This design comes from an exercise in tuning for small area and a short achievable clock period on the open sky130 flow, not from production work. Where RTL was checked, it was by simulation tests only, not by an equivalence proof against the original. Not every run is shown, and edits may drop behaviour that the tests do not exercise. The RTL of run 3 was laid out without a check of its function. Power is estimated from default activity; no workload was simulated.

[config.mk]
export PLATFORM = sky130hd
export DESIGN_NAME = cpu
export DESIGN_NICKNAME = cpu
export VERILOG_FILES = /design/flow/design.v
export SDC_FILE = /design/flow/constraint.sdc
export NUM_CORES = 4
export LEC_CHECK = 0
export CAP_MARGIN = 20
export CORE_MARGIN = 2
export CORE_UTILIZATION = 40
export SLEW_MARGIN = 20
[constraint.sdc]
create_clock -name core_clock -period 10.0 [get_ports {Clk}]
set_input_delay 2.0000 -clock core_clock [delete_from_list [all_inputs] [get_ports {Clk}]]
set_output_delay 2.0000 -clock core_clock [all_outputs]
set_load 0.01 [all_outputs]
[design.v]
`timescale 1ns / 1ps
module ctrl(
    input [31:0] instr,
	 output [1:0] NPC_Sel,
	 output NPCOp,
	 output [2:0] CmpOp,
    output [1:0] ExtOp,
	 output ALUASrc,
	 output ALUBSrc,
    output [3:0] ALUOp,
	 output [1:0] BEOp, 
	 output MemWrite,
	 output [1:0] RegDst,
	 output LoadExtOp, 
	 output [1:0] DataSrc,
    output RegWrite,
	 output [3:0] ic,
	 output [5:0] A1,
	 output [5:0] A2,
	 output [5:0] A3,
	 output RI_exp,
	 output iseret,
	 output iscp0,
	 output cp0_we
    );
	wire [31:26] OpCode; 
	wire [25:21] rs; 
	wire [20:16] rt; 
	wire [15:11] rd; 
	wire [10:6] Shamt; 
	wire [5:0] Funct;
	wire [15:0] imm;
	wire [25:0] instr_index;
	assign OpCode = instr[31:26];
	assign rs = instr[25:21];
	assign rt = instr[20:16];
	assign rd = instr[15:11];
	assign Shamt = instr[10:6];
	assign Funct = instr[5:0];
		assign nop = (instr == 32'h0000_0000) ? 1'b1 : 1'b0;
		assign sll = (OpCode == 6'b000000 && rs == 5'b0 && (rt != 5'b0 || rd != 5'b0 || Shamt != 5'b0) && Funct == 6'b000000) ? 1'b1 : 1'b0;
		assign srl = (OpCode == 6'b000000 && rs == 5'b0 && Funct == 6'b000010) ? 1'b1 : 1'b0;
		assign sra = (OpCode == 6'b000000 && rs == 5'b0 && Funct == 6'b000011) ? 1'b1 : 1'b0;
		assign sllv = (OpCode == 6'b000000 && Shamt == 5'b0 && Funct == 6'b000100) ? 1'b1 : 1'b0;
		assign srlv = (OpCode == 6'b000000 && Shamt == 5'b0 && Funct == 6'b000110) ? 1'b1 : 1'b0;
		assign srav = (OpCode == 6'b000000 && Shamt == 5'b0 && Funct == 6'b000111) ? 1'b1 : 1'b0;
		assign jr = (OpCode == 6'b000000 && rt == 5'b0 && rd == 5'b0 && Shamt == 5'b0 && Funct == 6'b001000) ? 1'b1 : 1'b0;
		assign jalr = (OpCode == 6'b000000 && rt == 5'b0 && Shamt == 5'b0 && Funct == 6'b001001) ? 1'b1 : 1'b0;
		assign add = (OpCode == 6'b000000 && Shamt == 5'b0 && Funct == 6'b100000) ? 1'b1 : 1'b0;
		assign addu = (OpCode == 6'b000000 && Shamt == 5'b0 && Funct == 6'b100001) ? 1'b1 : 1'b0;
		assign sub = (OpCode == 6'b000000 && Shamt == 5'b0 && Funct == 6'b100010) ? 1'b1 : 1'b0;
		assign subu = (OpCode == 6'b000000 && Shamt == 5'b0 && Funct == 6'b100011) ? 1'b1 : 1'b0;
		assign is_and = (OpCode == 6'b000000 && Shamt == 5'b0 && Funct == 6'b100100) ? 1'b1 : 1'b0;
		assign is_nor = (OpCode == 6'b000000 && Shamt == 5'b0 && Funct == 6'b100111) ? 1'b1 : 1'b0;
		assign is_or = (OpCode == 6'b000000 && Shamt == 5'b0 && Funct == 6'b100101) ? 1'b1 : 1'b0;
		assign is_xor = (OpCode == 6'b000000 && Shamt == 5'b0 && Funct == 6'b100110) ? 1'b1 : 1'b0;
		assign slt = (OpCode == 6'b000000 && Shamt == 5'b0 && Funct == 6'b101010) ? 1'b1 : 1'b0;
		assign sltu = (OpCode == 6'b000000 && Shamt == 5'b0 && Funct == 6'b101011) ? 1'b1 : 1'b0;
		assign bgez = (OpCode == 6'b000001 && rt == 5'b00001) ? 1'b1 : 1'b0;
		assign bltz = (OpCode == 6'b000001 && rt == 5'b00000) ? 1'b1 : 1'b0;
		assign beq = (OpCode == 6'b000100) ? 1'b1 : 1'b0;
		assign bne = (OpCode == 6'b000101) ? 1'b1 : 1'b0;
		assign blez = (OpCode == 6'b000110 && rt == 5'b00000) ? 1'b1 : 1'b0;
		assign bgtz = (OpCode == 6'b000111 && rt == 5'b00000) ? 1'b1 : 1'b0;
		assign addi = (OpCode == 6'b001000) ? 1'b1 : 1'b0;
		assign addiu = (OpCode == 6'b001001) ? 1'b1 : 1'b0;
		assign slti = (OpCode == 6'b001010) ? 1'b1 : 1'b0;
		assign sltiu = (OpCode == 6'b001011) ? 1'b1 : 1'b0;
		assign andi = (OpCode == 6'b001100) ? 1'b1 : 1'b0;
		assign ori = (OpCode == 6'b001101) ? 1'b1 : 1'b0;
		assign xori = (OpCode == 6'b001110) ? 1'b1 : 1'b0;
		assign lui = (OpCode == 6'b001111 && rs == 5'b0) ? 1'b1 : 1'b0;
		assign lb = (OpCode == 6'b100000) ? 1'b1 : 1'b0;
		assign lh = (OpCode == 6'b100001) ? 1'b1 : 1'b0;
		assign lw = (OpCode == 6'b100011) ? 1'b1 : 1'b0;
		assign lbu = (OpCode == 6'b100100) ? 1'b1 : 1'b0;
		assign lhu = (OpCode == 6'b100101) ? 1'b1 : 1'b0;
		assign sb = (OpCode == 6'b101000) ? 1'b1 : 1'b0;
		assign sh = (OpCode == 6'b101001) ? 1'b1 : 1'b0;
		assign sw = (OpCode == 6'b101011) ? 1'b1 : 1'b0;
		assign j = (OpCode == 6'b000010) ? 1'b1 : 1'b0;
		assign jal = (OpCode == 6'b000011) ? 1'b1 : 1'b0;
		assign mfc0 = (OpCode == 6'b010000 && rs == 5'b0 && Shamt == 5'b0 && Funct == 6'b0) ? 1'b1 : 1'b0;
		assign mtc0 = (OpCode == 6'b010000 && rs == 5'b00100 && Shamt == 5'b0 && Funct == 6'b0) ? 1'b1 : 1'b0;
		assign eret = (instr == 32'h4200_0018) ? 1'b1 : 1'b0;
	assign iseret = eret;
	assign cp0_we = mtc0;
	assign iscp0 = (mfc0 || mtc0) ? 1'b1 : 1'b0;
	assign RI_exp = (ic == 4'b1111) ? 1'b1 : 1'b0;
	assign ic = (add + addu + is_and + is_nor + is_or + sll + sllv + slt + sltu + sra + srav + srl + srlv + sub + subu + is_xor) ? 4'b0001 : 
	            (addi + addiu + andi + lui + ori + slti + sltiu + xori) ? 4'b0010 :
					(lb + lbu + lh + lhu + lw) ? 4'b0011 :
					(sb + sh + sw) ? 4'b0100 :
					(beq + bgez + bgtz + blez + bltz + bne) ? 4'b0101 :
					(j + eret) ? 4'b0110 :
					(jr) ? 4'b0111 :
					(jal) ? 4'b1000 :
					(jalr) ? 4'b1001 :
					(mfc0) ? 4'b1101 :
					(mtc0) ? 4'b1110 :
					(nop) ? 4'b0000 :
					4'b1111;
	assign A1 = (ic == 4'b0101 || (ic == 4'b0010 && ~lui) || (ic == 4'b0001 && ~sll && ~sra && ~srl) || jalr || jr || ic == 4'b0011 || ic == 4'b0100) ? {1'b0, rs} :
					(ic == 4'b1101) ? {1'b1, rd} :
					6'b0;
	assign A2 = (beq || bne || ic == 4'b0001 || ic == 4'b0100 || mtc0) ? {1'b0, rt} :
					6'b0;
	assign A3 = (ic == 4'b0001 || jalr) ? {1'b0, rd} :
					(ic == 4'b0010 || ic == 4'b0011 || mfc0) ? {1'b0, rt} :
					(jal) ? 6'b011111 :
					(mtc0) ? {1'b1, rd} :
					6'b0;
	assign NPC_Sel = (ic == 4'b0000 || ic == 4'b0010 || ic == 4'b0001 || ic == 4'b0011 || mfc0 || mtc0 || ic == 4'b0100) ? 2'b00 :
	                 (j + jal) ? 2'b01 :
						  (ic == 4'b0101) ? 2'b10 :
						  (jr + jalr) ? 2'b11 :
						  2'b00;
	assign NPCOp = (j + jal) ? 1'b1 :
	               (ic == 4'b0101) ? 1'b0 :
						1'b0;
	assign CmpOp = (beq) ? 3'b000 :
						(bgez) ? 3'b001 :
						(bgtz) ? 3'b010 :
						(blez) ? 3'b011 :
						(bltz) ? 3'b100 :
						(bne) ? 3'b101 :
						3'b000;
	assign ExtOp = (andi + xori + ori) ? 2'b00 :
	               (addi || addiu || slti || sltiu || ic == 4'b0011 || ic == 4'b0100) ? 2'b01 :
						(lui) ? 2'b10 :
						2'b11; 
	assign ALUASrc = (ic == 4'b0010 || (ic == 4'b0001 && ~sll && ~sra && ~srl) || ic == 4'b0011 || ic == 4'b0100) ? 1'b0 :
							(sll + sra + srl) ? 1'b1 :
							1'b0;
	assign ALUBSrc = (ic == 4'b0001) ? 1'b0 :
	                (ic == 4'b0010 || ic == 4'b0011 || ic == 4'b0100) ? 1'b1 :
						 1'b0;
	assign ALUOp = ((addi + addiu + add + addu) || ic == 4'b0011 || ic == 4'b0100) ? 4'b0001 :
	               (sub + subu) ? 4'b0010 :
						(andi + is_and) ? 4'b0011 : 
						(lui + ori + is_or) ? 4'b0100 :
						(is_nor) ? 4'b0101 :
						(xori + is_xor) ? 4'b0110 :
						(slti + slt) ? 4'b0111 :
						(sltiu + sltu) ? 4'b1000 :
						(sll + sllv) ? 4'b1001 :
						(sra + srav) ? 4'b1010 :
						(srl + srlv) ? 4'b1011 :
						4'b1111;
	assign BEOp = (lb + lbu + sb) ? 2'b00 :
						(lh + lhu + sh) ? 2'b01 :
						(lw + sw + mfc0) ? 2'b10 :
						2'b11; 
	assign MemWrite = (ic == 4'b0100) ? 1'b1 : 1'b0;
	assign RegDst = (ic == 4'b0001 || jalr) ? 2'b00 :
	                (ic == 4'b0010 || ic == 4'b0011 || mfc0) ? 2'b01 :
						 (jal) ? 2'b10 :
						 2'b11;
	assign LoadExtOp = (lb + lh) ? 1'b0 :
								(lbu + lhu) ? 1'b1 : 
								1'b0;
	assign DataSrc = (ic == 4'b0001 || ic == 4'b0010) ? 2'b00 :
	                 (ic == 4'b0011 || mfc0) ? 2'b01 :
						  (jalr + jal) ? 2'b10 :
						  2'b11;
	assign RegWrite = (ic == 4'b0010 || ic == 4'b0001 || ic == 4'b0011 || jal || jalr || mfc0) ? 1'b1 : 1'b0;
endmodule
`timescale 1ns / 1ps
module MUX_RF_A3(
    input [4:0] A3,
    input [4:0] A2,
    input [1:0] RegDst,
    output [4:0] RegDstOut
    );
	assign RegDstOut = (RegDst == 2'b00) ? A3 :
					(RegDst == 2'b01) ? A2 :
					(RegDst == 2'b10) ? 5'b11111 :
					5'b00000;
endmodule
module MUX_ALU_A(
    input [31:0] Rd1,
	 input [31:0] Shamt,
	 input ALUSrc,
	 output [31:0] ALUSrcOut
	 );
	assign ALUSrcOut = (ALUSrc == 1'b1) ? Shamt : Rd1;
endmodule
module MUX_ALU_B(
    input [31:0] Rd2,
	 input [31:0] Ext,
	 input ALUSrc,
	 output [31:0] ALUSrcOut
	 );
	assign ALUSrcOut = (ALUSrc == 1'b1) ? Ext : Rd2;
endmodule
module MUX_RF_WD(
    input [31:0] C,
	 input [31:0] Dout,
	 input [31:0] PC,
	 input [1:0] DataSrc,
	 output [31:0] DataSrcOut
	 );
	assign DataSrcOut = (DataSrc == 2'b00) ? C :
								(DataSrc == 2'b01) ? Dout : 
								(DataSrc == 2'b10) ? PC :
								32'h17230008;
endmodule
module MUX_PC(
	 input [31:0] add4,
	 input [31:0] NPC,
	 input [31:0] mf,
	 input [1:0] NPC_Sel,
	 input Branch,
	 output [31:0] MUX_PC_OUT
	 );
	assign MUX_PC_OUT = (NPC_Sel == 2'b00) ? add4 :
								(NPC_Sel == 2'b01) ? NPC :
								(NPC_Sel == 2'b10) ? ((Branch == 1'b1) ? NPC : add4) :
								(NPC_Sel == 2'b11) ? mf :
								32'h17230009;
endmodule
`timescale 1ns / 1ps
module mf(
    input [31:0] PC4E,
    input [31:0] AO,
    input [31:0] PC4M,
    input [31:0] Wd,
    input [31:0] Rd,
    input [2:0] Forward_Sel,
    output [31:0] MF_OUT
    );
	assign MF_OUT = (Forward_Sel == 3'b100) ? (PC4E+4) : 
	                (Forward_Sel == 3'b011) ? AO : 
						 (Forward_Sel == 3'b010) ? (PC4M+4) : 
						 (Forward_Sel == 3'b001) ? Wd : 
						 (Forward_Sel == 3'b000) ? Rd : 
						 32'h17230007; 
endmodule
`timescale 1ns / 1ps
module alu(
    input [31:0] A,
    input [31:0] B,
    input [3:0] ALUOp,
    output reg [31:0] C,
    output N,
    output Z,
    output reg V,
    output reg Carry
    );
	assign N = C[31];
	assign Z = ~(|C);
	reg CS;
	integer i;
	always @(*) begin
		case (ALUOp)
			4'b0000: begin
				C = 32'b0;
				CS = 0;
				V = 0;
				Carry = 0;
			end
			4'b0001: begin
				{CS, C[30:0]} = A[30:0] + B[30:0];
				{Carry, C[31]} = A[31] + B[31] + CS;
				V = CS ^ Carry;
			end
			4'b0010: begin
				{CS, C[30:0]} = A[30:0] - B[30:0];
				{Carry, C[31]} = A[31] - B[31] - CS;
				V = CS ^ Carry;
			end
			4'b0011: begin
				C = A & B;
				CS = 0;
				V = 0;
				Carry = 0;
			end
			4'b0100: begin
				C = A | B;
				CS = 0;
				V = 0;
				Carry = 0;
			end
			4'b0101: begin
				C = ~(A|B);
				CS = 0;
				V = 0;
				Carry = 0;
			end
			4'b0110: begin
				C = A ^ B;
				CS = 0;
				V = 0;
				Carry = 0;
			end
			4'b0111: begin
				C = ($signed(A)<$signed(B)) ? 32'b1 : 32'b0;
				CS = 0;
				V = 0;
				Carry = 0;
			end
			4'b1000: begin
				C = ($unsigned(A)<$unsigned(B)) ? 32'b1 : 32'b0;
				CS = 0;
				V = 0;
				Carry = 0;
			end
			4'b1001: begin
				C = B << A[4:0];
				CS = 0;
				V = 0;
				Carry = 0;
			end
			4'b1010: begin
				C = $signed(B) >>> A[4:0];
				CS = 0;
				V = 0;
				Carry = 0;
			end
			4'b1011: begin
				C = B >> A[4:0];
				CS = 0;
				V = 0;
				Carry = 0;
			end
			4'b1100: begin
				C = 32'h17230100;
				CS = 0;
				V = 0;
				Carry = 0;
			end
			4'b1101: begin
				C = 32'h17230101;
				CS = 0;
				V = 0;
				Carry = 0;
			end
			4'b1110: begin
				C = 32'h17230110;
				CS = 0;
				V = 0;
				Carry = 0;
			end
			4'b1111: begin
				C = 32'h17230010;
				CS = 0;
				V = 0;
				Carry = 0;
			end
		endcase
	end
endmodule
`timescale 1ns / 1ps
module be(
    input [1:0] Addr,
    input [1:0] BEOp,
    output reg [3:0] Be
    );
	always @(*) begin
		case (BEOp)
			2'b00: begin
				Be = (Addr[1:0] == 2'b00) ? 4'b0001 :
						(Addr[1:0] == 2'b01) ? 4'b0010 :
						(Addr[1:0] == 2'b10) ? 4'b0100 :
						(Addr[1:0] == 2'b11) ? 4'b1000 :
						4'b0000;
			end
			2'b01: begin
				Be = (Addr[1] == 1'b0) ? 4'b0011 : 
						(Addr[1] == 1'b1) ? 4'b1100 :
						4'b0000;
			end
			2'b10: begin
				Be = 4'b1111;
			end
			2'b11: begin
				Be = 4'b0000;
			end
		endcase
	end
endmodule
`timescale 1ns / 1ps
module cmp(
    input [31:0] Rd1,
    input [31:0] Rd2,
    input [2:0] CmpOp,
    output Branch
    );
	assign Branch = ((CmpOp == 3'b000 && Rd1 == Rd2) || 
							(CmpOp == 3'b001 && $signed(Rd1) >= 0) || 
							(CmpOp == 3'b010 && $signed(Rd1) > 0) ||
							(CmpOp == 3'b011 && $signed(Rd1) <= 0) || 
							(CmpOp == 3'b100 && $signed(Rd1) < 0) || 
							(CmpOp == 3'b101 && Rd1 != Rd2)) ? 1'b1 : 1'b0;
endmodule
`timescale 1ns / 1ps
module ext(
    input [1:0] ExtOp,
    input [15:0] Imm,
    output [31:0] Ext
    );
	assign Ext = (ExtOp == 2'b00) ? {16'b0, Imm} :
						(ExtOp == 2'b01) ? {{16{Imm[15]}}, Imm} :
						(ExtOp == 2'b10) ? {Imm, 16'b0} :
						32'h17230006;
endmodule
`timescale 1ns / 1ps
module npc(
    input [31:0] PC4,
    input [25:0] I26,
    input NPCOp,
    output [31:0] NPC
    );
	assign NPC = (NPCOp == 1'b1) ? {PC4[31:28], I26[25:0], 2'b00} :
						(NPCOp == 1'b0) ? PC4 + {{14{I26[15]}}, I26[15:0], 2'b00} :
						32'h17230003;
endmodule
`timescale 1ns / 1ps
module grf(
    input [4:0] A1,
    input [4:0] A2,
    input [4:0] A3,
    input [31:0] Wd,
    input We,
    input Clk,
    input Reset,
    output [31:0] Rd1,
    output [31:0] Rd2
    );
	reg [31:0] generalRegister[31:1];
	integer i;
	assign Rd1 = (A1 != 5'b0) ? generalRegister[A1] : 32'b0;
	assign Rd2 = (A2 != 5'b0) ? generalRegister[A2] : 32'b0;
	always @(posedge Clk) begin
		if (Reset) begin
			for(i=1; i<32; i=i+1) begin
				generalRegister[i] <= 0;
			end
		end else begin
			if (We == 1 && A3 != 0) begin
				generalRegister[A3] <= Wd;
			end
		end
	end
endmodule
`timescale 1ns / 1ps
module LoadExt(
    input [31:0] Dr,
    input [1:0] Addr,
    input [1:0] BEOp,
    input LoadExtOp,
    output reg [31:0] Ext
    );
	always @(*) begin
		case (BEOp) 
			2'b00: begin
				case (Addr)
					2'b00: Ext = (LoadExtOp == 1'b0) ? {{24{Dr[7]}}, Dr[7:0]} : {24'b0, Dr[7:0]};
					2'b01: Ext = (LoadExtOp == 1'b0) ? {{24{Dr[15]}}, Dr[15:8]} : {24'b0, Dr[15:8]};
					2'b10: Ext = (LoadExtOp == 1'b0) ? {{24{Dr[23]}}, Dr[23:16]} : {24'b0, Dr[23:16]};
					2'b11: Ext = (LoadExtOp == 1'b0) ? {{24{Dr[31]}}, Dr[31:24]} : {24'b0, Dr[31:24]};
				endcase
			end
			2'b01: begin
				case (Addr[1])
					1'b0: Ext = (LoadExtOp == 1'b0) ? {{16{Dr[15]}}, Dr[15:0]} : {16'b0, Dr[15:0]};
					1'b1: Ext = (LoadExtOp == 1'b0) ? {{16{Dr[31]}}, Dr[31:16]} : {16'b0, Dr[31:16]};
				endcase
			end
			2'b10: begin
				Ext = Dr;
			end
			2'b11: begin
				Ext = 32'b0;
			end
		endcase
	end
endmodule
`timescale 1ns / 1ps
module pc(
    input [31:0] NPC,
    input Clk,
    input Reset,
    input En,
    output reg [31:0] PC
    );
	always @(posedge Clk) begin
		if (Reset) begin
			PC <= 32'h0000_3000;
		end else begin
			if (En) begin
				PC <= NPC;
			end
		end
	end
endmodule
`timescale 1ns / 1ps
module expF(
    input [31:0] PC,
    output [6:2] ExcCodeF
    );
	assign addr_overflow = ~($unsigned(PC) >= 32'h0000_3000 && $unsigned(PC) < 32'h0000_5000);
	assign ExcCodeF = (PC[1:0] != 2'b00 || addr_overflow) ? 5'b00100 :
								5'b11111;
endmodule
`timescale 1ns / 1ps
module expD(
    input [6:2] ExcCodeF,
    input [31:0] IRD,
    output [6:2] ExcCodeE
    );
	wire RI_exp;
	assign ExcCodeE = (ExcCodeF != 5'b11111) ? ExcCodeF :
								(RI_exp) ? 5'b01010 :
								5'b11111;
	ctrl riD (
    .instr(IRD),
    .RI_exp(RI_exp)
    );
endmodule
`timescale 1ns / 1ps
module expE(
    input [6:2] ExcCodeE,
    input V,
    input [31:0] IRE,
    output [6:2] ExcCodeM
    );
	wire cal_ov;
	assign cal_ov = ((IRE[31:26] == 6'b000000 && IRE[10:6] == 5'b0 && IRE[5:0] == 6'b100000) ||
							(IRE[31:26] == 6'b000000 && IRE[10:6] == 5'b0 && IRE[5:0] == 6'b100010) || 
							(IRE[31:26] == 6'b001000)) ? 1'b1 : 1'b0;
	wire [3:0] ic;
	assign ExcCodeM = (ExcCodeE != 5'b11111) ? ExcCodeE :
								(V && ic == 4'b0011) ? 5'b00100 :
								(V && ic == 4'b0100) ? 5'b00101 :
								(V && cal_ov) ? 5'b01100 :
								5'b11111;
	ctrl atE (
    .instr(IRE), 
    .ic(ic)
    );
endmodule
`timescale 1ns / 1ps
module expM(
    input [6:2] ExcCodeM,
    input [31:0] AOM,
    input [31:0] IRM,
	 input [3:0] Be,
    output [6:2] ExcCode
    );
	wire [3:0] ic;
	assign addr_overflow = ~(($unsigned(AOM) >= 32'h0000_0000 && $unsigned(AOM) < 32'h0000_2000) || 
											($unsigned(AOM) >= 32'h0000_7f00 && $unsigned(AOM) < 32'h0000_7f0c && Be == 4'b1111) || 
											($unsigned(AOM) >= 32'h0000_7f10 && $unsigned(AOM) < 32'h0000_7f2c && Be == 4'b1111) ||
											($unsigned(AOM) >= 32'h0000_7f2c && $unsigned(AOM) < 32'h0000_7f34 && Be == 4'b1111) ||
											($unsigned(AOM) >= 32'h0000_7f34 && $unsigned(AOM) < 32'h0000_7f38 && Be == 4'b1111) ||
											($unsigned(AOM) >= 32'h0000_7f38 && $unsigned(AOM) < 32'h0000_7f40) ||
											($unsigned(AOM) >= 32'h0000_7f40 && $unsigned(AOM) < 32'h0000_7f44 && Be == 4'b1111));
	assign addr_overflow_load = addr_overflow && ic == 4'b0011;
	assign addr_overflow_store = (addr_overflow || AOM == 32'h00007f08) && ic == 4'b0100;
	assign ExcCode = (ExcCodeM != 5'b11111) ? ExcCodeM :
								(addr_overflow_load) ? 5'b00100 :
								(addr_overflow_store) ? 5'b00101 : 
								5'b11111;
	ctrl atM (
    .instr(IRM), 
    .ic(ic)
    );
endmodule
`timescale 1ns / 1ps
module cp0(
    input [4:0] Addr,
    input [31:0] Din,
    input [31:0] PC4M,
    input [31:0] IRW,
    input [6:2] ExcCodeM,
    input [15:10] HWInt,
    input We,
	 input EXLSet,
    input EXLClr,
    input Clk,
    input Reset,
    output IntReq,
    output [31:0] ePC,
	 output exl,
    output [31:0] Dout
    );
	reg [7:2] IM;
	reg EXL, IE;
	assign exl = EXL;
	reg BD;
	reg [7:2] IP;
	reg [6:2] ExcCode;
	reg [31:2] EPC;
	assign ePC = {EPC, 2'b00};
	assign Dout = ({1'b1, Addr} == 6'b101100) ? {16'b0, IM[7:2], 8'b0, EXL, IE} :
						({1'b1, Addr} == 6'b101101) ? {BD, 15'b0, IP[7:2], 3'b0, ExcCode[6:2], 2'b0} :
						({1'b1, Addr} == 6'b101110) ? {EPC, 2'b00} :
						({1'b1, Addr} == 6'b101111) ? 32'h1723_1173 :
						32'h17230005;
	wire [3:0] ic;
	assign IntReq = (|(HWInt & IM) && IE && ~EXL) ? 1'b1 : 1'b0;
	integer i;
	wire BD_next;
	assign BD_next = ((ic == 4'b0101) || (ic == 4'b0110 && IRW != 32'h4200_0018) || ic == 4'b0111 || ic == 4'b1000 || ic == 4'b1001) ? 1'b1 : 1'b0;
	always @(posedge Clk) begin
		if (Reset) begin
			IM <= 6'b0;
			EXL <= 1'b0;
			IE <= 1'b0;
			BD <= 1'b0;
			IP <= 6'b0;
			ExcCode <= 5'b11111;
			EPC <= 1'b0;
		end else begin
			if (~EXL)
				IP <= HWInt;
			if (EXLSet || IntReq) begin
				EXL <= 1'b1;
				BD <= BD_next;
				ExcCode <= ExcCodeM;
				EPC <= ((BD_next) ? PC4M - 8 : PC4M - 4) >> 2;
			end else if (EXLClr) begin
				EXL <= 1'b0;
			end else if (We) begin
				case ({1'b1, Addr})
					6'b101100: begin
						IM <= Din[15:10];
						{EXL, IE} <= {Din[1:0]};
					end
					6'b101110: EPC <= Din >> 2;
				endcase
			end
		end
	end
	ctrl atCP0 (
    .instr(IRW), 
    .ic(ic)
    );
endmodule
`timescale 1ns / 1ps
module exception(
    input Clk,
    input Reset,
	 input [31:0] IRM,
	 input [31:0] D2write,
	 input [31:0] PC4M,
	 input [31:0] IRW,
	 input [6:2] ExcCode,
	 input [7:2] HWInt,
	 output EXLSet, 
	 output [31:0] EPC,
	 output [31:0] Dread
    );
	wire EXL, iseret, cp0_we, IntReq;
	assign EXLSet = ((~EXL && ExcCode != 5'b11111) || IntReq) ? 1'b1 : 1'b0;
	wire [6:2] ExcCode_int;
	assign ExcCode_int = (IntReq) ? 5'b0 : ExcCode;
	cp0 CP0 (
    .Addr(IRM[15:11]), 
    .Din(D2write), 
    .PC4M(PC4M), 
    .IRW(IRW), 
    .ExcCodeM(ExcCode_int), 
    .HWInt(HWInt), 
    .We(cp0_we), 
    .EXLSet(EXLSet), 
    .EXLClr(iseret), 
    .Clk(Clk), 
    .Reset(Reset), 
    .IntReq(IntReq), 
    .ePC(EPC), 
	 .exl(EXL),
    .Dout(Dread)
    );
	ctrl controllerExp (
    .instr(IRM),
    .iseret(iseret), 
    .cp0_we(cp0_we)
    );
endmodule
`timescale 1ns / 1ps
module F(
    input [31:0] NPC,
    input [1:0] NPC_Sel,
	 input Branch,
	 input [31:0] MF_RS_D_OUT,
    input Clk,
    input Reset,
    input StallF,
    input StallD,
    output reg [31:0] IRD,
    output reg [31:0] PC4D,
	 input exp_in,
	 input iseretD,
	 input [31:0] EPC,
	 output reg [6:2] ExcCodeF,
	 output [31:0] IMAddr,
	 input [31:0] IMRD
    );
	wire [31:0] PCF_OUT, Instr, PC4, MUX_PC_OUT, NPC_exp;
	wire [6:2] ExcCode;
	assign PC4 = PCF_OUT + 4;
	assign NPC_exp = (exp_in) ? 32'h0000_4180 :
								(iseretD) ? EPC :
								MUX_PC_OUT;
	always @(posedge Clk) begin
		if (Reset || exp_in) begin
			IRD <= 32'b0;
			PC4D <= 32'b0;
			ExcCodeF <= 5'b11111;
		end else if (iseretD && ~StallD) begin
			IRD <= 32'b0;
			PC4D <= EPC + 4;
			ExcCodeF <= 5'b11111;
		end else if (~StallD) begin
			IRD <= (ExcCode == 5'b00100) ? 32'h8c001723 : Instr;
			PC4D <= PC4;
			ExcCodeF <= ExcCode;
		end
	end
	expF EXPF (
    .PC(PCF_OUT), 
    .ExcCodeF(ExcCode)
    );
	pc PCF (
    .NPC(NPC_exp), 
    .Clk(Clk), 
    .Reset(Reset), 
    .En(exp_in || ~StallF), 
    .PC(PCF_OUT)
    );
	assign IMAddr = PCF_OUT;
	assign Instr = IMRD;
	MUX_PC mux_pc_F (
    .add4(PC4), 
    .NPC(NPC), 
    .mf(MF_RS_D_OUT), 
    .NPC_Sel(NPC_Sel), 
    .Branch(Branch), 
    .MUX_PC_OUT(MUX_PC_OUT)
    );
endmodule
`timescale 1ns / 1ps
module D(
    input [31:0] IRD,
    input [31:0] PC4D,
    input Clk,
    input Reset,
    input FlushE,
    input [2:0] Forward_RS_D_Sel,
    input [2:0] Forward_RT_D_Sel,
    input [31:0] PC4fromE,
    input [31:0] AO,
    input [31:0] PC4fromM,
    input [31:0] MUX_RF_WD_OUT,
    output Branch,
    output [1:0] NPC_Sel,
    output [31:0] NPC,
	 output [31:0] MF_RS_D_OUT,
    output reg [31:0] IRE,
    output reg [31:0] PC4E,
    output reg [31:0] RSE,
    output reg [31:0] RTE,
    output reg [31:0] EXTE,
    input [4:0] MUX_RF_A3_OUT,
    input We,
	 input exp_in,
	 input [6:2] ExcCodeF,
	 output iseretD,
	 output reg [6:2] ExcCodeE
    );
	wire [31:0] Rd1, Rd2, Ext, MF_RT_D_OUT;
	wire [2:0] CmpOp;
	wire [1:0] ExtOp;
	wire NPCOp;
	wire [6:2] ExcCode;
	always @(posedge Clk) begin
		if (Reset || exp_in) begin
			IRE <= 32'b0;
			PC4E <= 32'b0;
			RSE <= 32'b0;
			RTE <= 32'b0;
			EXTE <= 32'b0;
			ExcCodeE <= 5'b11111;
		end else if (FlushE) begin
			IRE <= 32'b0;
			PC4E <= PC4D;
			RSE <= 32'b0;
			RTE <= 32'b0;
			EXTE <= 32'b0;
			ExcCodeE <= 5'b11111;
		end else begin
			IRE <= IRD;
			PC4E <= PC4D;
			RSE <= MF_RS_D_OUT;
			RTE <= MF_RT_D_OUT;
			EXTE <= Ext;
			ExcCodeE <= ExcCode;
		end
	end
	expD EXPD (
    .ExcCodeF(ExcCodeF), 
    .IRD(IRD), 
    .ExcCodeE(ExcCode)
    );
	ctrl controllerD (
    .instr(IRD),
    .NPC_Sel(NPC_Sel), 
	 .NPCOp(NPCOp),
	 .CmpOp(CmpOp),
    .ExtOp(ExtOp),
	 .iseret(iseretD)
    );
	grf GRFD (
    .A1(IRD[25:21]), 
    .A2(IRD[20:16]), 
    .A3(MUX_RF_A3_OUT), 
    .Wd(MUX_RF_WD_OUT), 
    .We(We), 
    .Clk(Clk), 
    .Reset(Reset), 
    .Rd1(Rd1), 
    .Rd2(Rd2)
    );
	cmp CMPD (
    .Rd1(MF_RS_D_OUT), 
    .Rd2(MF_RT_D_OUT), 
    .CmpOp(CmpOp), 
    .Branch(Branch)
    );
	npc NPCD (
    .PC4(PC4D), 
    .I26(IRD[25:0]), 
    .NPCOp(NPCOp), 
    .NPC(NPC)
    );
	ext EXTD (
    .ExtOp(ExtOp), 
    .Imm(IRD[15:0]), 
    .Ext(Ext)
    );
	mf MF_RS_D (
    .PC4E(PC4fromE), 
    .AO(AO), 
    .PC4M(PC4fromM), 
    .Wd(MUX_RF_WD_OUT), 
    .Rd(Rd1), 
    .Forward_Sel(Forward_RS_D_Sel), 
    .MF_OUT(MF_RS_D_OUT)
    );
	mf MF_RT_D (
    .PC4E(PC4fromE), 
    .AO(AO), 
    .PC4M(PC4fromM), 
    .Wd(MUX_RF_WD_OUT), 
    .Rd(Rd2), 
    .Forward_Sel(Forward_RT_D_Sel), 
    .MF_OUT(MF_RT_D_OUT)
    );
endmodule
`timescale 1ns / 1ps
module E(
    input [31:0] IRE,
    input [31:0] PC4E,
    input [31:0] RSE,
    input [31:0] RTE,
    input [31:0] EXTE,
    input Clk,
    input Reset,
    output reg [31:0] IRM,
    output reg [31:0] PC4M,
    output reg [31:0] AOM,
    output reg [31:0] RTM,
    input [2:0] Forward_RS_E_Sel,
    input [2:0] Forward_RT_E_Sel,
    input [31:0] AO,
    input [31:0] PC4fromM,
    input [31:0] MUX_RF_WD_OUT,
	 input exp_in,
	 input [6:2] ExcCodeE,
	 output reg [6:2] ExcCodeM
    );
	wire [31:0] ALUASrcOut, ALUBSrcOut, C, MF_RS_E_OUT, MF_RT_E_OUT;
	wire [3:0] ALUOp;
	wire ALUASrc, ALUBSrc, N, Z, V, Carry;
	wire [6:2] ExcCode;
	always @(posedge Clk) begin
		if (Reset || exp_in) begin
			IRM <= 32'b0;
			PC4M <= 32'b0;
			AOM <= 32'b0;
			RTM <= 32'b0;
			ExcCodeM <= 5'b11111;
		end else begin
			IRM <= IRE;
			PC4M <= PC4E;
			AOM <= C;
			RTM <= MF_RT_E_OUT;
			ExcCodeM <= ExcCode;
		end
	end
	expE EXPE (
    .ExcCodeE(ExcCodeE), 
    .V(V), 
    .IRE(IRE), 
    .ExcCodeM(ExcCode)
    );
	ctrl controllerE (
    .instr(IRE),
    .ALUASrc(ALUASrc),
	 .ALUBSrc(ALUBSrc),
    .ALUOp(ALUOp)
    );
	alu ALUE (
    .A(ALUASrcOut), 
    .B(ALUBSrcOut), 
    .ALUOp(ALUOp), 
    .C(C), 
    .N(N), 
    .Z(Z), 
    .V(V), 
    .Carry(Carry)
    );
	MUX_ALU_A mux_alu_a_E (
    .Rd1(MF_RS_E_OUT), 
    .Shamt({27'b0, IRE[10:6]}), 
    .ALUSrc(ALUASrc), 
    .ALUSrcOut(ALUASrcOut)
    );
	MUX_ALU_B mux_alu_b_E (
    .Rd2(MF_RT_E_OUT), 
    .Ext(EXTE), 
    .ALUSrc(ALUBSrc), 
    .ALUSrcOut(ALUBSrcOut)
    );
	mf MF_RS_E (
    .AO(AO), 
    .PC4M(PC4fromM), 
    .Wd(MUX_RF_WD_OUT), 
    .Rd(RSE), 
    .Forward_Sel(Forward_RS_E_Sel), 
    .MF_OUT(MF_RS_E_OUT)
    );
	mf MF_RT_E (
    .AO(AO), 
    .PC4M(PC4fromM), 
    .Wd(MUX_RF_WD_OUT), 
    .Rd(RTE), 
    .Forward_Sel(Forward_RT_E_Sel), 
    .MF_OUT(MF_RT_E_OUT)
    );
endmodule
`timescale 1ns / 1ps
module M(
    input [31:0] IRM,
    input [31:0] PC4M,
    input [31:0] AOM,
    input [31:0] RTM,
    input Clk,
    input Reset,
    output reg [31:0] IRW,
    output reg [31:0] PC4W,
    output reg [31:0] AOW,
    output reg [31:0] DRW,
    input [2:0] Forward_RT_M_Sel,
    input [31:0] MUX_RF_WD_OUT,
	 output [31:0] D2write,
	 input [31:0] Dread_exp,
	 input exp_in,
	 input [6:2] ExcCodeM,
	 output [6:2] ExcCode,
	 output [3:0] Be,
	 input [31:0] PrRD,
	 output [31:2] PrAddr,
	 output [31:0] PrWD,
	 output PrWe,
	 input [31:0] DMRD
    );
	wire [31:0] MF_RT_M_OUT, Dout;
	wire [1:0] BEOp;
	wire MemWrite;
	wire iscp0;
	assign D2write = MF_RT_M_OUT;
	assign PrAddr = AOM[31:2];
	assign PrWD = MF_RT_M_OUT;
	assign PrWe = MemWrite;
	always @(posedge Clk) begin
		if (Reset || exp_in) begin
			IRW <= 32'b0;
			PC4W <= 32'b0;
			AOW <= 32'b0;
			DRW <= 32'b0;
		end else begin
			IRW <= IRM;
			PC4W <= PC4M;
			AOW <= AOM;
			DRW <= (iscp0) ? Dread_exp : 
						($unsigned(AOM) >= 32'h0000_0000 && $unsigned(AOM) < 32'h0000_2000) ? Dout :
						($unsigned(AOM) >= 32'h0000_7f00 && $unsigned(AOM) < 32'h0000_7f44) ? PrRD :
						32'h17230011;
		end
	end
	expM EXPM (
    .ExcCodeM(ExcCodeM), 
    .AOM(AOM), 
    .IRM(IRM), 
	 .Be(Be),
    .ExcCode(ExcCode)
    );
	ctrl controllerM (
    .instr(IRM),
    .MemWrite(MemWrite), 
	 .BEOp(BEOp), 
	 .iscp0(iscp0)
    );
	be BE (
    .Addr(AOM[1:0]), 
    .BEOp(BEOp), 
    .Be(Be)
    );
	assign Dout = DMRD;
	mf MF_RT_M (
    .Wd(MUX_RF_WD_OUT), 
    .Rd(RTM), 
    .Forward_Sel(Forward_RT_M_Sel), 
    .MF_OUT(MF_RT_M_OUT)
    );
endmodule
`timescale 1ns / 1ps
module W(
    input [31:0] IRW,
    input [31:0] PC4W,
    input [31:0] AOW,
    input [31:0] DRW,
    output [4:0] MUX_RF_A3_OUT,
    output [31:0] MUX_RF_WD_OUT,
	 output RegWrite
    );
	wire [31:0] load_ext_out;
	wire [1:0] RegDst, DataSrc, BEOp;
	wire LoadExtOp;
	ctrl contorllerW (
    .instr(IRW),
	 .BEOp(BEOp),
	 .LoadExtOp(LoadExtOp),
    .RegDst(RegDst), 
    .DataSrc(DataSrc), 
    .RegWrite(RegWrite)
    );
	MUX_RF_A3 mux_rf_a3_W (
    .A3(IRW[15:11]), 
    .A2(IRW[20:16]), 
    .RegDst(RegDst), 
    .RegDstOut(MUX_RF_A3_OUT)
    );
	LoadExt load_ext (
    .Dr(DRW), 
    .Addr(AOW[1:0]), 
    .BEOp(BEOp), 
    .LoadExtOp(LoadExtOp), 
    .Ext(load_ext_out)
    );
	MUX_RF_WD mux_rf_wd_W (
    .C(AOW), 
    .Dout(load_ext_out), 
    .PC(PC4W+4), 
    .DataSrc(DataSrc), 
    .DataSrcOut(MUX_RF_WD_OUT)
    );
endmodule
`timescale 1ns / 1ps
module datapath(
    input StallF,
    input StallD,
    input FlushE,
    input [2:0] Forward_RS_D_Sel,
    input [2:0] Forward_RT_D_Sel,
    input [2:0] Forward_RS_E_Sel,
    input [2:0] Forward_RT_E_Sel,
    input [2:0] Forward_RT_M_Sel,
    input Clk,
    input Reset,
    output [31:0] IRD,
	 input [7:2] HWInt,
	 output [3:0] Be,
	 input [31:0] PrRD,
	 output [31:2] PrAddr,
	 output [31:0] PrWD,
	 output PrWe,
	 output [31:0] IMAddr,
	 input [31:0] IMRD,
	 input [31:0] DMRD
    );
	wire EXLSet, iseretD, cp0_we;
	wire [6:2] ExcCodeF, ExcCodeE, ExcCodeM, ExcCode;
	wire [31:0] EPC, D2write, Dread_exp;
	wire RegWrite, PrWeDM;
	assign PrWe = (PrWeDM && ~EXLSet) ? 1'b1 : 1'b0;
	wire [31:0] PC4D;
	wire [31:0] IRE, PC4E, RSE, RTE, EXTE;
	wire [31:0] IRM, PC4M, AOM, RTM;
	wire [31:0] IRW, PC4W, AOW, DRW;
	wire [31:0] NPC, MF_RS_D_OUT, MUX_RF_WD_OUT;
	wire [4:0] MUX_RF_A3_OUT;
	wire [1:0] NPC_Sel;
	wire Branch;
	wire [31:0] MF_EPC_OUT;
	assign MF_EPC_OUT = (IRD == 32'h4200_0018 && IRM[31:26] == 6'b010000 && IRM[25:21] == 5'b00100 && {1'b1, IRM[15:11]} == 6'b101110) ?
								D2write : EPC; 
	exception EXP (
    .Clk(Clk), 
    .Reset(Reset), 
    .IRM(IRM), 
    .D2write(D2write), 
    .PC4M(PC4M), 
    .IRW(IRW), 
    .ExcCode(ExcCode), 
    .HWInt(HWInt), 
    .EXLSet(EXLSet), 
    .EPC(EPC), 
    .Dread(Dread_exp)
    );
	F f (
    .NPC(NPC), 
    .NPC_Sel(NPC_Sel), 
    .Branch(Branch), 
	 .MF_RS_D_OUT(MF_RS_D_OUT),
    .Clk(Clk), 
    .Reset(Reset), 
    .StallF(StallF), 
    .StallD(StallD), 
    .IRD(IRD), 
    .PC4D(PC4D),
	 .exp_in(EXLSet),
	 .iseretD(iseretD),
	 .EPC(MF_EPC_OUT),
	 .ExcCodeF(ExcCodeF),
	 .IMAddr(IMAddr),
	 .IMRD(IMRD)
    );
	D d (
    .IRD(IRD), 
    .PC4D(PC4D), 
    .Clk(Clk), 
    .Reset(Reset), 
    .FlushE(FlushE), 
    .Forward_RS_D_Sel(Forward_RS_D_Sel), 
    .Forward_RT_D_Sel(Forward_RT_D_Sel), 
    .PC4fromE(PC4E), 
    .AO(AOM), 
    .PC4fromM(PC4M), 
    .MUX_RF_WD_OUT(MUX_RF_WD_OUT), 
    .Branch(Branch), 
    .NPC_Sel(NPC_Sel), 
    .NPC(NPC), 
	 .MF_RS_D_OUT(MF_RS_D_OUT),
    .IRE(IRE), 
    .PC4E(PC4E), 
    .RSE(RSE), 
    .RTE(RTE), 
    .EXTE(EXTE), 
    .MUX_RF_A3_OUT(MUX_RF_A3_OUT), 
    .We(RegWrite),
	 .exp_in(EXLSet),
	 .ExcCodeF(ExcCodeF),
	 .iseretD(iseretD),
	 .ExcCodeE(ExcCodeE)
    );
	E e (
    .IRE(IRE), 
    .PC4E(PC4E), 
    .RSE(RSE), 
    .RTE(RTE), 
    .EXTE(EXTE), 
    .Clk(Clk), 
    .Reset(Reset), 
    .IRM(IRM), 
    .PC4M(PC4M), 
    .AOM(AOM), 
    .RTM(RTM), 
    .Forward_RS_E_Sel(Forward_RS_E_Sel), 
    .Forward_RT_E_Sel(Forward_RT_E_Sel), 
    .AO(AOM), 
    .PC4fromM(PC4M), 
    .MUX_RF_WD_OUT(MUX_RF_WD_OUT),
	 .exp_in(EXLSet),
	 .ExcCodeE(ExcCodeE),
	 .ExcCodeM(ExcCodeM)
    );
	M m (
    .IRM(IRM), 
    .PC4M(PC4M), 
    .AOM(AOM), 
    .RTM(RTM), 
    .Clk(Clk), 
    .Reset(Reset), 
    .IRW(IRW), 
    .PC4W(PC4W), 
    .AOW(AOW), 
    .DRW(DRW), 
    .Forward_RT_M_Sel(Forward_RT_M_Sel), 
    .MUX_RF_WD_OUT(MUX_RF_WD_OUT),
	 .D2write(D2write),
	 .Dread_exp(Dread_exp),
	 .exp_in(EXLSet),
	 .ExcCodeM(ExcCodeM),
	 .ExcCode(ExcCode),
	 .Be(Be),
	 .PrRD(PrRD),
	 .PrAddr(PrAddr),
	 .PrWD(PrWD),
	 .PrWe(PrWeDM),
	 .DMRD(DMRD)
    );
	W w (
    .IRW(IRW), 
    .PC4W(PC4W), 
    .AOW(AOW), 
    .DRW(DRW), 
    .MUX_RF_A3_OUT(MUX_RF_A3_OUT), 
    .MUX_RF_WD_OUT(MUX_RF_WD_OUT), 
    .RegWrite(RegWrite)
    );
endmodule
`timescale 1ns / 1ps
module hazard(
    input [31:0] Instr,
    input Clk,
    input Reset,
    output stall,
    output [2:0] Forward_RS_D_Sel,
    output [2:0] Forward_RT_D_Sel,
    output [2:0] Forward_RS_E_Sel,
    output [2:0] Forward_RT_E_Sel,
    output [2:0] Forward_RT_M_Sel
    );
	wire [5:0] A1D, A2D, A3D;
	wire [3:0] icD;
	reg [5:0] A1E, A2E, A3E, A1M, A2M, A3M, A3W;
	reg [3:0] icE, icM, icW;
	wire stall_E, stall_M, stall_E_cal_r, stall_E_cal_i, stall_E_load, stall_M_load;
	assign stall = stall_E || stall_M || 
							(Instr == 32'h4200_0018 && icE == 4'b1110 && A3E == 6'b101110);  
		assign stall_E = (A3E != 6'b0 && (
							  (icE == 4'b0001 && stall_E_cal_r) || 
							  (icE == 4'b0010 && stall_E_cal_i) || 
							  (icE == 4'b0011 && stall_E_load) ||
							  (icE == 4'b1101 && stall_E_cp0_load)));
			assign stall_E_cal_r = ((icD == 4'b0101 && 
												((A1D != 6'b0 && A1D == A3E) || (A2D != 6'b0 && A2D == A3E))) || 
										  (icD == 4'b0111 && 
												A1D != 6'b0 && A1D == A3E) || 
										  (icD == 4'b1001 && 
												A1D != 6'b0 && A1D == A3E));
			assign stall_E_cal_i = stall_E_cal_r;
			assign stall_E_load = ((icD == 4'b0101 && 
												((A1D != 6'b0 && A1D == A3E) || (A2D != 6'b0 && A2D == A3E))) ||
										 (icD == 4'b0001 && 
												((A1D != 6'b0 && A1D == A3E) || (A2D != 6'b0 && A2D == A3E))) ||
										 (icD == 4'b0010 && 
												A1D != 6'b0 && A1D == A3E) ||
										 (icD == 4'b0011 && 
												A1D != 6'b0 && A1D == A3E) ||
										 (icD == 4'b0100 && 
												A1D != 6'b0 && A1D == A3E) ||
										 (icD == 4'b0111 && 
												A1D != 6'b0 && A1D == A3E) || 
										 (icD == 4'b1001 && 
												A1D != 6'b0 && A1D == A3E));
			assign stall_E_cp0_load = stall_E_load;
		assign stall_M = (A3M != 6'b0 && (
								(icM == 4'b0011 && stall_M_load) ||
								(icM == 4'b1101 && stall_M_cp0_load)));
			assign stall_M_load = ((icD == 4'b0101 && 
												(A1D != 6'b0 && A1D == A3M || A2D != 6'b0 && A2D == A3M)) || 
										 (icD == 4'b0111 && 
												A1D != 6'b0 && A1D == A3M) || 
										 (icD == 4'b1001 && 
												A1D != 6'b0 && A1D == A3M));
			assign stall_M_cp0_load = stall_M_load;
	assign Forward_RS_D_Sel = ((A1D != 6'b0 && A3E != 6'b0 && A1D == A3E && 
												(icE == 4'b1000 || icE == 4'b1001)) ? 3'b100 :
										(A1D != 6'b0 && A3M != 6'b0 && A1D == A3M && 
												(icM == 4'b0001 || icM == 4'b0010)) ? 3'b011 :
										(A1D != 6'b0 && A3M != 6'b0 && A1D == A3M && 
												(icM == 4'b1000 || icM == 4'b1001)) ? 3'b010 :
										(A1D != 6'b0 && A3W != 6'b0 && A1D == A3W && 
												(icW == 4'b0001 || icW == 4'b0010 || icW == 4'b0011 || icW == 4'b1000 || icW == 4'b1001 || icW == 4'b1101)) ? 3'b001 :
										3'b000);
	assign Forward_RT_D_Sel = ((A2D != 6'b0 && A3E != 6'b0 && A2D == A3E && 
												(icE == 4'b1000 || icE == 4'b1001)) ? 3'b100 :
										(A2D != 6'b0 && A3M != 6'b0 && A2D == A3M && 
												(icM == 4'b0001 || icM == 4'b0010)) ? 3'b011 :
										(A2D != 6'b0 && A3M != 6'b0 && A2D == A3M && 
												(icM == 4'b1000 || icM == 4'b1001)) ? 3'b010 :
										(A2D != 6'b0 && A3W != 6'b0 && A2D == A3W && 
												(icW == 4'b0001 || icW == 4'b0010 || icW == 4'b0011 || icW == 4'b1000 || icW == 4'b1001 || icW == 4'b1101)) ? 3'b001 :
										3'b000);
	assign Forward_RS_E_Sel = ((A1E != 6'b0 && A3M != 6'b0 && A1E == A3M && 
												(icM == 4'b0001 || icM == 4'b0010)) ? 3'b011 :
										(A1E != 6'b0 && A3M != 6'b0 && A1E == A3M && 
												(icM == 4'b1000 || icM == 4'b1001)) ? 3'b010 :
										(A1E != 6'b0 && A3W != 6'b0 && A1E == A3W && 
												(icW == 4'b0001 || icW == 4'b0010 || icW == 4'b0011 || icW == 4'b1000 || icW == 4'b1001 || icW == 4'b1101)) ? 3'b001 :
										3'b000);
	assign Forward_RT_E_Sel = ((A2E != 6'b0 && A3M != 6'b0 && A2E == A3M && 
												(icM == 4'b0001 || icM == 4'b0010)) ? 3'b011 :
										(A2E != 6'b0 && A3M != 6'b0 && A2E == A3M && 
												(icM == 4'b1000 || icM == 4'b1001)) ? 3'b010 :
										(A2E != 6'b0 && A3W != 6'b0 && A2E == A3W && 
												(icW == 4'b0001 || icW == 4'b0010 || icW == 4'b0011 || icW == 4'b1000 || icW == 4'b1001 || icW == 4'b1101)) ? 3'b001 :
										3'b000);
	assign Forward_RT_M_Sel = ((A2M != 6'b0 && A3W != 6'b0 && A2M == A3W && 
												(icW == 4'b0001 || icW == 4'b0010 || icW == 4'b0011 || icW == 4'b1000 || icW == 4'b1001 || icW == 4'b1101)) ? 3'b001 :
										3'b000);
	always @(posedge Clk) begin
		if (Reset) begin
			A1E <= 6'b0; A2E <= 6'b0; A3E <= 6'b0; 
			A1M <= 6'b0; A2M <= 6'b0; A3M <= 6'b0; 
			A3W <= 6'b0; 
			icE <= 4'b0; icM <= 4'b0; icW <= 4'b0;
		end else if (stall) begin
			A1E <= 6'b0; A2E <= 6'b0; A3E <= 6'b0; 
			A1M <= A1E; A2M <= A2E; A3M <= A3E; 
			A3W <= A3M; 
			icE <= icD; icM <= icE; icW <= icM;
		end else begin
			A1E <= A1D; A2E <= A2D; A3E <= A3D; 
			A1M <= A1E; A2M <= A2E; A3M <= A3E; 
			A3W <= A3M; 
			icE <= icD; icM <= icE; icW <= icM;
		end
	end
	ctrl at (
    .instr(Instr), 
    .A1(A1D), 
    .A2(A2D), 
    .A3(A3D), 
    .ic(icD)
    );
endmodule
`timescale 1ns / 1ps
module cpu(
    input Clk,
    input Reset,
	 input [7:2] HWInt,
	 output [3:0] Be,
	 input [31:0] PrRD,
	 output [31:2] PrAddr,
	 output [31:0] PrWD,
	 output PrWe,
	 output [31:0] IMAddr,
	 input [31:0] IMRD,
	 input [31:0] DMRD
    );
	wire Stall;
	wire [2:0] Forward_RS_D_Sel, Forward_RT_D_Sel, Forward_RS_E_Sel, Forward_RT_E_Sel, Forward_RT_M_Sel;
	wire [31:0] Instr;
	datapath pipeline_dp (
    .StallF(Stall), 
    .StallD(Stall), 
    .FlushE(Stall), 
    .Forward_RS_D_Sel(Forward_RS_D_Sel), 
    .Forward_RT_D_Sel(Forward_RT_D_Sel), 
    .Forward_RS_E_Sel(Forward_RS_E_Sel), 
    .Forward_RT_E_Sel(Forward_RT_E_Sel), 
    .Forward_RT_M_Sel(Forward_RT_M_Sel), 
    .Clk(Clk), 
    .Reset(Reset), 
    .IRD(Instr),
	 .HWInt(HWInt),
	 .Be(Be),
	 .PrRD(PrRD),
	 .PrAddr(PrAddr),
	 .PrWD(PrWD),
	 .PrWe(PrWe),
	 .IMAddr(IMAddr),
	 .IMRD(IMRD),
	 .DMRD(DMRD)
    );
	hazard pipeline_hzd (
    .Instr(Instr), 
    .Clk(Clk), 
    .Reset(Reset), 
    .stall(Stall), 
    .Forward_RS_D_Sel(Forward_RS_D_Sel), 
    .Forward_RT_D_Sel(Forward_RT_D_Sel), 
    .Forward_RS_E_Sel(Forward_RS_E_Sel), 
    .Forward_RT_E_Sel(Forward_RT_E_Sel), 
    .Forward_RT_M_Sel(Forward_RT_M_Sel)
    );
endmodule
[run.sh]
#!/bin/bash
# synth_recipe.tcl (not shown) runs the flow's synth.tcl, then flattens the netlist and writes it again
# the make line also repeats each setting of config.mk as NAME=value (left out here)
make -C /OpenROAD-flow-scripts/flow DESIGN_CONFIG=/design/flow/config.mk WORK_HOME=/design/flow/orfs CLKGATE_MAP_FILE= SYNTH_SCRIPT=/design/flow/synth_recipe.tcl finish
run_1/final_worst_path.png
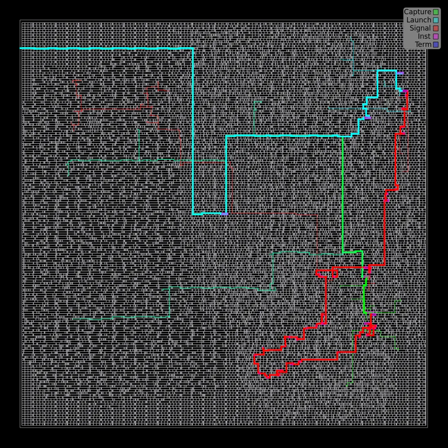
Non-Filler Instances: 12800
setup TNS: 0 ns
min setup slack post-route: 0.429 ns
min cycle time layout: 9.57 ns

run_1/pdn.png
(1 px per um) Pins as bars on the die edge.
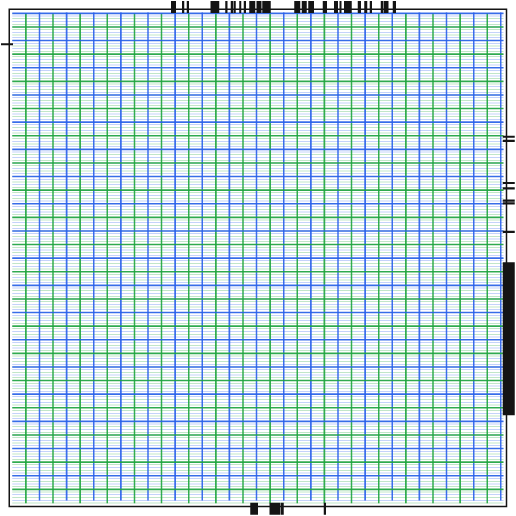
color	net
blue	VDD
green	VSS
met5 straps	36
met1 rails	181
signal pins	203
met4 straps	36
rows	180
Core Region: 241000 um2
DIE HEIGHT: 496 um
Max IR drop VDD: 0.346 mV
die span in x: 496 um

==> results_dict.tcl, run 1 <==
set metrics [dict create \
    totalPowerFinal_w 0.0347 \
    yosysTopAreaCell "edfxtp_1" \
    hold_violations 0 \
    drc 0 \
    antenna_found_initial 59 \
    largest_reg_flops 1024 \
    gp_congestion 1.07 \
    synthCells 9348 \
    io-pin-count 203 \
    drv_cap 0 \
    vias 84600 \
    num_rows 180 \
    dp_slack_ns 0.326 \
    grt_pass1_wl_um 646000 \
    firstDrtPassIters 8 \
    ys_warn_count 223 \
    yosysSeqAreaShare 0.448 \
    cts-root-buf "clkbuf_16" \
    whs_ns 0.455 \
    leakage_nw 39.0 \
    synth_top_area_share 0.318 \
    routed_via_density 6.62 \
    end_kind "flop" \
    startpoint "pipeline_dp.m.IRW[20]" \
    ys_seq_elements 1651 \
    finalCritPeriodShare 0.957 \
    hp-class "reg -> reg" \
    max_flop_register "pipeline_dp.d.GRFD.generalRegister" \
    r2r_slack_ns 0.43 \
    rsz0062_at_grt "no" \
    wl_per_cell_um 37.0 \
    syn_area_um2 96700 \
    synthTopCellsByArea "edfxtp_1 32%, mux4_2 15%, dfxtp_1 13%" \
    drt_iter0_drc 12600 \
    post_dp_cell_area_um2 104000 \
    grtUsageTotal 0.376 \
    port_buffers 202 \
    startpoint_type "flop" \
    grt.overflow.total 0 \
    clock.fmax_mhz 104 \
    cpMaxStageDelayCell "or4_1" \
    cts_tree "done" \
    timing.critical_path.mode_cell "buf_4" \
    drtAntennaViolNets 0 \
    status "finished clean" \
    fill_cells 22400 \
    final_max_slew_viol_count 0 \
    grt_max_degree 154 \
    worstPathMaxFanout 35 \
    fin_skew_ns 0.0736 \
    hpwl_um 341000 \
    drive_gt1_frac 0.176 \
    finalInstanceArea_um2 110000 \
    synth_flop_cell "edfxtp_1" \
    critical_path_class "reg -> reg" \
]
run_1/density.png
The die is cut into 25 by 25 equal tiles; dark purple is low, yellow is high, 0 to 100% covered.
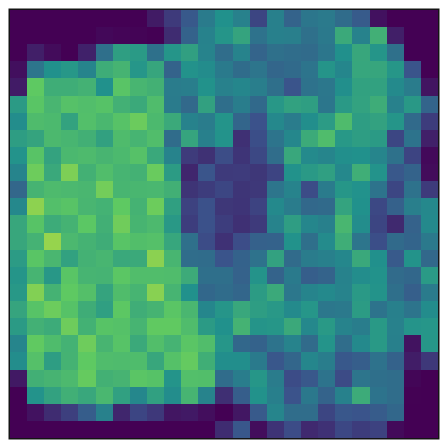
mean over tiles	43%
nearly empty tiles	7.8%
tiles over 75% full	3.5%
fullest tile	84%
emptiest ninth of the die	south-east
densest ninth of the die	west
final core occ: 0.459
Initial Util: 0.402

-- run 1: layout make-up --
type	count	area (um2)	share of cell area
multi-input combinational	6672	50100	0.454
sequential	1651	43300	0.393
timing repair buffer	657	5640	0.0511
clock buffer	227	5010	0.0454
tap	3185	3990	0.0361
clock inverter	117	1360	0.0123
inverter	228	856	0.00775
antenna	36	90.1	0.000816
-- run 1: cell families (layout without fill, tap and decap cells) --
group | after synthesis | in the layout | share of synthesized area
other cells | 1 | 68 | 0.0000388
mux | 911 | 911 | 0.178
fa+ha+maj | 142 | 142 | 0.0188
flops | 1651 | 1651 | 0.448
compound gates | 1778 | 1778 | 0.121
xor+xnor | 257 | 257 | 0.0233
simple gates | 3552 | 3552 | 0.168
buf+inv | 1056 | 1229 | 0.0429
-- run 1: per-layer routing --
metal	vias up	track usage	share of wire
met5	-	0	0.00074
met4	50	0.251	0.080
met1	42100	0.452	0.36
met2	6137	0.591	0.45
li1	34700	-	-
met3	1563	0.102	0.11
-- run 1: synth_stat cells, types with 72 or more instances --
master,instances
nor2_1,1706
edfxtp_1,1024
clkbuf_1,664
nand2_1,656
mux4_2,642
dfxtp_1,627
a21oi_1,445
o21ai_0,390
and2_1,233
inv_1,227
mux2i_1,216
nand3_1,198
nor3_1,158
ha_1,136
xor2_1,132
xnor2_1,125
and3_1,123
a211oi_1,106
buf_1,103
a31oi_1,87
o211ai_1,82
a221oi_1,73
nor4_1,72
-- run 1: repair_timing --
action | in CTS | in global routing
hold buffers | 0 | 0
setup buffers | 0 | 4
resized for setup | 0 | 6
endpoints found under the setup margin | 0 | 5
-- run 1: per-stage QoR --
| stage | cells | util |
|---|---|---|
| 2_1_floorplan | 9379 | - |
| 3_3_place_gp | 12400 | 0.431 |
| 3_5_place_dp | 12400 | 0.432 |
| 4_1_cts | 12700 | 0.458 |
| 5_1_grt | 12700 | 0.459 |
| 6_report | 12800 | 0.459 |
-- run 1: path summary, 6_finish.rpt --
path | to | cells past startpoint
setup / recovery | pipeline_dp.e.AOM[0] | 38
hold reg to reg | pipeline_dp.e.IRM[19] | 1
setup reg to reg | pipeline_dp.e.AOM[0] | 38
hold / removal | pipeline_dp.e.IRM[19] | 1
-- run 1: critical path: cells and delay by family, from the launching register on --
kind / cells / cell delay [ns]
AO/OA/AOI/OAI: 21 / 4.83
adder cells (fa/ha/maj): 2 / 0.93
buffers and inverters: 6 / 1.45
flip-flops: 1 / 0.31
AND/OR/NAND/NOR: 9 / 1.85
-- run 1: report_power, final --
part,internal [W],switching (W)
clock network,0.00411,0.00314
logic,0.00596,0.0126
registers,0.00790,0.000977
==> run 2: changes to the inputs <==
--- a/config.mk
+++ b/config.mk
@@ -10,2 +10,3 @@
 export CORE_UTILIZATION = 40
+export SETUP_SLACK_MARGIN = 4
 export SLEW_MARGIN = 20
run_2/final_congestion.png
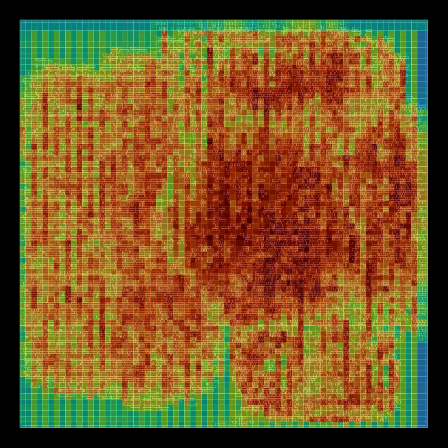
Top Usage Layer GRT: met2
GR Util met3: 0.104
Avg WL per Cell: 38.2 um

run_2/clock_map.png
(1 px per um)
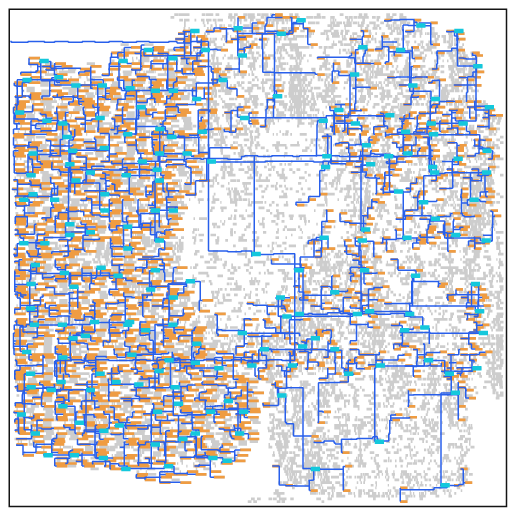
[blue] clock wires | length: 23.3 mm
[cyan] cells driving clock nets | count: 190
[orange] flip-flops | count: 1651
routed clock nets	191
flops lie	spread over the die
clock network power: 0.00710 W
Max Clock Skew: 0.0919 ns
clock group share of total power: 0.183

==> run 2 against run 1 <==
Compared with the run above: clock skew rose by 0.018 ns; critical path depth decreased by 7; combinational power grew 23%; count of clock-buffer cells in the layout rose by 22; synthesized cell count unchanged; critical endpoint unchanged; largest power group unchanged.
==> results_dict.tcl, run 2 <==
set metrics [dict create \
    grtUsageTotal 0.395 \
    grt_util_met2 0.600 \
    power.ir.vdd_worst_mv 0.267 \
    status "finished clean" \
    switchingPower_w 0.0185 \
    grt_max_degree 178 \
    min_period_ns 8.01 \
    drive_gt1_frac 0.251 \
    reg2regPathDepth 31 \
    path_buf_inv 5 \
    gp_congestion 1.09 \
    hpwl_um 343000 \
    cts-root-buf "clkbuf_16" \
    hp-class "reg -> reg" \
    worst-path-stages 31 \
    grtUsageMet1 0.499 \
    yosysSeqAreaShare 0.448 \
    coreArea_um2 241000 \
    vias 88000 \
    firstDrtPassIters 27 \
    die_w_um 496 \
    start_util 0.402 \
    max_flop_register "pipeline_dp.d.GRFD.generalRegister" \
    drc 0 \
    io-pin-count 203 \
    critical_path_class "reg -> reg" \
    cts_hold_buf 0 \
    grt_pass1_wl_um 675000 \
    synthTopCellsByArea "edfxtp_1 32%, mux4_2 15%, dfxtp_1 13%" \
]
-- run 2: cell counts after synthesis --
Identical to the previous run, type by type.
-- run 2: area by class of cell --
class,instances,area [um2]
well taps,3185,3990
fillers,21900,122000
multi-input cells,6676,52900
inverters,228,872
clock buffers,249,5230
repair buffers,1071,10500
clock inverters,96,1040
diodes,56,140
flip-flops and latches,1651,43400
-- run 2: cell families after synthesis --
kind of cell / after synthesis / share of synthesized area
muxes: 911 / 0.178
AOI/OAI and AO/OA: 1778 / 0.121
and+or+nand+nor: 3552 / 0.168
xor gates and xnor gates: 257 / 0.0233
other: 1 / 0.0000388
adders and majority gates: 142 / 0.0188
buffers and inverters: 1056 / 0.0429
DFF: 1651 / 0.448
-- run 2: how the worst min path moves through the flow --
| stage | depth (start not counted) | endpoint | startpoint | slack, ns |
|---|---|---|---|---|
| 3_3_place_gp | 1 | pipeline_dp.m.IRW[9] | pipeline_dp.e.IRM[9] | 0.44 |
| 4_1_cts | 1 | pipeline_dp.m.IRW[8] | pipeline_dp.e.IRM[8] | 0.46 |
| 3_5_place_dp | 1 | pipeline_dp.e.IRM[25] | pipeline_dp.d.IRE[25] | 0.45 |
| 6_report | 1 | pipeline_dp.m.IRW[8] | pipeline_dp.e.IRM[8] | 0.46 |
| 5_1_grt | 1 | pipeline_dp.m.IRW[9] | pipeline_dp.e.IRM[9] | 0.47 |
| 2_1_floorplan | 1 | pipeline_dp.d.ExcCodeE[4] | pipeline_dp.f.ExcCodeF[5] | 0.39 |
-- run 2: routing by layer --
metal  vias to the layer above  share of wire
met3                      1565           0.12
met1                     44100           0.36
met4                        18          0.078
li1                      35600              -
met5                         -        0.00029
met2                      6659           0.44
-- run 2: worst register-to-register path: cells and delay by family (launching register included) --
family	cells	cell delay, ns
simple gates	8	1.75
fa+ha+maj	2	0.76
buf+inv	5	1.02
compound gates	16	4.01
flops	1	0.32
-- run 2: power groups by stage --
stage / Sequential [W] / Combinational (W) / Clock, W
2_1_floorplan: 0.00835 / 0.0110 / 0
3_3_place_gp: 0.00895 / 0.0179 / 0
3_5_place_dp: 0.00896 / 0.0178 / 0
4_1_cts: 0.00883 / 0.0204 / 0.00711
5_1_grt: 0.00891 / 0.0234 / 0.00738
6_report: 0.00890 / 0.0229 / 0.00710
-- run 2: repair_timing --
action / 4_1_cts / 5_1_grt
setup buffers: 245 / 167
resized for setup: 514 / 364
gates cloned: 19 / 19
pin swaps: 150 / 150
setup endpoints to repair: 600 / 298
endpoints found under the hold margin: 0 / 0
-- run 2: through the flow --
stage	utilization	cells	cell area [um2]	hold WS (ns)	setup WS, ns
after global routing	0.490	13200	118000	0.474	1.75
after CTS	0.478	13000	115000	0.458	2.04
after global placement	0.432	12400	104000	0.439	1.00
after detailed placement	0.432	12400	104000	0.446	1.03
final	0.491	13200	118000	0.455	1.99
after floorplan	-	9379	97400	0.393	2.55
--- run 3 (changed files replaced; the others as in run 2) ---
==> design.v <==
module ctrl(
    input  [31:0] instr,
    output cal_r, output cal_i, output load, output store, output br,
    output jmp,              
    output jreg,             
    output jal, output jalr, output mfc0, output mtc0, output eret,
    output ri,
    output beq, output bne, output bgez, output bltz, output blez, output bgtz,
    output [4:0] a1, output [4:0] a2, output [4:0] a3,
    output [3:0] aluop,      
    output asrc,             
    output bsrc,             
    output e_lui, output e_sgn,
    output calov,
    output [1:0] beop,       
    output lext,             
    output [1:0] dsrc,       
    output bdj,              
    output iscp0,
    output copepc            
    );
	wire [5:0] op = instr[31:26];
	wire [4:0] rs = instr[25:21];
	wire [4:0] rt = instr[20:16];
	wire [4:0] rd = instr[15:11];
	wire [4:0] sh = instr[10:6];
	wire [5:0] fn = instr[5:0];
	wire R = (op == 6'b000000);
	wire sh0 = (sh == 5'b0);
	wire rs0 = (rs == 5'b0);
	wire sll  = R && rs0 && (rt != 5'b0 || rd != 5'b0 || !sh0) && fn == 6'b000000;
	wire srl  = R && rs0 && fn == 6'b000010;
	wire sra  = R && rs0 && fn == 6'b000011;
	wire sllv = R && sh0 && fn == 6'b000100;
	wire srlv = R && sh0 && fn == 6'b000110;
	wire srav = R && sh0 && fn == 6'b000111;
	wire jr_  = R && rt == 5'b0 && rd == 5'b0 && sh0 && fn == 6'b001000;
	wire jalr_= R && rt == 5'b0 && sh0 && fn == 6'b001001;
	wire add  = R && sh0 && fn == 6'b100000;
	wire addu = R && sh0 && fn == 6'b100001;
	wire sub  = R && sh0 && fn == 6'b100010;
	wire subu = R && sh0 && fn == 6'b100011;
	wire andr = R && sh0 && fn == 6'b100100;
	wire orr  = R && sh0 && fn == 6'b100101;
	wire xorr = R && sh0 && fn == 6'b100110;
	wire norr = R && sh0 && fn == 6'b100111;
	wire slt  = R && sh0 && fn == 6'b101010;
	wire sltu = R && sh0 && fn == 6'b101011;
	wire bgez_ = op == 6'b000001 && rt == 5'b00001;
	wire bltz_ = op == 6'b000001 && rt == 5'b00000;
	wire beq_  = op == 6'b000100;
	wire bne_  = op == 6'b000101;
	wire blez_ = op == 6'b000110 && rt == 5'b0;
	wire bgtz_ = op == 6'b000111 && rt == 5'b0;
	wire addi  = op == 6'b001000;
	wire addiu = op == 6'b001001;
	wire slti  = op == 6'b001010;
	wire sltiu = op == 6'b001011;
	wire andi  = op == 6'b001100;
	wire ori   = op == 6'b001101;
	wire xori  = op == 6'b001110;
	wire lui   = op == 6'b001111 && rs0;
	wire lb  = op == 6'b100000;
	wire lh  = op == 6'b100001;
	wire lw  = op == 6'b100011;
	wire lbu = op == 6'b100100;
	wire lhu = op == 6'b100101;
	wire sb  = op == 6'b101000;
	wire sh_ = op == 6'b101001;
	wire sw  = op == 6'b101011;
	wire j_  = op == 6'b000010;
	wire jal_= op == 6'b000011;
	wire cop0 = op == 6'b010000;
	wire mfc0_ = cop0 && rs0 && sh0 && fn == 6'b0;
	wire mtc0_ = cop0 && rs == 5'b00100 && sh0 && fn == 6'b0;
	wire eret_ = instr == 32'h4200_0018;
	wire nop  = instr == 32'h0;
	assign cal_r = sll | srl | sra | sllv | srlv | srav | add | addu | sub | subu |
	               andr | orr | xorr | norr | slt | sltu;
	assign cal_i = addi | addiu | slti | sltiu | andi | ori | xori | lui;
	assign load  = lb | lh | lw | lbu | lhu;
	assign store = sb | sh_ | sw;
	assign br    = bgez_ | bltz_ | beq_ | bne_ | blez_ | bgtz_;
	assign jmp   = j_ | jal_;
	assign jreg  = jr_ | jalr_;
	assign jal   = jal_;
	assign jalr  = jalr_;
	assign mfc0  = mfc0_;
	assign mtc0  = mtc0_;
	assign eret  = eret_;
	assign ri    = ~(cal_r | cal_i | load | store | br | j_ | eret_ | jr_ | jal_ | jalr_ |
	                 mfc0_ | mtc0_ | nop);
	assign beq = beq_; assign bne = bne_; assign bgez = bgez_;
	assign bltz = bltz_; assign blez = blez_; assign bgtz = bgtz_;
	wire rs_use = br | (cal_i & ~lui) | (cal_r & ~sll & ~sra & ~srl) | jalr_ | jr_ | load | store;
	wire rt_use = beq_ | bne_ | cal_r | store | mtc0_;
	assign a1 = rs_use ? rs : 5'b0;
	assign a2 = rt_use ? rt : 5'b0;
	assign a3 = (cal_r | jalr_) ? rd :
	            (cal_i | load | mfc0_) ? rt :
	            jal_ ? 5'b11111 : 5'b0;
	assign aluop = (addi | addiu | add | addu | load | store) ? 4'd1 :
	               (sub | subu) ? 4'd2 :
	               (andi | andr) ? 4'd3 :
	               (lui | ori | orr) ? 4'd4 :
	               norr ? 4'd5 :
	               (xori | xorr) ? 4'd6 :
	               (slti | slt) ? 4'd7 :
	               (sltiu | sltu) ? 4'd8 :
	               (sll | sllv) ? 4'd9 :
	               (sra | srav) ? 4'd10 :
	               (srl | srlv) ? 4'd11 : 4'd0;
	assign asrc  = sll | sra | srl;
	assign bsrc  = cal_i | load | store;
	assign e_lui = lui;
	assign e_sgn = addi | addiu | slti | sltiu | load | store;
	assign calov = add | sub | addi;
	assign beop  = {lw | sw | mfc0_, lh | lhu | sh_};
	assign lext  = lbu | lhu;
	assign dsrc  = (cal_r | cal_i) ? 2'd1 :
	               (load | mfc0_) ? 2'd2 :
	               (jal_ | jalr_) ? 2'd3 : 2'd0;
	assign bdj   = br | j_ | jr_ | jal_ | jalr_;
	assign iscp0 = mfc0_ | mtc0_;
	assign copepc = cop0 && rs == 5'b00100 && rd == 5'd14;
endmodule
module alu(
    input  [31:0] A,
    input  [31:0] B,
    input  [3:0] ALUOp,      
    output reg [31:0] C,
    output V                 
    );
	wire sub = (ALUOp == 4'd2) | (ALUOp == 4'd7) | (ALUOp == 4'd8);
	wire [31:0] Bx = sub ? ~B : B;
	wire [33:0] s2 = {1'b0, A, 1'b1} + {1'b0, Bx, sub};
	wire [32:0] s = s2[33:1];
	wire c32 = s[32];
	wire c31 = s[31] ^ A[31] ^ Bx[31];
	assign V = c31 ^ c32;
	wire lt  = s[31] ^ V;
	wire ltu = ~c32;
	wire sll = (ALUOp == 4'd9);
	wire [31:0] x;
	genvar k;
	generate for (k = 0; k < 32; k = k + 1) begin : rev
		assign x[k] = sll ? B[31-k] : B[k];
	end endgenerate
	wire fill = (ALUOp == 4'd10) & B[31];
	wire [32:0] y33 = $signed({fill, x}) >>> A[4:0];
	wire [31:0] y = y33[31:0];
	wire [31:0] shl;
	generate for (k = 0; k < 32; k = k + 1) begin : rev2
		assign shl[k] = y[31-k];
	end endgenerate
	always @(*) begin
		case (ALUOp)
			4'd1, 4'd2: C = s[31:0];
			4'd3: C = A & B;
			4'd4: C = A | B;
			4'd5: C = ~(A | B);
			4'd6: C = A ^ B;
			4'd7: C = {31'b0, lt};
			4'd8: C = {31'b0, ltu};
			4'd9: C = shl;
			4'd10, 4'd11: C = y;
			default: C = 32'h17230010;
		endcase
	end
endmodule
module grf(
    input  [4:0] A1,
    input  [4:0] A2,
    input  [4:0] A3,
    input  [31:0] Wd,
    input  Clk,
    input  Reset,
    output [31:0] Rd1,
    output [31:0] Rd2
    );
	reg [31:0] r [1:31];
	reg [31:1] v;
	integer i;
	always @(posedge Clk) begin
		if (A3 != 5'b0)
			r[A3] <= Wd;
	end
	always @(posedge Clk) begin
		if (Reset)
			v <= 31'b0;
		else if (A3 != 5'b0)
			v[A3] <= 1'b1;
	end
	assign Rd1 = (A1 != 5'b0 && v[A1]) ? r[A1] : 32'b0;
	assign Rd2 = (A2 != 5'b0 && v[A2]) ? r[A2] : 32'b0;
endmodule
module cpu(
    input Clk,
    input Reset,
    input [7:2] HWInt,
    output [3:0] Be,
    input [31:0] PrRD,
    output [31:2] PrAddr,
    output [31:0] PrWD,
    output PrWe,
    output [31:0] IMAddr,
    input [31:0] IMRD,
    input [31:0] DMRD
    );
	reg [31:0] PC;
	reg [31:0] IRD;
	reg [31:2] PC4D;
	reg        excF;                  
	reg [31:2] PC4E;
	reg [31:0] RSE, RTE;
	reg [15:0] immE;
	reg [3:0]  aluopE;
	reg        asrcE, bsrcE, luiE, sgnE, calovE, ldE, stE;
	reg [1:0]  beopE, dsrcE;
	reg        lextE, bdjE, iscp0E, mtc0E, eretE, copepcE;
	reg [4:0]  waE;
	reg [1:0]  excE;                  
	reg [31:2] PC4M;
	reg [31:0] AOM, RTM;
	reg [4:0]  rdM;
	reg        ldM, stM;
	reg [1:0]  beopM, dsrcM;
	reg        lextM, bdjM, iscp0M, mtc0M, eretM, copepcM;
	reg [4:0]  waM;
	reg [2:0]  excM;                  
	reg [31:0] WD;
	reg [4:0]  WA;
	reg        BDW;
	reg [4:0] A1E, A2E, A3E, A2M, A3M, A3W;
	reg       hcalE, hldE, hlinkE, hepcE, hcalM, hldM, hlinkM;
	reg [7:2]  IM;
	reg        EXL, IE, BD;
	reg [7:2]  IP;
	reg [6:2]  ExcCode;
	reg [31:2] EPC;
	wire exp_in;
	wire stall;
	wire cal_r, cal_i, load, store, br, jmp, jreg, jal, jalr, mfc0, mtc0, eret, ri;
	wire beq, bne, bgez, bltz, blez, bgtz;
	wire [4:0] a1, a2, a3;
	wire [3:0] aluop;
	wire asrc, bsrc, e_lui, e_sgn, calov, lext, bdj, iscp0, copepc;
	wire [1:0] beop, dsrc;
	ctrl dec (
		.instr(IRD),
		.cal_r(cal_r), .cal_i(cal_i), .load(load), .store(store), .br(br),
		.jmp(jmp), .jreg(jreg), .jal(jal), .jalr(jalr), .mfc0(mfc0), .mtc0(mtc0),
		.eret(eret), .ri(ri),
		.beq(beq), .bne(bne), .bgez(bgez), .bltz(bltz), .blez(blez), .bgtz(bgtz),
		.a1(a1), .a2(a2), .a3(a3),
		.aluop(aluop), .asrc(asrc), .bsrc(bsrc), .e_lui(e_lui), .e_sgn(e_sgn),
		.calov(calov), .beop(beop), .lext(lext), .dsrc(dsrc), .bdj(bdj),
		.iscp0(iscp0), .copepc(copepc)
	);
	wire m1E = (a1 != 5'b0) && (a1 == A3E);
	wire m2E = (a2 != 5'b0) && (a2 == A3E);
	wire m1M = (a1 != 5'b0) && (a1 == A3M);
	wire m2M = (a2 != 5'b0) && (a2 == A3M);
	wire m1W = (a1 != 5'b0) && (a1 == A3W);
	wire m2W = (a2 != 5'b0) && (a2 == A3W);
	wire stall_E = (hcalE && ((br && (m1E || m2E)) || (jreg && m1E))) ||
	               (hldE && ((br && (m1E || m2E)) || (cal_r && (m1E || m2E)) ||
	                         ((cal_i || load || store || jreg) && m1E)));
	wire stall_M = hldM && ((br && (m1M || m2M)) || (jreg && m1M));
	assign stall = stall_E || stall_M || (eret && hepcE);
	wire [31:2] PC8E = PC4E + 30'd1;
	wire [31:2] PC8M = PC4M + 30'd1;
	wire [31:0] Rd1, Rd2;
	wire [31:0] RSD = (m1E && hlinkE) ? {PC8E, 2'b00} :
	                  (m1M && hcalM)  ? AOM :
	                  (m1M && hlinkM) ? {PC8M, 2'b00} :
	                  m1W             ? WD : Rd1;
	wire [31:0] RTD = (m2E && hlinkE) ? {PC8E, 2'b00} :
	                  (m2M && hcalM)  ? AOM :
	                  (m2M && hlinkM) ? {PC8M, 2'b00} :
	                  m2W             ? WD : Rd2;
	grf rf (
		.A1(IRD[25:21]), .A2(IRD[20:16]), .A3(WA), .Wd(WD),
		.Clk(Clk), .Reset(Reset), .Rd1(Rd1), .Rd2(Rd2)
	);
	wire eq = (RSD == RTD);
	wire z  = (RSD == 32'b0);
	wire taken = (beq & eq) | (bne & ~eq) | (bgez & ~RSD[31]) | (bltz & RSD[31]) |
	             (blez & (RSD[31] | z)) | (bgtz & ~RSD[31] & ~z);
	wire [31:0] PC4 = PC + 32'd4;
	wire [31:2] btarget = PC4D + {{14{IRD[15]}}, IRD[15:0]};
	wire [31:0] jtarget = {PC4D[31:28], IRD[25:0], 2'b00};
	wire [31:0] D2write;
	wire [31:0] EPCfwd = (eret && copepcM) ? D2write : {EPC, 2'b00};
	wire [31:0] npc = eret ? EPCfwd :
	                  jmp ? jtarget :
	                  (br & taken) ? {btarget, 2'b00} :
	                  jreg ? RSD : PC4;
	wire adelF = (PC[1:0] != 2'b00) || (PC < 32'h3000) || (PC >= 32'h5000);
	always @(posedge Clk) begin
		if (Reset)
			PC <= 32'h3000;
		else if (exp_in)
			PC <= 32'h4180;
		else if (~stall)
			PC <= npc;
	end
	always @(posedge Clk) begin
		if (Reset || exp_in) begin
			IRD <= 32'b0;
			PC4D <= 30'b0;
			excF <= 1'b0;
		end else if (~stall) begin
			if (eret) begin
				IRD <= 32'b0;
				PC4D <= EPCfwd[31:2] + 30'd1;
				excF <= 1'b0;
			end else begin
				IRD <= adelF ? 32'h8c001723 : IMRD;
				PC4D <= PC4[31:2];
				excF <= adelF;
			end
		end
	end
	assign IMAddr = PC;
	always @(posedge Clk) begin
		RSE <= RSD;
		RTE <= RTD;
		immE <= IRD[15:0];
		if (Reset || exp_in) begin
			PC4E <= 30'b0;
		end else begin
			PC4E <= PC4D;
		end
		if (Reset || exp_in || stall) begin
			aluopE <= 4'd0; asrcE <= 1'b0; bsrcE <= 1'b0; luiE <= 1'b0; sgnE <= 1'b0;
			calovE <= 1'b0; ldE <= 1'b0; stE <= 1'b0; beopE <= 2'b0; dsrcE <= 2'd0;
			lextE <= 1'b0; bdjE <= 1'b0; iscp0E <= 1'b0; mtc0E <= 1'b0; eretE <= 1'b0;
			copepcE <= 1'b0; waE <= 5'b0; excE <= 2'd0;
		end else begin
			aluopE <= aluop; asrcE <= asrc; bsrcE <= bsrc; luiE <= e_lui; sgnE <= e_sgn;
			calovE <= calov; ldE <= load; stE <= store; beopE <= beop; dsrcE <= dsrc;
			lextE <= lext; bdjE <= bdj; iscp0E <= iscp0; mtc0E <= mtc0; eretE <= eret;
			copepcE <= copepc; waE <= a3; excE <= excF ? 2'd1 : ri ? 2'd2 : 2'd0;
		end
	end
	wire f1EM = (A1E != 5'b0) && (A1E == A3M);
	wire f2EM = (A2E != 5'b0) && (A2E == A3M);
	wire f1EW = (A1E != 5'b0) && (A1E == A3W);
	wire f2EW = (A2E != 5'b0) && (A2E == A3W);
	wire [31:0] RSEf = (f1EM && hcalM)  ? AOM :
	                   (f1EM && hlinkM) ? {PC8M, 2'b00} :
	                   f1EW             ? WD : RSE;
	wire [31:0] RTEf = (f2EM && hcalM)  ? AOM :
	                   (f2EM && hlinkM) ? {PC8M, 2'b00} :
	                   f2EW             ? WD : RTE;
	wire [31:0] ext = luiE ? {immE, 16'b0} : {{16{sgnE & immE[15]}}, immE};
	wire [31:0] aluA = asrcE ? {27'b0, immE[10:6]} : RSEf;
	wire [31:0] aluB = bsrcE ? ext : RTEf;
	wire [31:0] C;
	wire V;
	alu ALU (.A(aluA), .B(aluB), .ALUOp(aluopE), .C(C), .V(V));
	always @(posedge Clk) begin
		RTM <= RTEf;
		rdM <= immE[15:11];
		if (Reset || exp_in) begin
			PC4M <= 30'b0; AOM <= 32'b0;
			ldM <= 1'b0; stM <= 1'b0; beopM <= 2'b0; dsrcM <= 2'd0; lextM <= 1'b0;
			bdjM <= 1'b0; iscp0M <= 1'b0; mtc0M <= 1'b0; eretM <= 1'b0; copepcM <= 1'b0;
			waM <= 5'b0; excM <= 3'd0;
		end else begin
			PC4M <= PC4E; AOM <= C;
			ldM <= ldE; stM <= stE; beopM <= beopE; dsrcM <= dsrcE; lextM <= lextE;
			bdjM <= bdjE; iscp0M <= iscp0E; mtc0M <= mtc0E; eretM <= eretE; copepcM <= copepcE;
			waM <= waE;
			excM <= (excE != 2'd0) ? {1'b0, excE} :
			        (V && ldE) ? 3'd1 :
			        (V && stE) ? 3'd3 :
			        (V && calovE) ? 3'd4 : 3'd0;
		end
	end
	assign D2write = (A2M != 5'b0 && A2M == A3W) ? WD : RTM;
	assign PrWD = D2write;
	assign PrAddr = AOM[31:2];
	wire word = beopM[1];
	wire half = beopM[0];
	assign Be = word ? 4'b1111 :
	            half ? (AOM[1] ? 4'b1100 : 4'b0011) :
	            (4'b0001 << AOM[1:0]);
	wire inData = (AOM[31:13] == 19'b0);
	wire hi7f   = (AOM[31:8] == 24'h00007f);
	wire [7:0] lo = AOM[7:0];
	wire inExt  = hi7f && (lo < 8'h44);
	wire okW    = (lo < 8'h0c) || (lo >= 8'h10 && lo < 8'h38) || (lo >= 8'h40 && lo < 8'h44);
	wire tube   = (lo >= 8'h38 && lo < 8'h40);
	wire ovf    = ~(inData || (hi7f && ((okW && word) || tube)));
	wire ovfL   = ovf && ldM;
	wire ovfS   = (ovf || AOM == 32'h7f08) && stM;
	wire excAny = (excM != 3'd0) || ovfL || ovfS;
	wire IntReq = (|(HWInt & IM)) && IE && ~EXL;
	assign exp_in = (~EXL && excAny) || IntReq;
	assign PrWe = stM && ~exp_in;
	wire [6:2] codeM = (excM == 3'd1) ? 5'd4 :
	                   (excM == 3'd2) ? 5'd10 :
	                   (excM == 3'd3) ? 5'd5 :
	                   (excM == 3'd4) ? 5'd12 :
	                   ovfL ? 5'd4 : 5'd5;
	wire [31:0] cp0out = (rdM == 5'd12) ? {16'b0, IM, 8'b0, EXL, IE} :
	                     (rdM == 5'd13) ? {BD, 15'b0, IP, 3'b0, ExcCode, 2'b0} :
	                     (rdM == 5'd14) ? {EPC, 2'b00} :
	                     (rdM == 5'd15) ? 32'h17231173 : 32'h17230005;
	always @(posedge Clk) begin
		if (Reset) begin
			IM <= 6'b0; EXL <= 1'b0; IE <= 1'b0; BD <= 1'b0; IP <= 6'b0;
			ExcCode <= 5'b11111; EPC <= 30'b0;
		end else begin
			if (~EXL)
				IP <= HWInt;
			if (exp_in) begin
				EXL <= 1'b1;
				BD <= BDW;
				ExcCode <= IntReq ? 5'd0 : codeM;
				EPC <= BDW ? PC4M - 30'd2 : PC4M - 30'd1;
			end else if (eretM) begin
				EXL <= 1'b0;
			end else if (mtc0M) begin
				if (rdM == 5'd12) begin
					IM <= D2write[15:10];
					EXL <= D2write[1];
					IE <= D2write[0];
				end
				if (rdM == 5'd14)
					EPC <= D2write[31:2];
			end
		end
	end
	wire [31:0] DR = iscp0M ? cp0out :
	                 inData ? DMRD :
	                 inExt ? PrRD : 32'h17230011;
	reg [31:0] LD;
	always @(*) begin
		if (word)
			LD = DR;
		else if (half)
			LD = AOM[1] ? {{16{~lextM & DR[31]}}, DR[31:16]} : {{16{~lextM & DR[15]}}, DR[15:0]};
		else case (AOM[1:0])
			2'b00: LD = {{24{~lextM & DR[7]}},  DR[7:0]};
			2'b01: LD = {{24{~lextM & DR[15]}}, DR[15:8]};
			2'b10: LD = {{24{~lextM & DR[23]}}, DR[23:16]};
			default: LD = {{24{~lextM & DR[31]}}, DR[31:24]};
		endcase
	end
	wire [31:0] WDn = (dsrcM == 2'd1) ? AOM :
	                  (dsrcM == 2'd2) ? LD :
	                  (dsrcM == 2'd3) ? {PC8M, 2'b00} : 32'h17230008;
	always @(posedge Clk) begin
		if (Reset || exp_in) begin
			WD <= 32'h17230008;
			WA <= 5'b0;
			BDW <= 1'b0;
		end else begin
			WD <= WDn;
			WA <= waM;
			BDW <= bdjM;
		end
	end
	always @(posedge Clk) begin
		if (Reset) begin
			A1E <= 5'b0; A2E <= 5'b0; A3E <= 5'b0; A2M <= 5'b0; A3M <= 5'b0; A3W <= 5'b0;
			hcalE <= 1'b0; hldE <= 1'b0; hlinkE <= 1'b0; hepcE <= 1'b0;
			hcalM <= 1'b0; hldM <= 1'b0; hlinkM <= 1'b0;
		end else begin
			A1E <= stall ? 5'b0 : a1;
			A2E <= stall ? 5'b0 : a2;
			A3E <= stall ? 5'b0 : a3;
			hepcE <= ~stall && mtc0 && IRD[15:11] == 5'd14;
			hcalE <= cal_r | cal_i;
			hldE <= load | mfc0;
			hlinkE <= jal | jalr;
			A2M <= A2E;
			A3M <= A3E;
			hcalM <= hcalE; hldM <= hldE; hlinkM <= hlinkE;
			A3W <= (hcalM | hldM | hlinkM) ? A3M : 5'b0;
		end
	end
endmodule
==> config.mk <==
export PLATFORM = sky130hd
export DESIGN_NAME = cpu
export DESIGN_NICKNAME = cpu
export VERILOG_FILES = /design/flow/design.v
export SDC_FILE = /design/flow/constraint.sdc
export NUM_CORES = 4
export LEC_CHECK = 0
export CAP_MARGIN = 20
export CORE_MARGIN = 2
export CORE_UTILIZATION = 40
export SLEW_MARGIN = 20
run_3/final_worst_path.png
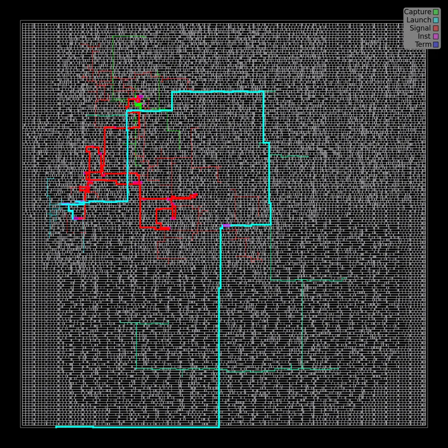
min setup slack post-route: 1.92 ns
Non-Filler Instances: 10500
final core occ: 0.457

run_3/registers.png
(1 px per um) Other sequential cells in the stronger gray, the rest of the logic in the fainter gray.
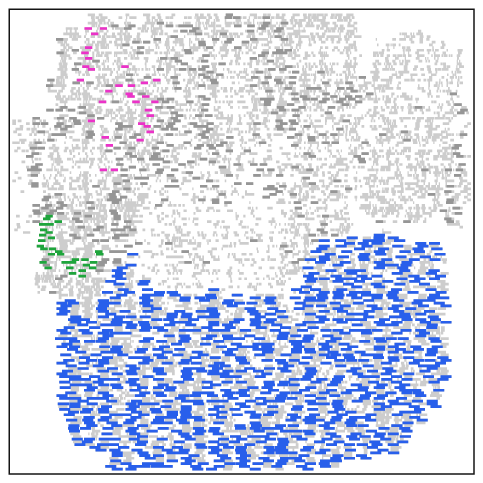
color	name in the netlist	placed flops
blue	`rf.r`	992
magenta	`PC`	32
green	`rf.v`	31
area taken by flip-flops and latches: 40200 um2
sequential power: 0.00790 W
sequential cell area share: 0.419

==> run 3 against run 2 <==
Compared with the run above: register-to-register slack worse by 0.07 ns; still clean; non-clock buffer count shrank 556; largest cell class unchanged; combinational power down 61%; critical path type unchanged; critical endpoint is now PC[11]; cell count fell by 20%; setup slack worse by 0.072 ns; clock skew decreased by 0.031 ns; global-route usage decreased by 4.8 points.
==> results_dict.tcl, run 3 <==
set metrics [dict create \
    dr.max_layer_used "met5" \
    grt_max_degree 85 \
    fin_skew_ns 0.0613 \
    wl_met1_um 152000 \
    gp_congestion 1.03 \
    whs_ns 0.426 \
    path_buf_inv 5 \
    worst-path-stages 23 \
    vias 69400 \
    drive_gt1_frac 0.164 \
    max_flop_register "rf.r" \
    cts_hold_buf 0 \
    met2_length_um 164000 \
    hpwl_um 268000 \
    fill_cells 19200 \
    grtUsageTotal 0.347 \
    hold_depth 1 \
    dr_wl_met3_um 45300 \
    io-pin-count 203 \
    critical_path_class "reg -> reg" \
    firstDrtPassIters 7 \
    post-cts-setup-buffers 0 \
    coreArea_um2 210000 \
    pwr-share-clk 0.269 \
    status "finished clean" \
    synthTopCellsByArea "edfxtp_1 35%, mux4_2 13%, dfxtp_1 12%" \
]
## run 3: changes by cell type after synthesis, sizes merged, moves of 80 or more
cell and delta:
a21oi +80, and2 -95, clkbuf -289, dfxtp -109, mux2i +125, mux4 -145
nand2 -104, nor2 -1000, o21ai -100
## run 3: worst min path at each step
| stage | from | to | slack [ns] |
|---|---|---|---|
| 2_1_floorplan | immE[15] | rdM[4] | 0.34 |
| 3_3_place_gp | copepcE | copepcM | 0.41 |
| 3_5_place_dp | eretE | eretM | 0.41 |
| 4_1_cts | eretE | eretM | 0.43 |
| 5_1_grt | eretE | eretM | 0.43 |
| 6_report | eretE | eretM | 0.43 |
## run 3: cell type report
cell class	count	area (um2)	area share
multi-input combinational	5171	41400	0.432
sequential	1510	40200	0.419
timing repair buffer	515	4500	0.0469
clock buffer	222	4550	0.0475
antenna	47	118	0.00123
inverter	178	668	0.00697
clock inverter	86	876	0.00914
tap	2805	3510	0.0366
## run 3: cells by family after synthesis
family          Yosys count  synth area share
compound gates         1719             0.132
xor+xnor                327            0.0341
fa+ha+maj               154            0.0229
buf+inv                 762            0.0390
flops                  1510             0.476
mux                     887             0.180
simple gates           2084             0.116
## run 3: routing by layer
| metal | global-route usage | vias to the layer above |
|---|---|---|
| met5 | 0.00334 | - |
| met4 | 0.161 | 26 |
| met3 | 0.0960 | 951 |
| met2 | 0.508 | 4798 |
| met1 | 0.476 | 35000 |
| li1 | - | 28600 |
## run 3: through the flow
step	cell area (um2)	instances	worst slack [ns]
floorplan	84400	7443	4.04
global placement	90200	10200	2.03
detailed placement	90200	10200	1.89
CTS	95600	10500	1.86
global route	95800	10500	1.56
finish	95800	10500	1.92
## run 3: power groups by stage
stage          Clock [W]  Combinational (W)  Sequential (W)
2_1_floorplan          0            0.00550         0.00746
3_3_place_gp           0            0.00870         0.00798
3_5_place_dp           0            0.00872         0.00799
4_1_cts          0.00626            0.00877         0.00785
5_1_grt          0.00650            0.00940         0.00792
6_report         0.00623            0.00902         0.00790
==> run 4: changes to the inputs <==
--- a/design.v
+++ b/design.v
@@ -158,6 +158,6 @@
 			4'd1, 4'd2: C = s[31:0];
-			4'd3: C = A & B;
-			4'd4: C = A | B;
-			4'd5: C = ~(A | B);
-			4'd6: C = A ^ B;
+			4'd3: C = A & Bx;
+			4'd4: C = A | Bx;
+			4'd5: C = ~(A | Bx);
+			4'd6: C = A ^ Bx;
 			4'd7: C = {31'b0, lt};
@@ -171,4 +171,4 @@
 module grf(
-    input  [4:0] A1,
-    input  [4:0] A2,
+    input  [4:0] A1n,
+    input  [4:0] A2n,
     input  [4:0] A3,
@@ -182,3 +182,3 @@
 	reg [31:1] v;
-	integer i;
+	reg [31:1] s1, s2;
 	always @(posedge Clk) begin
@@ -187,10 +187,24 @@
 	end
-	always @(posedge Clk) begin
-		if (Reset)
-			v <= 31'b0;
-		else if (A3 != 5'b0)
-			v[A3] <= 1'b1;
+	wire [31:1] vn;
+	genvar i;
+	generate for (i = 1; i < 32; i = i + 1) begin : sel
+		assign vn[i] = ~Reset & (v[i] | (A3 == i));
+		always @(posedge Clk) begin
+			v[i] <= vn[i];
+			s1[i] <= (A1n == i) & vn[i];
+			s2[i] <= (A2n == i) & vn[i];
+		end
+	end endgenerate
+	reg [31:0] o1, o2;
+	integer k;
+	always @(*) begin
+		o1 = 32'b0;
+		o2 = 32'b0;
+		for (k = 1; k < 32; k = k + 1) begin
+			o1 = o1 | ({32{s1[k]}} & r[k]);
+			o2 = o2 | ({32{s2[k]}} & r[k]);
+		end
 	end
-	assign Rd1 = (A1 != 5'b0 && v[A1]) ? r[A1] : 32'b0;
-	assign Rd2 = (A2 != 5'b0 && v[A2]) ? r[A2] : 32'b0;
+	assign Rd1 = o1;
+	assign Rd2 = o2;
 endmodule
@@ -211,5 +225,5 @@
 	reg [31:0] IRD;
-	reg [31:2] PC4D;
+	reg [31:2] PCD;                   
 	reg        excF;                  
-	reg [31:2] PC4E;
+	reg [31:2] LE;                    
 	reg [31:0] RSE, RTE;
@@ -222,3 +236,3 @@
 	reg [1:0]  excE;                  
-	reg [31:2] PC4M;
+	reg [31:2] LM;                    
 	reg [31:0] AOM, RTM;
@@ -242,5 +256,4 @@
 	wire stall;
-	wire cal_r, cal_i, load, store, br, jmp, jreg, jal, jalr, mfc0, mtc0, eret, ri;
-	wire beq, bne, bgez, bltz, blez, bgtz;
-	wire [4:0] a1, a2, a3;
+	wire cal_r, cal_i, load, store, jal, jalr, mfc0, mtc0, ri;
+	wire [4:0] a3;
 	wire [3:0] aluop;
@@ -250,7 +263,7 @@
 		.instr(IRD),
-		.cal_r(cal_r), .cal_i(cal_i), .load(load), .store(store), .br(br),
-		.jmp(jmp), .jreg(jreg), .jal(jal), .jalr(jalr), .mfc0(mfc0), .mtc0(mtc0),
-		.eret(eret), .ri(ri),
-		.beq(beq), .bne(bne), .bgez(bgez), .bltz(bltz), .blez(blez), .bgtz(bgtz),
-		.a1(a1), .a2(a2), .a3(a3),
+		.cal_r(cal_r), .cal_i(cal_i), .load(load), .store(store), .br(),
+		.jmp(), .jreg(), .jal(jal), .jalr(jalr), .mfc0(mfc0), .mtc0(mtc0),
+		.eret(), .ri(ri),
+		.beq(), .bne(), .bgez(), .bltz(), .blez(), .bgtz(),
+		.a1(), .a2(), .a3(a3),
 		.aluop(aluop), .asrc(asrc), .bsrc(bsrc), .e_lui(e_lui), .e_sgn(e_sgn),
@@ -259,2 +272,18 @@
 	);
+	wire f_cal_r, f_cal_i, f_load, f_store, f_br, f_jmp, f_jreg, f_eret;
+	wire f_beq, f_bne, f_bgez, f_bltz, f_blez, f_bgtz;
+	wire [4:0] f_a1, f_a2;
+	ctrl decF (
+		.instr(IMRD),
+		.cal_r(f_cal_r), .cal_i(f_cal_i), .load(f_load), .store(f_store), .br(f_br),
+		.jmp(f_jmp), .jreg(f_jreg), .jal(), .jalr(), .mfc0(), .mtc0(),
+		.eret(f_eret), .ri(),
+		.beq(f_beq), .bne(f_bne), .bgez(f_bgez), .bltz(f_bltz), .blez(f_blez), .bgtz(f_bgtz),
+		.a1(f_a1), .a2(f_a2), .a3(),
+		.aluop(), .asrc(), .bsrc(), .e_lui(), .e_sgn(),
+		.calov(), .beop(), .lext(), .dsrc(), .bdj(),
+		.iscp0(), .copepc()
+	);
+	reg [4:0] a1, a2;
+	reg br, jmp, jreg, eret, pcal_r, pcil, beq, bne, bgez, bltz, blez, bgtz;
 	wire m1E = (a1 != 5'b0) && (a1 == A3E);
@@ -266,19 +295,21 @@
 	wire stall_E = (hcalE && ((br && (m1E || m2E)) || (jreg && m1E))) ||
-	               (hldE && ((br && (m1E || m2E)) || (cal_r && (m1E || m2E)) ||
-	                         ((cal_i || load || store || jreg) && m1E)));
+	               (hldE && ((br && (m1E || m2E)) || (pcal_r && (m1E || m2E)) ||
+	                         ((pcil || jreg) && m1E)));
 	wire stall_M = hldM && ((br && (m1M || m2M)) || (jreg && m1M));
 	assign stall = stall_E || stall_M || (eret && hepcE);
-	wire [31:2] PC8E = PC4E + 30'd1;
-	wire [31:2] PC8M = PC4M + 30'd1;
+	wire [31:2] LD = PCD + 30'd2;
 	wire [31:0] Rd1, Rd2;
-	wire [31:0] RSD = (m1E && hlinkE) ? {PC8E, 2'b00} :
+	wire [31:0] RSD = (m1E && hlinkE) ? {LE, 2'b00} :
 	                  (m1M && hcalM)  ? AOM :
-	                  (m1M && hlinkM) ? {PC8M, 2'b00} :
+	                  (m1M && hlinkM) ? {LM, 2'b00} :
 	                  m1W             ? WD : Rd1;
-	wire [31:0] RTD = (m2E && hlinkE) ? {PC8E, 2'b00} :
+	wire [31:0] RTD = (m2E && hlinkE) ? {LE, 2'b00} :
 	                  (m2M && hcalM)  ? AOM :
-	                  (m2M && hlinkM) ? {PC8M, 2'b00} :
+	                  (m2M && hlinkM) ? {LM, 2'b00} :
 	                  m2W             ? WD : Rd2;
+	wire ird_zero = Reset || exp_in || (~stall && eret) || (~stall && adelF);
+	wire [4:0] rsn = ird_zero ? 5'b0 : stall ? IRD[25:21] : IMRD[25:21];
+	wire [4:0] rtn = ird_zero ? 5'b0 : stall ? IRD[20:16] : IMRD[20:16];
 	grf rf (
-		.A1(IRD[25:21]), .A2(IRD[20:16]), .A3(WA), .Wd(WD),
+		.A1n(rsn), .A2n(rtn), .A3(WA), .Wd(WD),
 		.Clk(Clk), .Reset(Reset), .Rd1(Rd1), .Rd2(Rd2)
@@ -290,4 +321,5 @@
 	wire [31:0] PC4 = PC + 32'd4;
-	wire [31:2] btarget = PC4D + {{14{IRD[15]}}, IRD[15:0]};
-	wire [31:0] jtarget = {PC4D[31:28], IRD[25:0], 2'b00};
+	wire [30:0] bsum = {PCD, 1'b1} + {{14{IRD[15]}}, IRD[15:0], 1'b1};
+	wire [31:2] btarget = bsum[30:1];
+	wire [31:0] jtarget = {PCD[31:28], IRD[25:0], 2'b00};
 	wire [31:0] D2write;
@@ -310,3 +342,3 @@
 			IRD <= 32'b0;
-			PC4D <= 30'b0;
+			PCD <= 30'h3fffffff;
 			excF <= 1'b0;
@@ -315,3 +347,3 @@
 				IRD <= 32'b0;
-				PC4D <= EPCfwd[31:2] + 30'd1;
+				PCD <= EPCfwd[31:2];
 				excF <= 1'b0;
@@ -319,3 +351,3 @@
 				IRD <= adelF ? 32'h8c001723 : IMRD;
-				PC4D <= PC4[31:2];
+				PCD <= PC[31:2];
 				excF <= adelF;
@@ -324,2 +356,20 @@
 	end
+	always @(posedge Clk) begin
+		if (Reset || exp_in || (~stall && eret)) begin
+			a1 <= 5'b0; a2 <= 5'b0;
+			br <= 1'b0; jmp <= 1'b0; jreg <= 1'b0; eret <= 1'b0; pcal_r <= 1'b0; pcil <= 1'b0;
+			beq <= 1'b0; bne <= 1'b0; bgez <= 1'b0; bltz <= 1'b0; blez <= 1'b0; bgtz <= 1'b0;
+		end else if (~stall) begin
+			if (adelF) begin
+				a1 <= 5'b0; a2 <= 5'b0;
+				br <= 1'b0; jmp <= 1'b0; jreg <= 1'b0; eret <= 1'b0; pcal_r <= 1'b0; pcil <= 1'b1;
+				beq <= 1'b0; bne <= 1'b0; bgez <= 1'b0; bltz <= 1'b0; blez <= 1'b0; bgtz <= 1'b0;
+			end else begin
+				a1 <= f_a1; a2 <= f_a2;
+				br <= f_br; jmp <= f_jmp; jreg <= f_jreg; eret <= f_eret; pcal_r <= f_cal_r;
+				pcil <= f_cal_i | f_load | f_store;
+				beq <= f_beq; bne <= f_bne; bgez <= f_bgez; bltz <= f_bltz; blez <= f_blez; bgtz <= f_bgtz;
+			end
+		end
+	end
 	assign IMAddr = PC;
@@ -330,5 +380,5 @@
 		if (Reset || exp_in) begin
-			PC4E <= 30'b0;
+			LE <= 30'd1;
 		end else begin
-			PC4E <= PC4D;
+			LE <= LD;
 		end
@@ -351,6 +401,6 @@
 	wire [31:0] RSEf = (f1EM && hcalM)  ? AOM :
-	                   (f1EM && hlinkM) ? {PC8M, 2'b00} :
+	                   (f1EM && hlinkM) ? {LM, 2'b00} :
 	                   f1EW             ? WD : RSE;
 	wire [31:0] RTEf = (f2EM && hcalM)  ? AOM :
-	                   (f2EM && hlinkM) ? {PC8M, 2'b00} :
+	                   (f2EM && hlinkM) ? {LM, 2'b00} :
 	                   f2EW             ? WD : RTE;
@@ -366,3 +416,3 @@
 		if (Reset || exp_in) begin
-			PC4M <= 30'b0; AOM <= 32'b0;
+			LM <= 30'd1; AOM <= 32'b0;
 			ldM <= 1'b0; stM <= 1'b0; beopM <= 2'b0; dsrcM <= 2'd0; lextM <= 1'b0;
@@ -371,3 +421,3 @@
 		end else begin
-			PC4M <= PC4E; AOM <= C;
+			LM <= LE; AOM <= C;
 			ldM <= ldE; stM <= stE; beopM <= beopE; dsrcM <= dsrcE; lextM <= lextE;
@@ -399,3 +449,4 @@
 	wire excAny = (excM != 3'd0) || ovfL || ovfS;
-	wire IntReq = (|(HWInt & IM)) && IE && ~EXL;
+	reg [7:2] IMe;
+	wire IntReq = |(HWInt & IMe);
 	assign exp_in = (~EXL && excAny) || IntReq;
@@ -411,2 +462,13 @@
 	                     (rdM == 5'd15) ? 32'h17231173 : 32'h17230005;
+	wire wrSR = mtc0M && rdM == 5'd12;
+	always @(posedge Clk) begin
+		if (Reset || exp_in)
+			IMe <= 6'b0;
+		else if (eretM)
+			IMe <= IM & {6{IE}};
+		else if (wrSR)
+			IMe <= D2write[15:10] & {6{D2write[0] & ~D2write[1]}};
+		else
+			IMe <= IM & {6{IE & ~EXL}};
+	end
 	always @(posedge Clk) begin
@@ -422,3 +484,3 @@
 				ExcCode <= IntReq ? 5'd0 : codeM;
-				EPC <= BDW ? PC4M - 30'd2 : PC4M - 30'd1;
+				EPC <= LM - (BDW ? 30'd3 : 30'd2);
 			end else if (eretM) begin
@@ -439,13 +501,13 @@
 	                 inExt ? PrRD : 32'h17230011;
-	reg [31:0] LD;
+	reg [31:0] LDv;
 	always @(*) begin
 		if (word)
-			LD = DR;
+			LDv = DR;
 		else if (half)
-			LD = AOM[1] ? {{16{~lextM & DR[31]}}, DR[31:16]} : {{16{~lextM & DR[15]}}, DR[15:0]};
+			LDv = AOM[1] ? {{16{~lextM & DR[31]}}, DR[31:16]} : {{16{~lextM & DR[15]}}, DR[15:0]};
 		else case (AOM[1:0])
-			2'b00: LD = {{24{~lextM & DR[7]}},  DR[7:0]};
-			2'b01: LD = {{24{~lextM & DR[15]}}, DR[15:8]};
-			2'b10: LD = {{24{~lextM & DR[23]}}, DR[23:16]};
-			default: LD = {{24{~lextM & DR[31]}}, DR[31:24]};
+			2'b00: LDv = {{24{~lextM & DR[7]}},  DR[7:0]};
+			2'b01: LDv = {{24{~lextM & DR[15]}}, DR[15:8]};
+			2'b10: LDv = {{24{~lextM & DR[23]}}, DR[23:16]};
+			default: LDv = {{24{~lextM & DR[31]}}, DR[31:24]};
 		endcase
@@ -453,4 +515,4 @@
 	wire [31:0] WDn = (dsrcM == 2'd1) ? AOM :
-	                  (dsrcM == 2'd2) ? LD :
-	                  (dsrcM == 2'd3) ? {PC8M, 2'b00} : 32'h17230008;
+	                  (dsrcM == 2'd2) ? LDv :
+	                  (dsrcM == 2'd3) ? {LM, 2'b00} : 32'h17230008;
 	always @(posedge Clk) begin
--- a/config.mk
+++ b/config.mk
@@ -10,2 +10,3 @@
 export CORE_UTILIZATION = 40
+export SETUP_SLACK_MARGIN = 5
 export SLEW_MARGIN = 20
run_4/registers.png
(1 px per um) Other sequential cells in the stronger gray, the rest of the logic in the fainter gray.
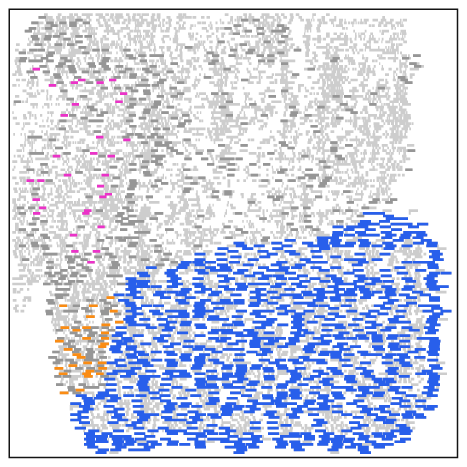
color	name in the netlist	placed flops
magenta	`PC`	32
orange	`rf.s1`	31
blue	`rf.r`	992
area taken by flip-flops and latches: 42000 um2
sequential cell area share: 0.435

run_4/density.png
The die is cut into 22 by 22 equal tiles; dark purple is low, yellow is high, 0 to 100% covered.
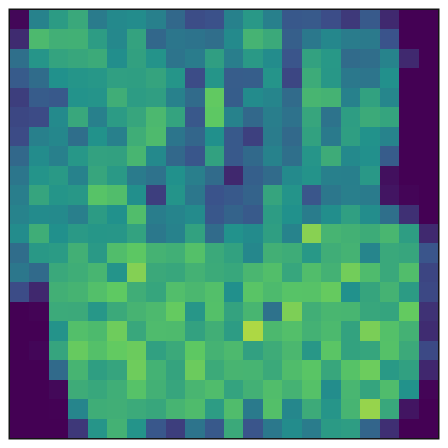
fullest tile	88%
nearly empty tiles	8.5%
tiles over 75% full	3.7%
densest ninth of the die	south
mean over tiles	47%
final core occ: 0.496
Initial Util: 0.402
Core Region: 195000 um2

==> run 4 against run 3 <==
Compared with the run above: still clean; sequential cell count grew 80; combinational power shrank 2%; clock power grew 9.0%; setup slack gained 2.3 ns; sequential share of layout area grew 1.5 points; worst hold slack lost 0.016 ns; routed wire length grew 20%; register-to-register slack gained 2.3 ns; largest cell class is now registers.
==> results_dict.tcl, run 4 <==
set metrics [dict create \
    status "finished clean" \
    yosysUniqueCellTypes 93 \
    synthAdderAreaFrac 0.0159 \
    startpoint_type "flop" \
    min_delay_worst_endpoint "immE[10]" \
    fill_cells 17500 \
    startpoint "A3M[3]" \
    synthXorXnorAreaFrac 0.0260 \
    drv_cap 0 \
    fin_skew_ns 0.0933 \
    drive_gt1_frac 0.189 \
    instances_no_fill 10600 \
    firstDrtPassIters 13 \
    synth-compound-area-share 0.223 \
    hp-start "IRD[10]" \
    totalPowerFinal_w 0.0241 \
    muxShareOfSynthArea 0.0329 \
    yosysSeqAreaShare 0.533 \
    final_cell_mix "992 x edfxtp_1, 567 x nor2_1, 494 x dfxtp_1, 427 x nand2_1, 404 x buf_4" \
    worst_path_largest_cell_delay_ns 0.48 \
    drtAntennaViolNets 0 \
    grtUsageTotal 0.441 \
    finalCritPeriodShare 0.578 \
    grt.overflow.total 0 \
    gp_congestion 1.00 \
    tightest_slew_ns 1.27 \
    io-pin-count 203 \
    synth_top_family_by_area "compound AO/OA/AOI/OAI gates" \
    hold_depth 0 \
    leakage_nw 33.4 \
    final_common_cell "edfxtp_1" \
    max_flop_register "rf.r" \
    vias 78100 \
    critical_path_class "reg -> reg" \
    power.density_nw_per_um2 249 \
    grt_max_degree 78 \
    hpwl_um 286000 \
    post-place-cells 9980 \
    synthTopCellsByArea "edfxtp_1 38%, dfxtp_1 15%, a221oi_1 3.8%" \
    synth-simple-area-share 0.130 \
]
==> run 4: worst max-delay path by stage <==
stage,end,slack (ns),depth (start not counted)
floorplan,excM[0],4.86,28
global placement,excM[0],2.54,23
detailed placement,excM[0],2.88,23
CTS,excM[0],4.33,25
global route,excM[0],4.12,25
finish,excM[0],4.22,25
==> run 4: final cells by class <==
type	instances	area, um2	share of cell area
flip-flops and latches	1590	42000	0.435
multi-input cells	5061	36300	0.376
repair buffers	783	8170	0.0846
clock buffers	225	4780	0.0495
well taps	2624	3280	0.0340
clock inverters	104	1160	0.0120
inverters	199	796	0.00823
diodes	28	70.1	0.000725
repair inverters	1	8.76	0.0000906
==> run 4: critical path, delay by kind of cell (launching register included) <==
family | cells | cell delay, ns
fa+ha+maj | 1 | 0.21
buf+inv | 3 | 0.44
xor+xnor | 4 | 1.04
compound gates | 11 | 2.54
simple gates | 6 | 1.06
flops | 1 | 0.37
==> run 4: logic make-up after synthesis <==
logic type | Yosys count
flops | 1590
simple gates | 2078
compound gates | 2402
xor+xnor | 233
fa+ha+maj | 99
buf+inv | 791
mux | 246
==> run 4: repair_timing <==
item | 4_1_cts | 5_1_grt
pin swaps | 119 | 105
setup buffers | 187 | 63
cloned | 23 | 4
hold buffers | 0 | 0
endpoints found under the setup margin | 185 | 101
gates resized for setup | 758 | 192
==> run 4: report_power, final <==
part | switching, W | total [W] | internal, W | leakage, nW
Combinational | 0.00579 | 0.00887 | 0.00308 | 17.6
Clock | 0.00299 | 0.00679 | 0.00381 | 2.87
Sequential | 0.000974 | 0.00845 | 0.00748 | 12.9
Total | 0.00975 | 0.0241 | 0.0144 | 33.4
==> run 4: metrics by stage <==
stage	hold slack [ns]	utilization	instance area, um2	worst slack, ns
2_1_floorplan	0.346	-	78600	4.86
3_3_place_gp	0.396	0.432	84100	2.54
3_5_place_dp	0.396	0.432	84200	2.88
4_1_cts	0.400	0.488	95100	4.33
5_1_grt	0.409	0.496	96600	4.12
6_report	0.409	0.496	96600	4.22
==> run 4: metal layers <==
metal	share of wire	vias to the layer above	global-route usage	wire length [um]
li1	-	29800	-	-
met1	0.37	38100	0.578	168000
met2	0.39	8106	0.594	178000
met3	0.17	2125	0.195	77100
met4	0.077	22	0.264	35400
met5	0.00030	-	0	136
==> run 5: changes to the inputs <==
--- a/design.v
+++ b/design.v
@@ -138,4 +138,3 @@
 	wire c32 = s[32];
-	wire c31 = s[31] ^ A[31] ^ Bx[31];
-	assign V = c31 ^ c32;
+	assign V = (A[31] & Bx[31] & ~s[31]) | (~A[31] & ~Bx[31] & s[31]);
 	wire lt  = s[31] ^ V;
@@ -247,3 +246,6 @@
 	reg        BDW;
-	reg [4:0] A1E, A2E, A3E, A2M, A3M, A3W;
+	reg [4:0] A3E, A3M, A3W;
+	reg m1E, m2E, m1M, m2M, m1W, m2W;
+	reg e1ao, e1lk, e1wd, e2ao, e2lk, e2wd;
+	reg x2, mwd;
 	reg       hcalE, hldE, hlinkE, hepcE, hcalM, hldM, hlinkM;
@@ -288,8 +290,2 @@
 	reg br, jmp, jreg, eret, pcal_r, pcil, beq, bne, bgez, bltz, blez, bgtz;
-	wire m1E = (a1 != 5'b0) && (a1 == A3E);
-	wire m2E = (a2 != 5'b0) && (a2 == A3E);
-	wire m1M = (a1 != 5'b0) && (a1 == A3M);
-	wire m2M = (a2 != 5'b0) && (a2 == A3M);
-	wire m1W = (a1 != 5'b0) && (a1 == A3W);
-	wire m2W = (a2 != 5'b0) && (a2 == A3W);
 	wire stall_E = (hcalE && ((br && (m1E || m2E)) || (jreg && m1E))) ||
@@ -396,12 +392,8 @@
 	end
-	wire f1EM = (A1E != 5'b0) && (A1E == A3M);
-	wire f2EM = (A2E != 5'b0) && (A2E == A3M);
-	wire f1EW = (A1E != 5'b0) && (A1E == A3W);
-	wire f2EW = (A2E != 5'b0) && (A2E == A3W);
-	wire [31:0] RSEf = (f1EM && hcalM)  ? AOM :
-	                   (f1EM && hlinkM) ? {LM, 2'b00} :
-	                   f1EW             ? WD : RSE;
-	wire [31:0] RTEf = (f2EM && hcalM)  ? AOM :
-	                   (f2EM && hlinkM) ? {LM, 2'b00} :
-	                   f2EW             ? WD : RTE;
+	wire [31:0] RSEf = e1ao ? AOM :
+	                   e1lk ? {LM, 2'b00} :
+	                   e1wd ? WD : RSE;
+	wire [31:0] RTEf = e2ao ? AOM :
+	                   e2lk ? {LM, 2'b00} :
+	                   e2wd ? WD : RTE;
 	wire [31:0] ext = luiE ? {immE, 16'b0} : {{16{sgnE & immE[15]}}, immE};
@@ -431,3 +423,3 @@
 	end
-	assign D2write = (A2M != 5'b0 && A2M == A3W) ? WD : RTM;
+	assign D2write = mwd ? WD : RTM;
 	assign PrWD = D2write;
@@ -528,11 +520,18 @@
 	end
+	wire [4:0] A3En = stall ? 5'b0 : a3;
+	wire [4:0] A3Wn = (hcalM | hldM | hlinkM) ? A3M : 5'b0;
+	wire [4:0] a1n = ird_zero ? 5'b0 : stall ? a1 : f_a1;
+	wire [4:0] a2n = ird_zero ? 5'b0 : stall ? a2 : f_a2;
+	wire anyE = hcalE | hldE | hlinkE;
+	wire anyM = hcalM | hldM | hlinkM;
 	always @(posedge Clk) begin
 		if (Reset) begin
-			A1E <= 5'b0; A2E <= 5'b0; A3E <= 5'b0; A2M <= 5'b0; A3M <= 5'b0; A3W <= 5'b0;
+			A3E <= 5'b0; A3M <= 5'b0; A3W <= 5'b0;
 			hcalE <= 1'b0; hldE <= 1'b0; hlinkE <= 1'b0; hepcE <= 1'b0;
 			hcalM <= 1'b0; hldM <= 1'b0; hlinkM <= 1'b0;
+			m1E <= 1'b0; m2E <= 1'b0; m1M <= 1'b0; m2M <= 1'b0; m1W <= 1'b0; m2W <= 1'b0;
+			e1ao <= 1'b0; e1lk <= 1'b0; e1wd <= 1'b0; e2ao <= 1'b0; e2lk <= 1'b0; e2wd <= 1'b0;
+			x2 <= 1'b0; mwd <= 1'b0;
 		end else begin
-			A1E <= stall ? 5'b0 : a1;
-			A2E <= stall ? 5'b0 : a2;
-			A3E <= stall ? 5'b0 : a3;
+			A3E <= A3En;
 			hepcE <= ~stall && mtc0 && IRD[15:11] == 5'd14;
@@ -541,6 +540,19 @@
 			hlinkE <= jal | jalr;
-			A2M <= A2E;
 			A3M <= A3E;
 			hcalM <= hcalE; hldM <= hldE; hlinkM <= hlinkE;
-			A3W <= (hcalM | hldM | hlinkM) ? A3M : 5'b0;
+			A3W <= A3Wn;
+			m1E <= (a1n != 5'b0) && (a1n == A3En);
+			m2E <= (a2n != 5'b0) && (a2n == A3En);
+			m1M <= (a1n != 5'b0) && (a1n == A3E);
+			m2M <= (a2n != 5'b0) && (a2n == A3E);
+			m1W <= (a1n != 5'b0) && (a1n == A3Wn);
+			m2W <= (a2n != 5'b0) && (a2n == A3Wn);
+			e1ao <= ~stall & m1E & hcalE;
+			e1lk <= ~stall & m1E & hlinkE;
+			e1wd <= ~stall & m1M & anyM;
+			e2ao <= ~stall & m2E & hcalE;
+			e2lk <= ~stall & m2E & hlinkE;
+			e2wd <= ~stall & m2M & anyM;
+			x2 <= ~stall & m2E & anyE;
+			mwd <= x2;
 		end
run_5/registers.png
(1 px per um) Other sequential cells in the stronger gray, the rest of the logic in the fainter gray.
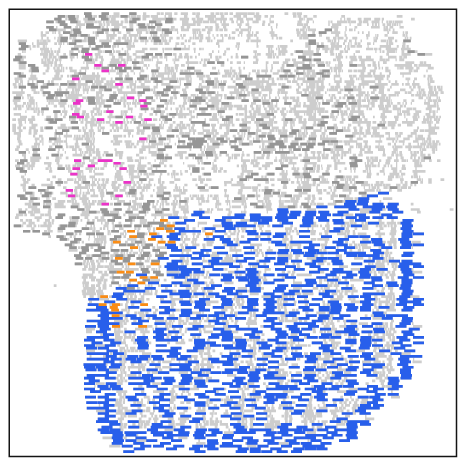
color	name in the netlist	placed flops
magenta	`PC`	32
blue	`rf.r`	992
orange	`rf.s1`	31
not colored	529
final core occ: 0.470
sequential power: 0.00830 W
sequential cell area share: 0.458
area taken by flip-flops and latches: 41800 um2

run_5/final_worst_path.png
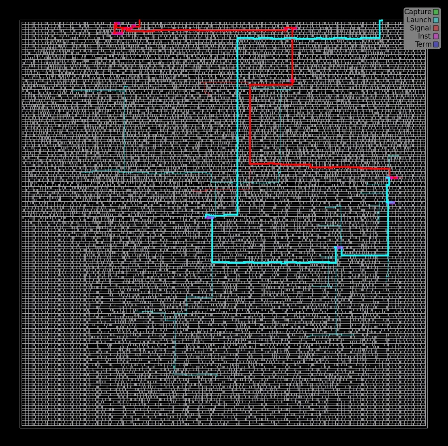
Non-Filler Instances: 10200
min setup slack post-route: 4.80 ns

==> run 5 against run 4 <==
Compared with the run above: still clean on timing, DRC and antenna; clock skew down 0.023 ns; non-clock buffer count is 256 lower; power fell by 5.8%; global-route usage down 4.7 points; highest routed layer unchanged.
==> results_dict.tcl, run 5 <==
set metrics [dict create \
    startpoint "AOM[17]" \
    hold_depth 1 \
    setup.worst_path.end "PrWe" \
    clock.fmax_mhz 192 \
    coreArea_um2 194000 \
    hp-class "reg -> reg" \
    yosysSeqAreaShare 0.534 \
    arrival_ns 3.20 \
    met2_length_um 161000 \
    grt_max_degree 103 \
    clock_sinks 1584 \
    grt_pass1_wl_um 548000 \
    synth-edff-count 992 \
    yosysTopAreaCell "edfxtp_1" \
    final_cell_mix "992 x edfxtp_1, 559 x nor2_1, 541 x nand2_1, 490 x dfxtp_1, 482 x a22oi_1" \
    final_nets 7710 \
    drv_cap 0 \
    drtAntennaViolNets 0 \
    io-pin-count 203 \
    status "finished clean" \
    fill_cells 17700 \
    vias 73900 \
    wl_met1_um 148000 \
    grtUsageTotal 0.394 \
    fin_skew_ns 0.0698 \
    dr.max_layer_used "met5" \
    cts_hold_buf 0 \
    firstDrtPassIters 7 \
    fin_setup_tns_ns 0 \
    setup_viol 0 \
    leakage_nw 33.6 \
    worst_path_largest_cell_delay_ns 0.49 \
    final_common_cell "edfxtp_1" \
    finalCritPeriodShare 0.520 \
    grt.overflow.total 0 \
    gp_congestion 1.03 \
    synthTopCellsByArea "edfxtp_1 38%, dfxtp_1 15%, a22oi_1 4.7%" \
    dp_slack_ns 3.66 \
    startpoint_type "flop" \
    whs_ns 0.420 \
    yosysUniqueCellTypes 100 \
    critical_path_class "reg -> out" \
    power.density_nw_per_um2 249 \
    cp.required_ns 8.00 \
    drive_gt1_frac 0.134 \
    num_rows 162 \
    tightest_slew_ns 1.33 \
    routed_via_density 7.23 \
    max_flop_register "rf.r" \
    dr_wl_met3_um 68900 \
    hpwl_um 256000 \
    start_util 0.401 \
]
[run 5: cell type report]
| class | instances | area [um2] | share of cell area |
|---|---|---|---|
| Inverter | 238 | 921 | 0.0101 |
| Multi-Input combinational cell | 4985 | 34500 | 0.378 |
| Timing Repair inverter | 1 | 7.51 | 0.0000822 |
| Sequential cell | 1584 | 41800 | 0.458 |
| Clock inverter | 99 | 1290 | 0.0142 |
| Tap cell | 2542 | 3180 | 0.0348 |
| Clock buffer | 216 | 4640 | 0.0509 |
| Timing Repair Buffer | 527 | 4880 | 0.0535 |
| Antenna cell | 18 | 45.0 | 0.000493 |
[run 5: cells by family (layout without fill, tap and decap cells)]
logic type / count (synthesis) / after routing / share of synthesized area
buffers and inverters: 824 / 1081 / 0.0428
and+or+nand+nor: 2019 / 2019 / 0.124
adders and majority gates: 99 / 99 / 0.0160
AOI/OAI and AO/OA: 2372 / 2372 / 0.223
xor gates and xnor gates: 241 / 241 / 0.0271
muxes: 254 / 254 / 0.0335
other: 0 / 18 / 0
DFF: 1584 / 1584 / 0.534
[run 5: stage by stage]
stage | utilization | instance area, um2 | power, W | std cells
final | 0.470 | 91300 | 0.0227 | 10200
after global placement | 0.428 | 83300 | 0.0152 | 9818
after floorplan | - | 78000 | 0.0123 | 7393
after global routing | 0.469 | 91200 | 0.0233 | 10200
after detailed placement | 0.428 | 83300 | 0.0153 | 9818
after CTS | 0.464 | 90200 | 0.0221 | 10200
[run 5: what timing repair did]
action,in CTS,in global routing
resized for setup,192,175
pin swaps,18,22
gates cloned,4,3
endpoints found under the setup margin,100,55
hold endpoints to repair,0,0
setup buffers,30,21
[run 5: critical path: cells and delay by family, from the launching register on]
family / cells / cell delay (ns)
DFF: 1 / 0.30
and+or+nand+nor: 5 / 1.23
buffers and inverters: 3 / 0.45
AOI/OAI and AO/OA: 2 / 0.30
[run 5: worst min path at each step]
stage	slack (ns)	endpoint	startpoint
2_1_floorplan	0.33	immE[0]	IRD[0]
3_3_place_gp	0.41	copepcM	copepcE
6_report	0.42	iscp0M	iscp0E
5_1_grt	0.44	BDW	bdjM
3_5_place_dp	0.41	iscp0M	iscp0E
4_1_cts	0.42	iscp0M	iscp0E
[run 5: power by group]
| group | internal (W) | switching, W |
|---|---|---|
| sequential | 0.00744 | 0.000855 |
| combinational | 0.00262 | 0.00504 |
| clock | 0.00385 | 0.00291 |
| total | 0.0139 | 0.00881 |
[run 5: layer usage]
metal,up-vias,track usage
met2,7414,0.540
met4,14,0.220
met3,1753,0.164
met1,35900,0.522
met5,-,0
li1,28800,-

==> gallery <==
Cell area per tile.
shot_01.png
The die is cut into 22 by 22 equal tiles; dark purple is low, yellow is high, 0 to 100% covered.
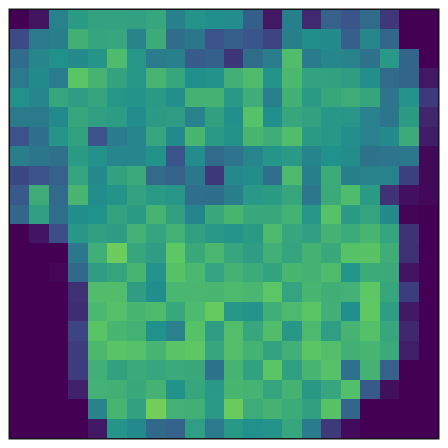
shot_02.png
The die is cut into 25 by 25 equal tiles; dark purple is low, yellow is high, 0 to 100% covered.
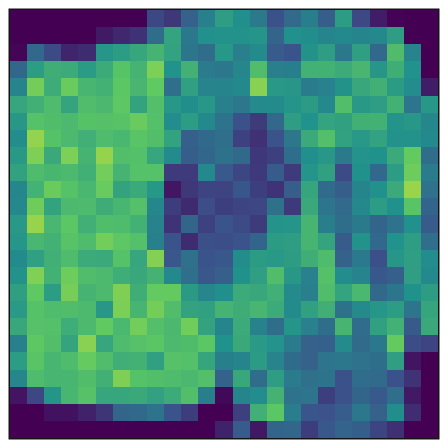
shot_03.png
The die is cut into 23 by 23 equal tiles; dark purple is low, yellow is high, 0 to 100% covered.
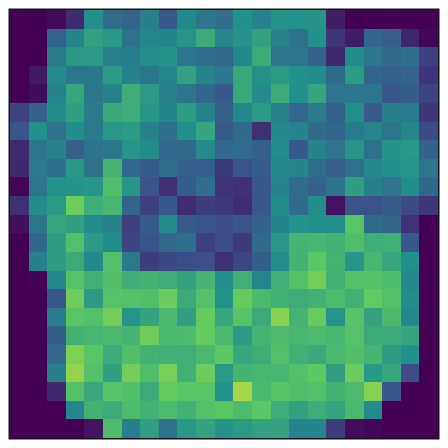
| from | picture |
|---|---|
| run 3 | shot_03.png |
| run 2 | shot_02.png |
| run 5 | shot_01.png |

Key to shot_03.png:
nearly empty tiles	11%
tiles over 75% full	4.0%
densest ninth of the die	south
mean over tiles	43%
fullest tile	86%


## Gallery

Power grid.
(1 px per um) Pins as bars on the die edge.
image #1
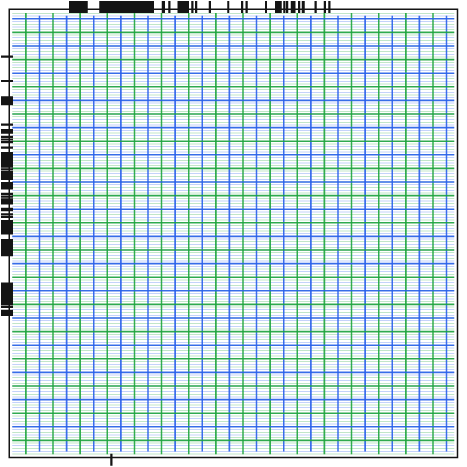
image #2
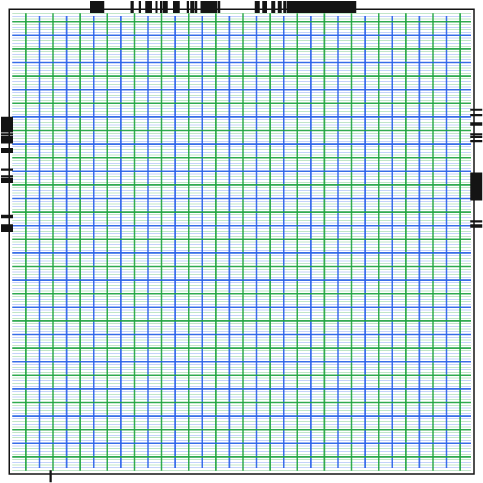
image #3
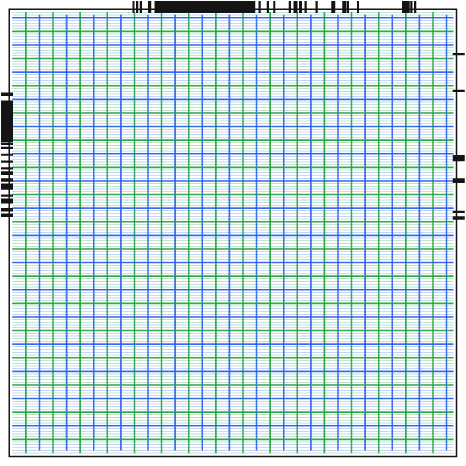
image #4
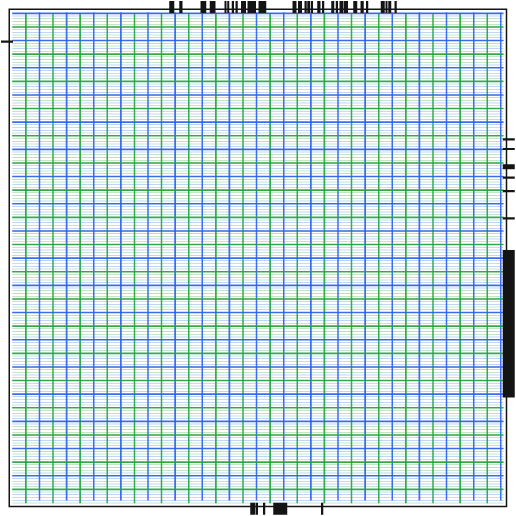
For run 3, see image #2.
For run 5, see image #3.
For run 4, see image #1.
For run 2, see image #4.

-- static timing again, ports no longer ideal --
How much do the figures lean on ideal ports? The routed layouts below were timed once more, with nothing changed but the port constraints. Step 1 assumes that a clkbuf_16 drives the clock port and a buf_2 every other input. Step 2 moves the port delays by t, midway between the first and last clock arrival at a register: inputs arrive t later, outputs are due t later. That takes back most of the time a late clock gives input paths. Three values: no drivers, after step 1, after step 2; two values: the first two.
run	shift t [ns]	setup slack, ns	worst setup path at the end	latest minus earliest clock arrival (ns)
run 1	0.966	0.429 / 0.429 / 0.429	register to register	0.074 / 0.075
run 2	0.965	1.989 / 1.989 / 1.989	register to register	0.092 / 0.092
run 3	0.932	1.917 / 1.917 / 1.917	register to register	0.061 / 0.062
run 4	0.962	4.220 / 4.220 / 4.220	register to register	0.094 / 0.094
run 5	0.945	4.803 / 4.704 / 4.302	input to register	0.073 / 0.072
After both steps every run listed still meets setup and hold. For run 5, which loses most, drivers alone change the setup slack by -0.099 ns; drivers and shift together by -0.501 ns.
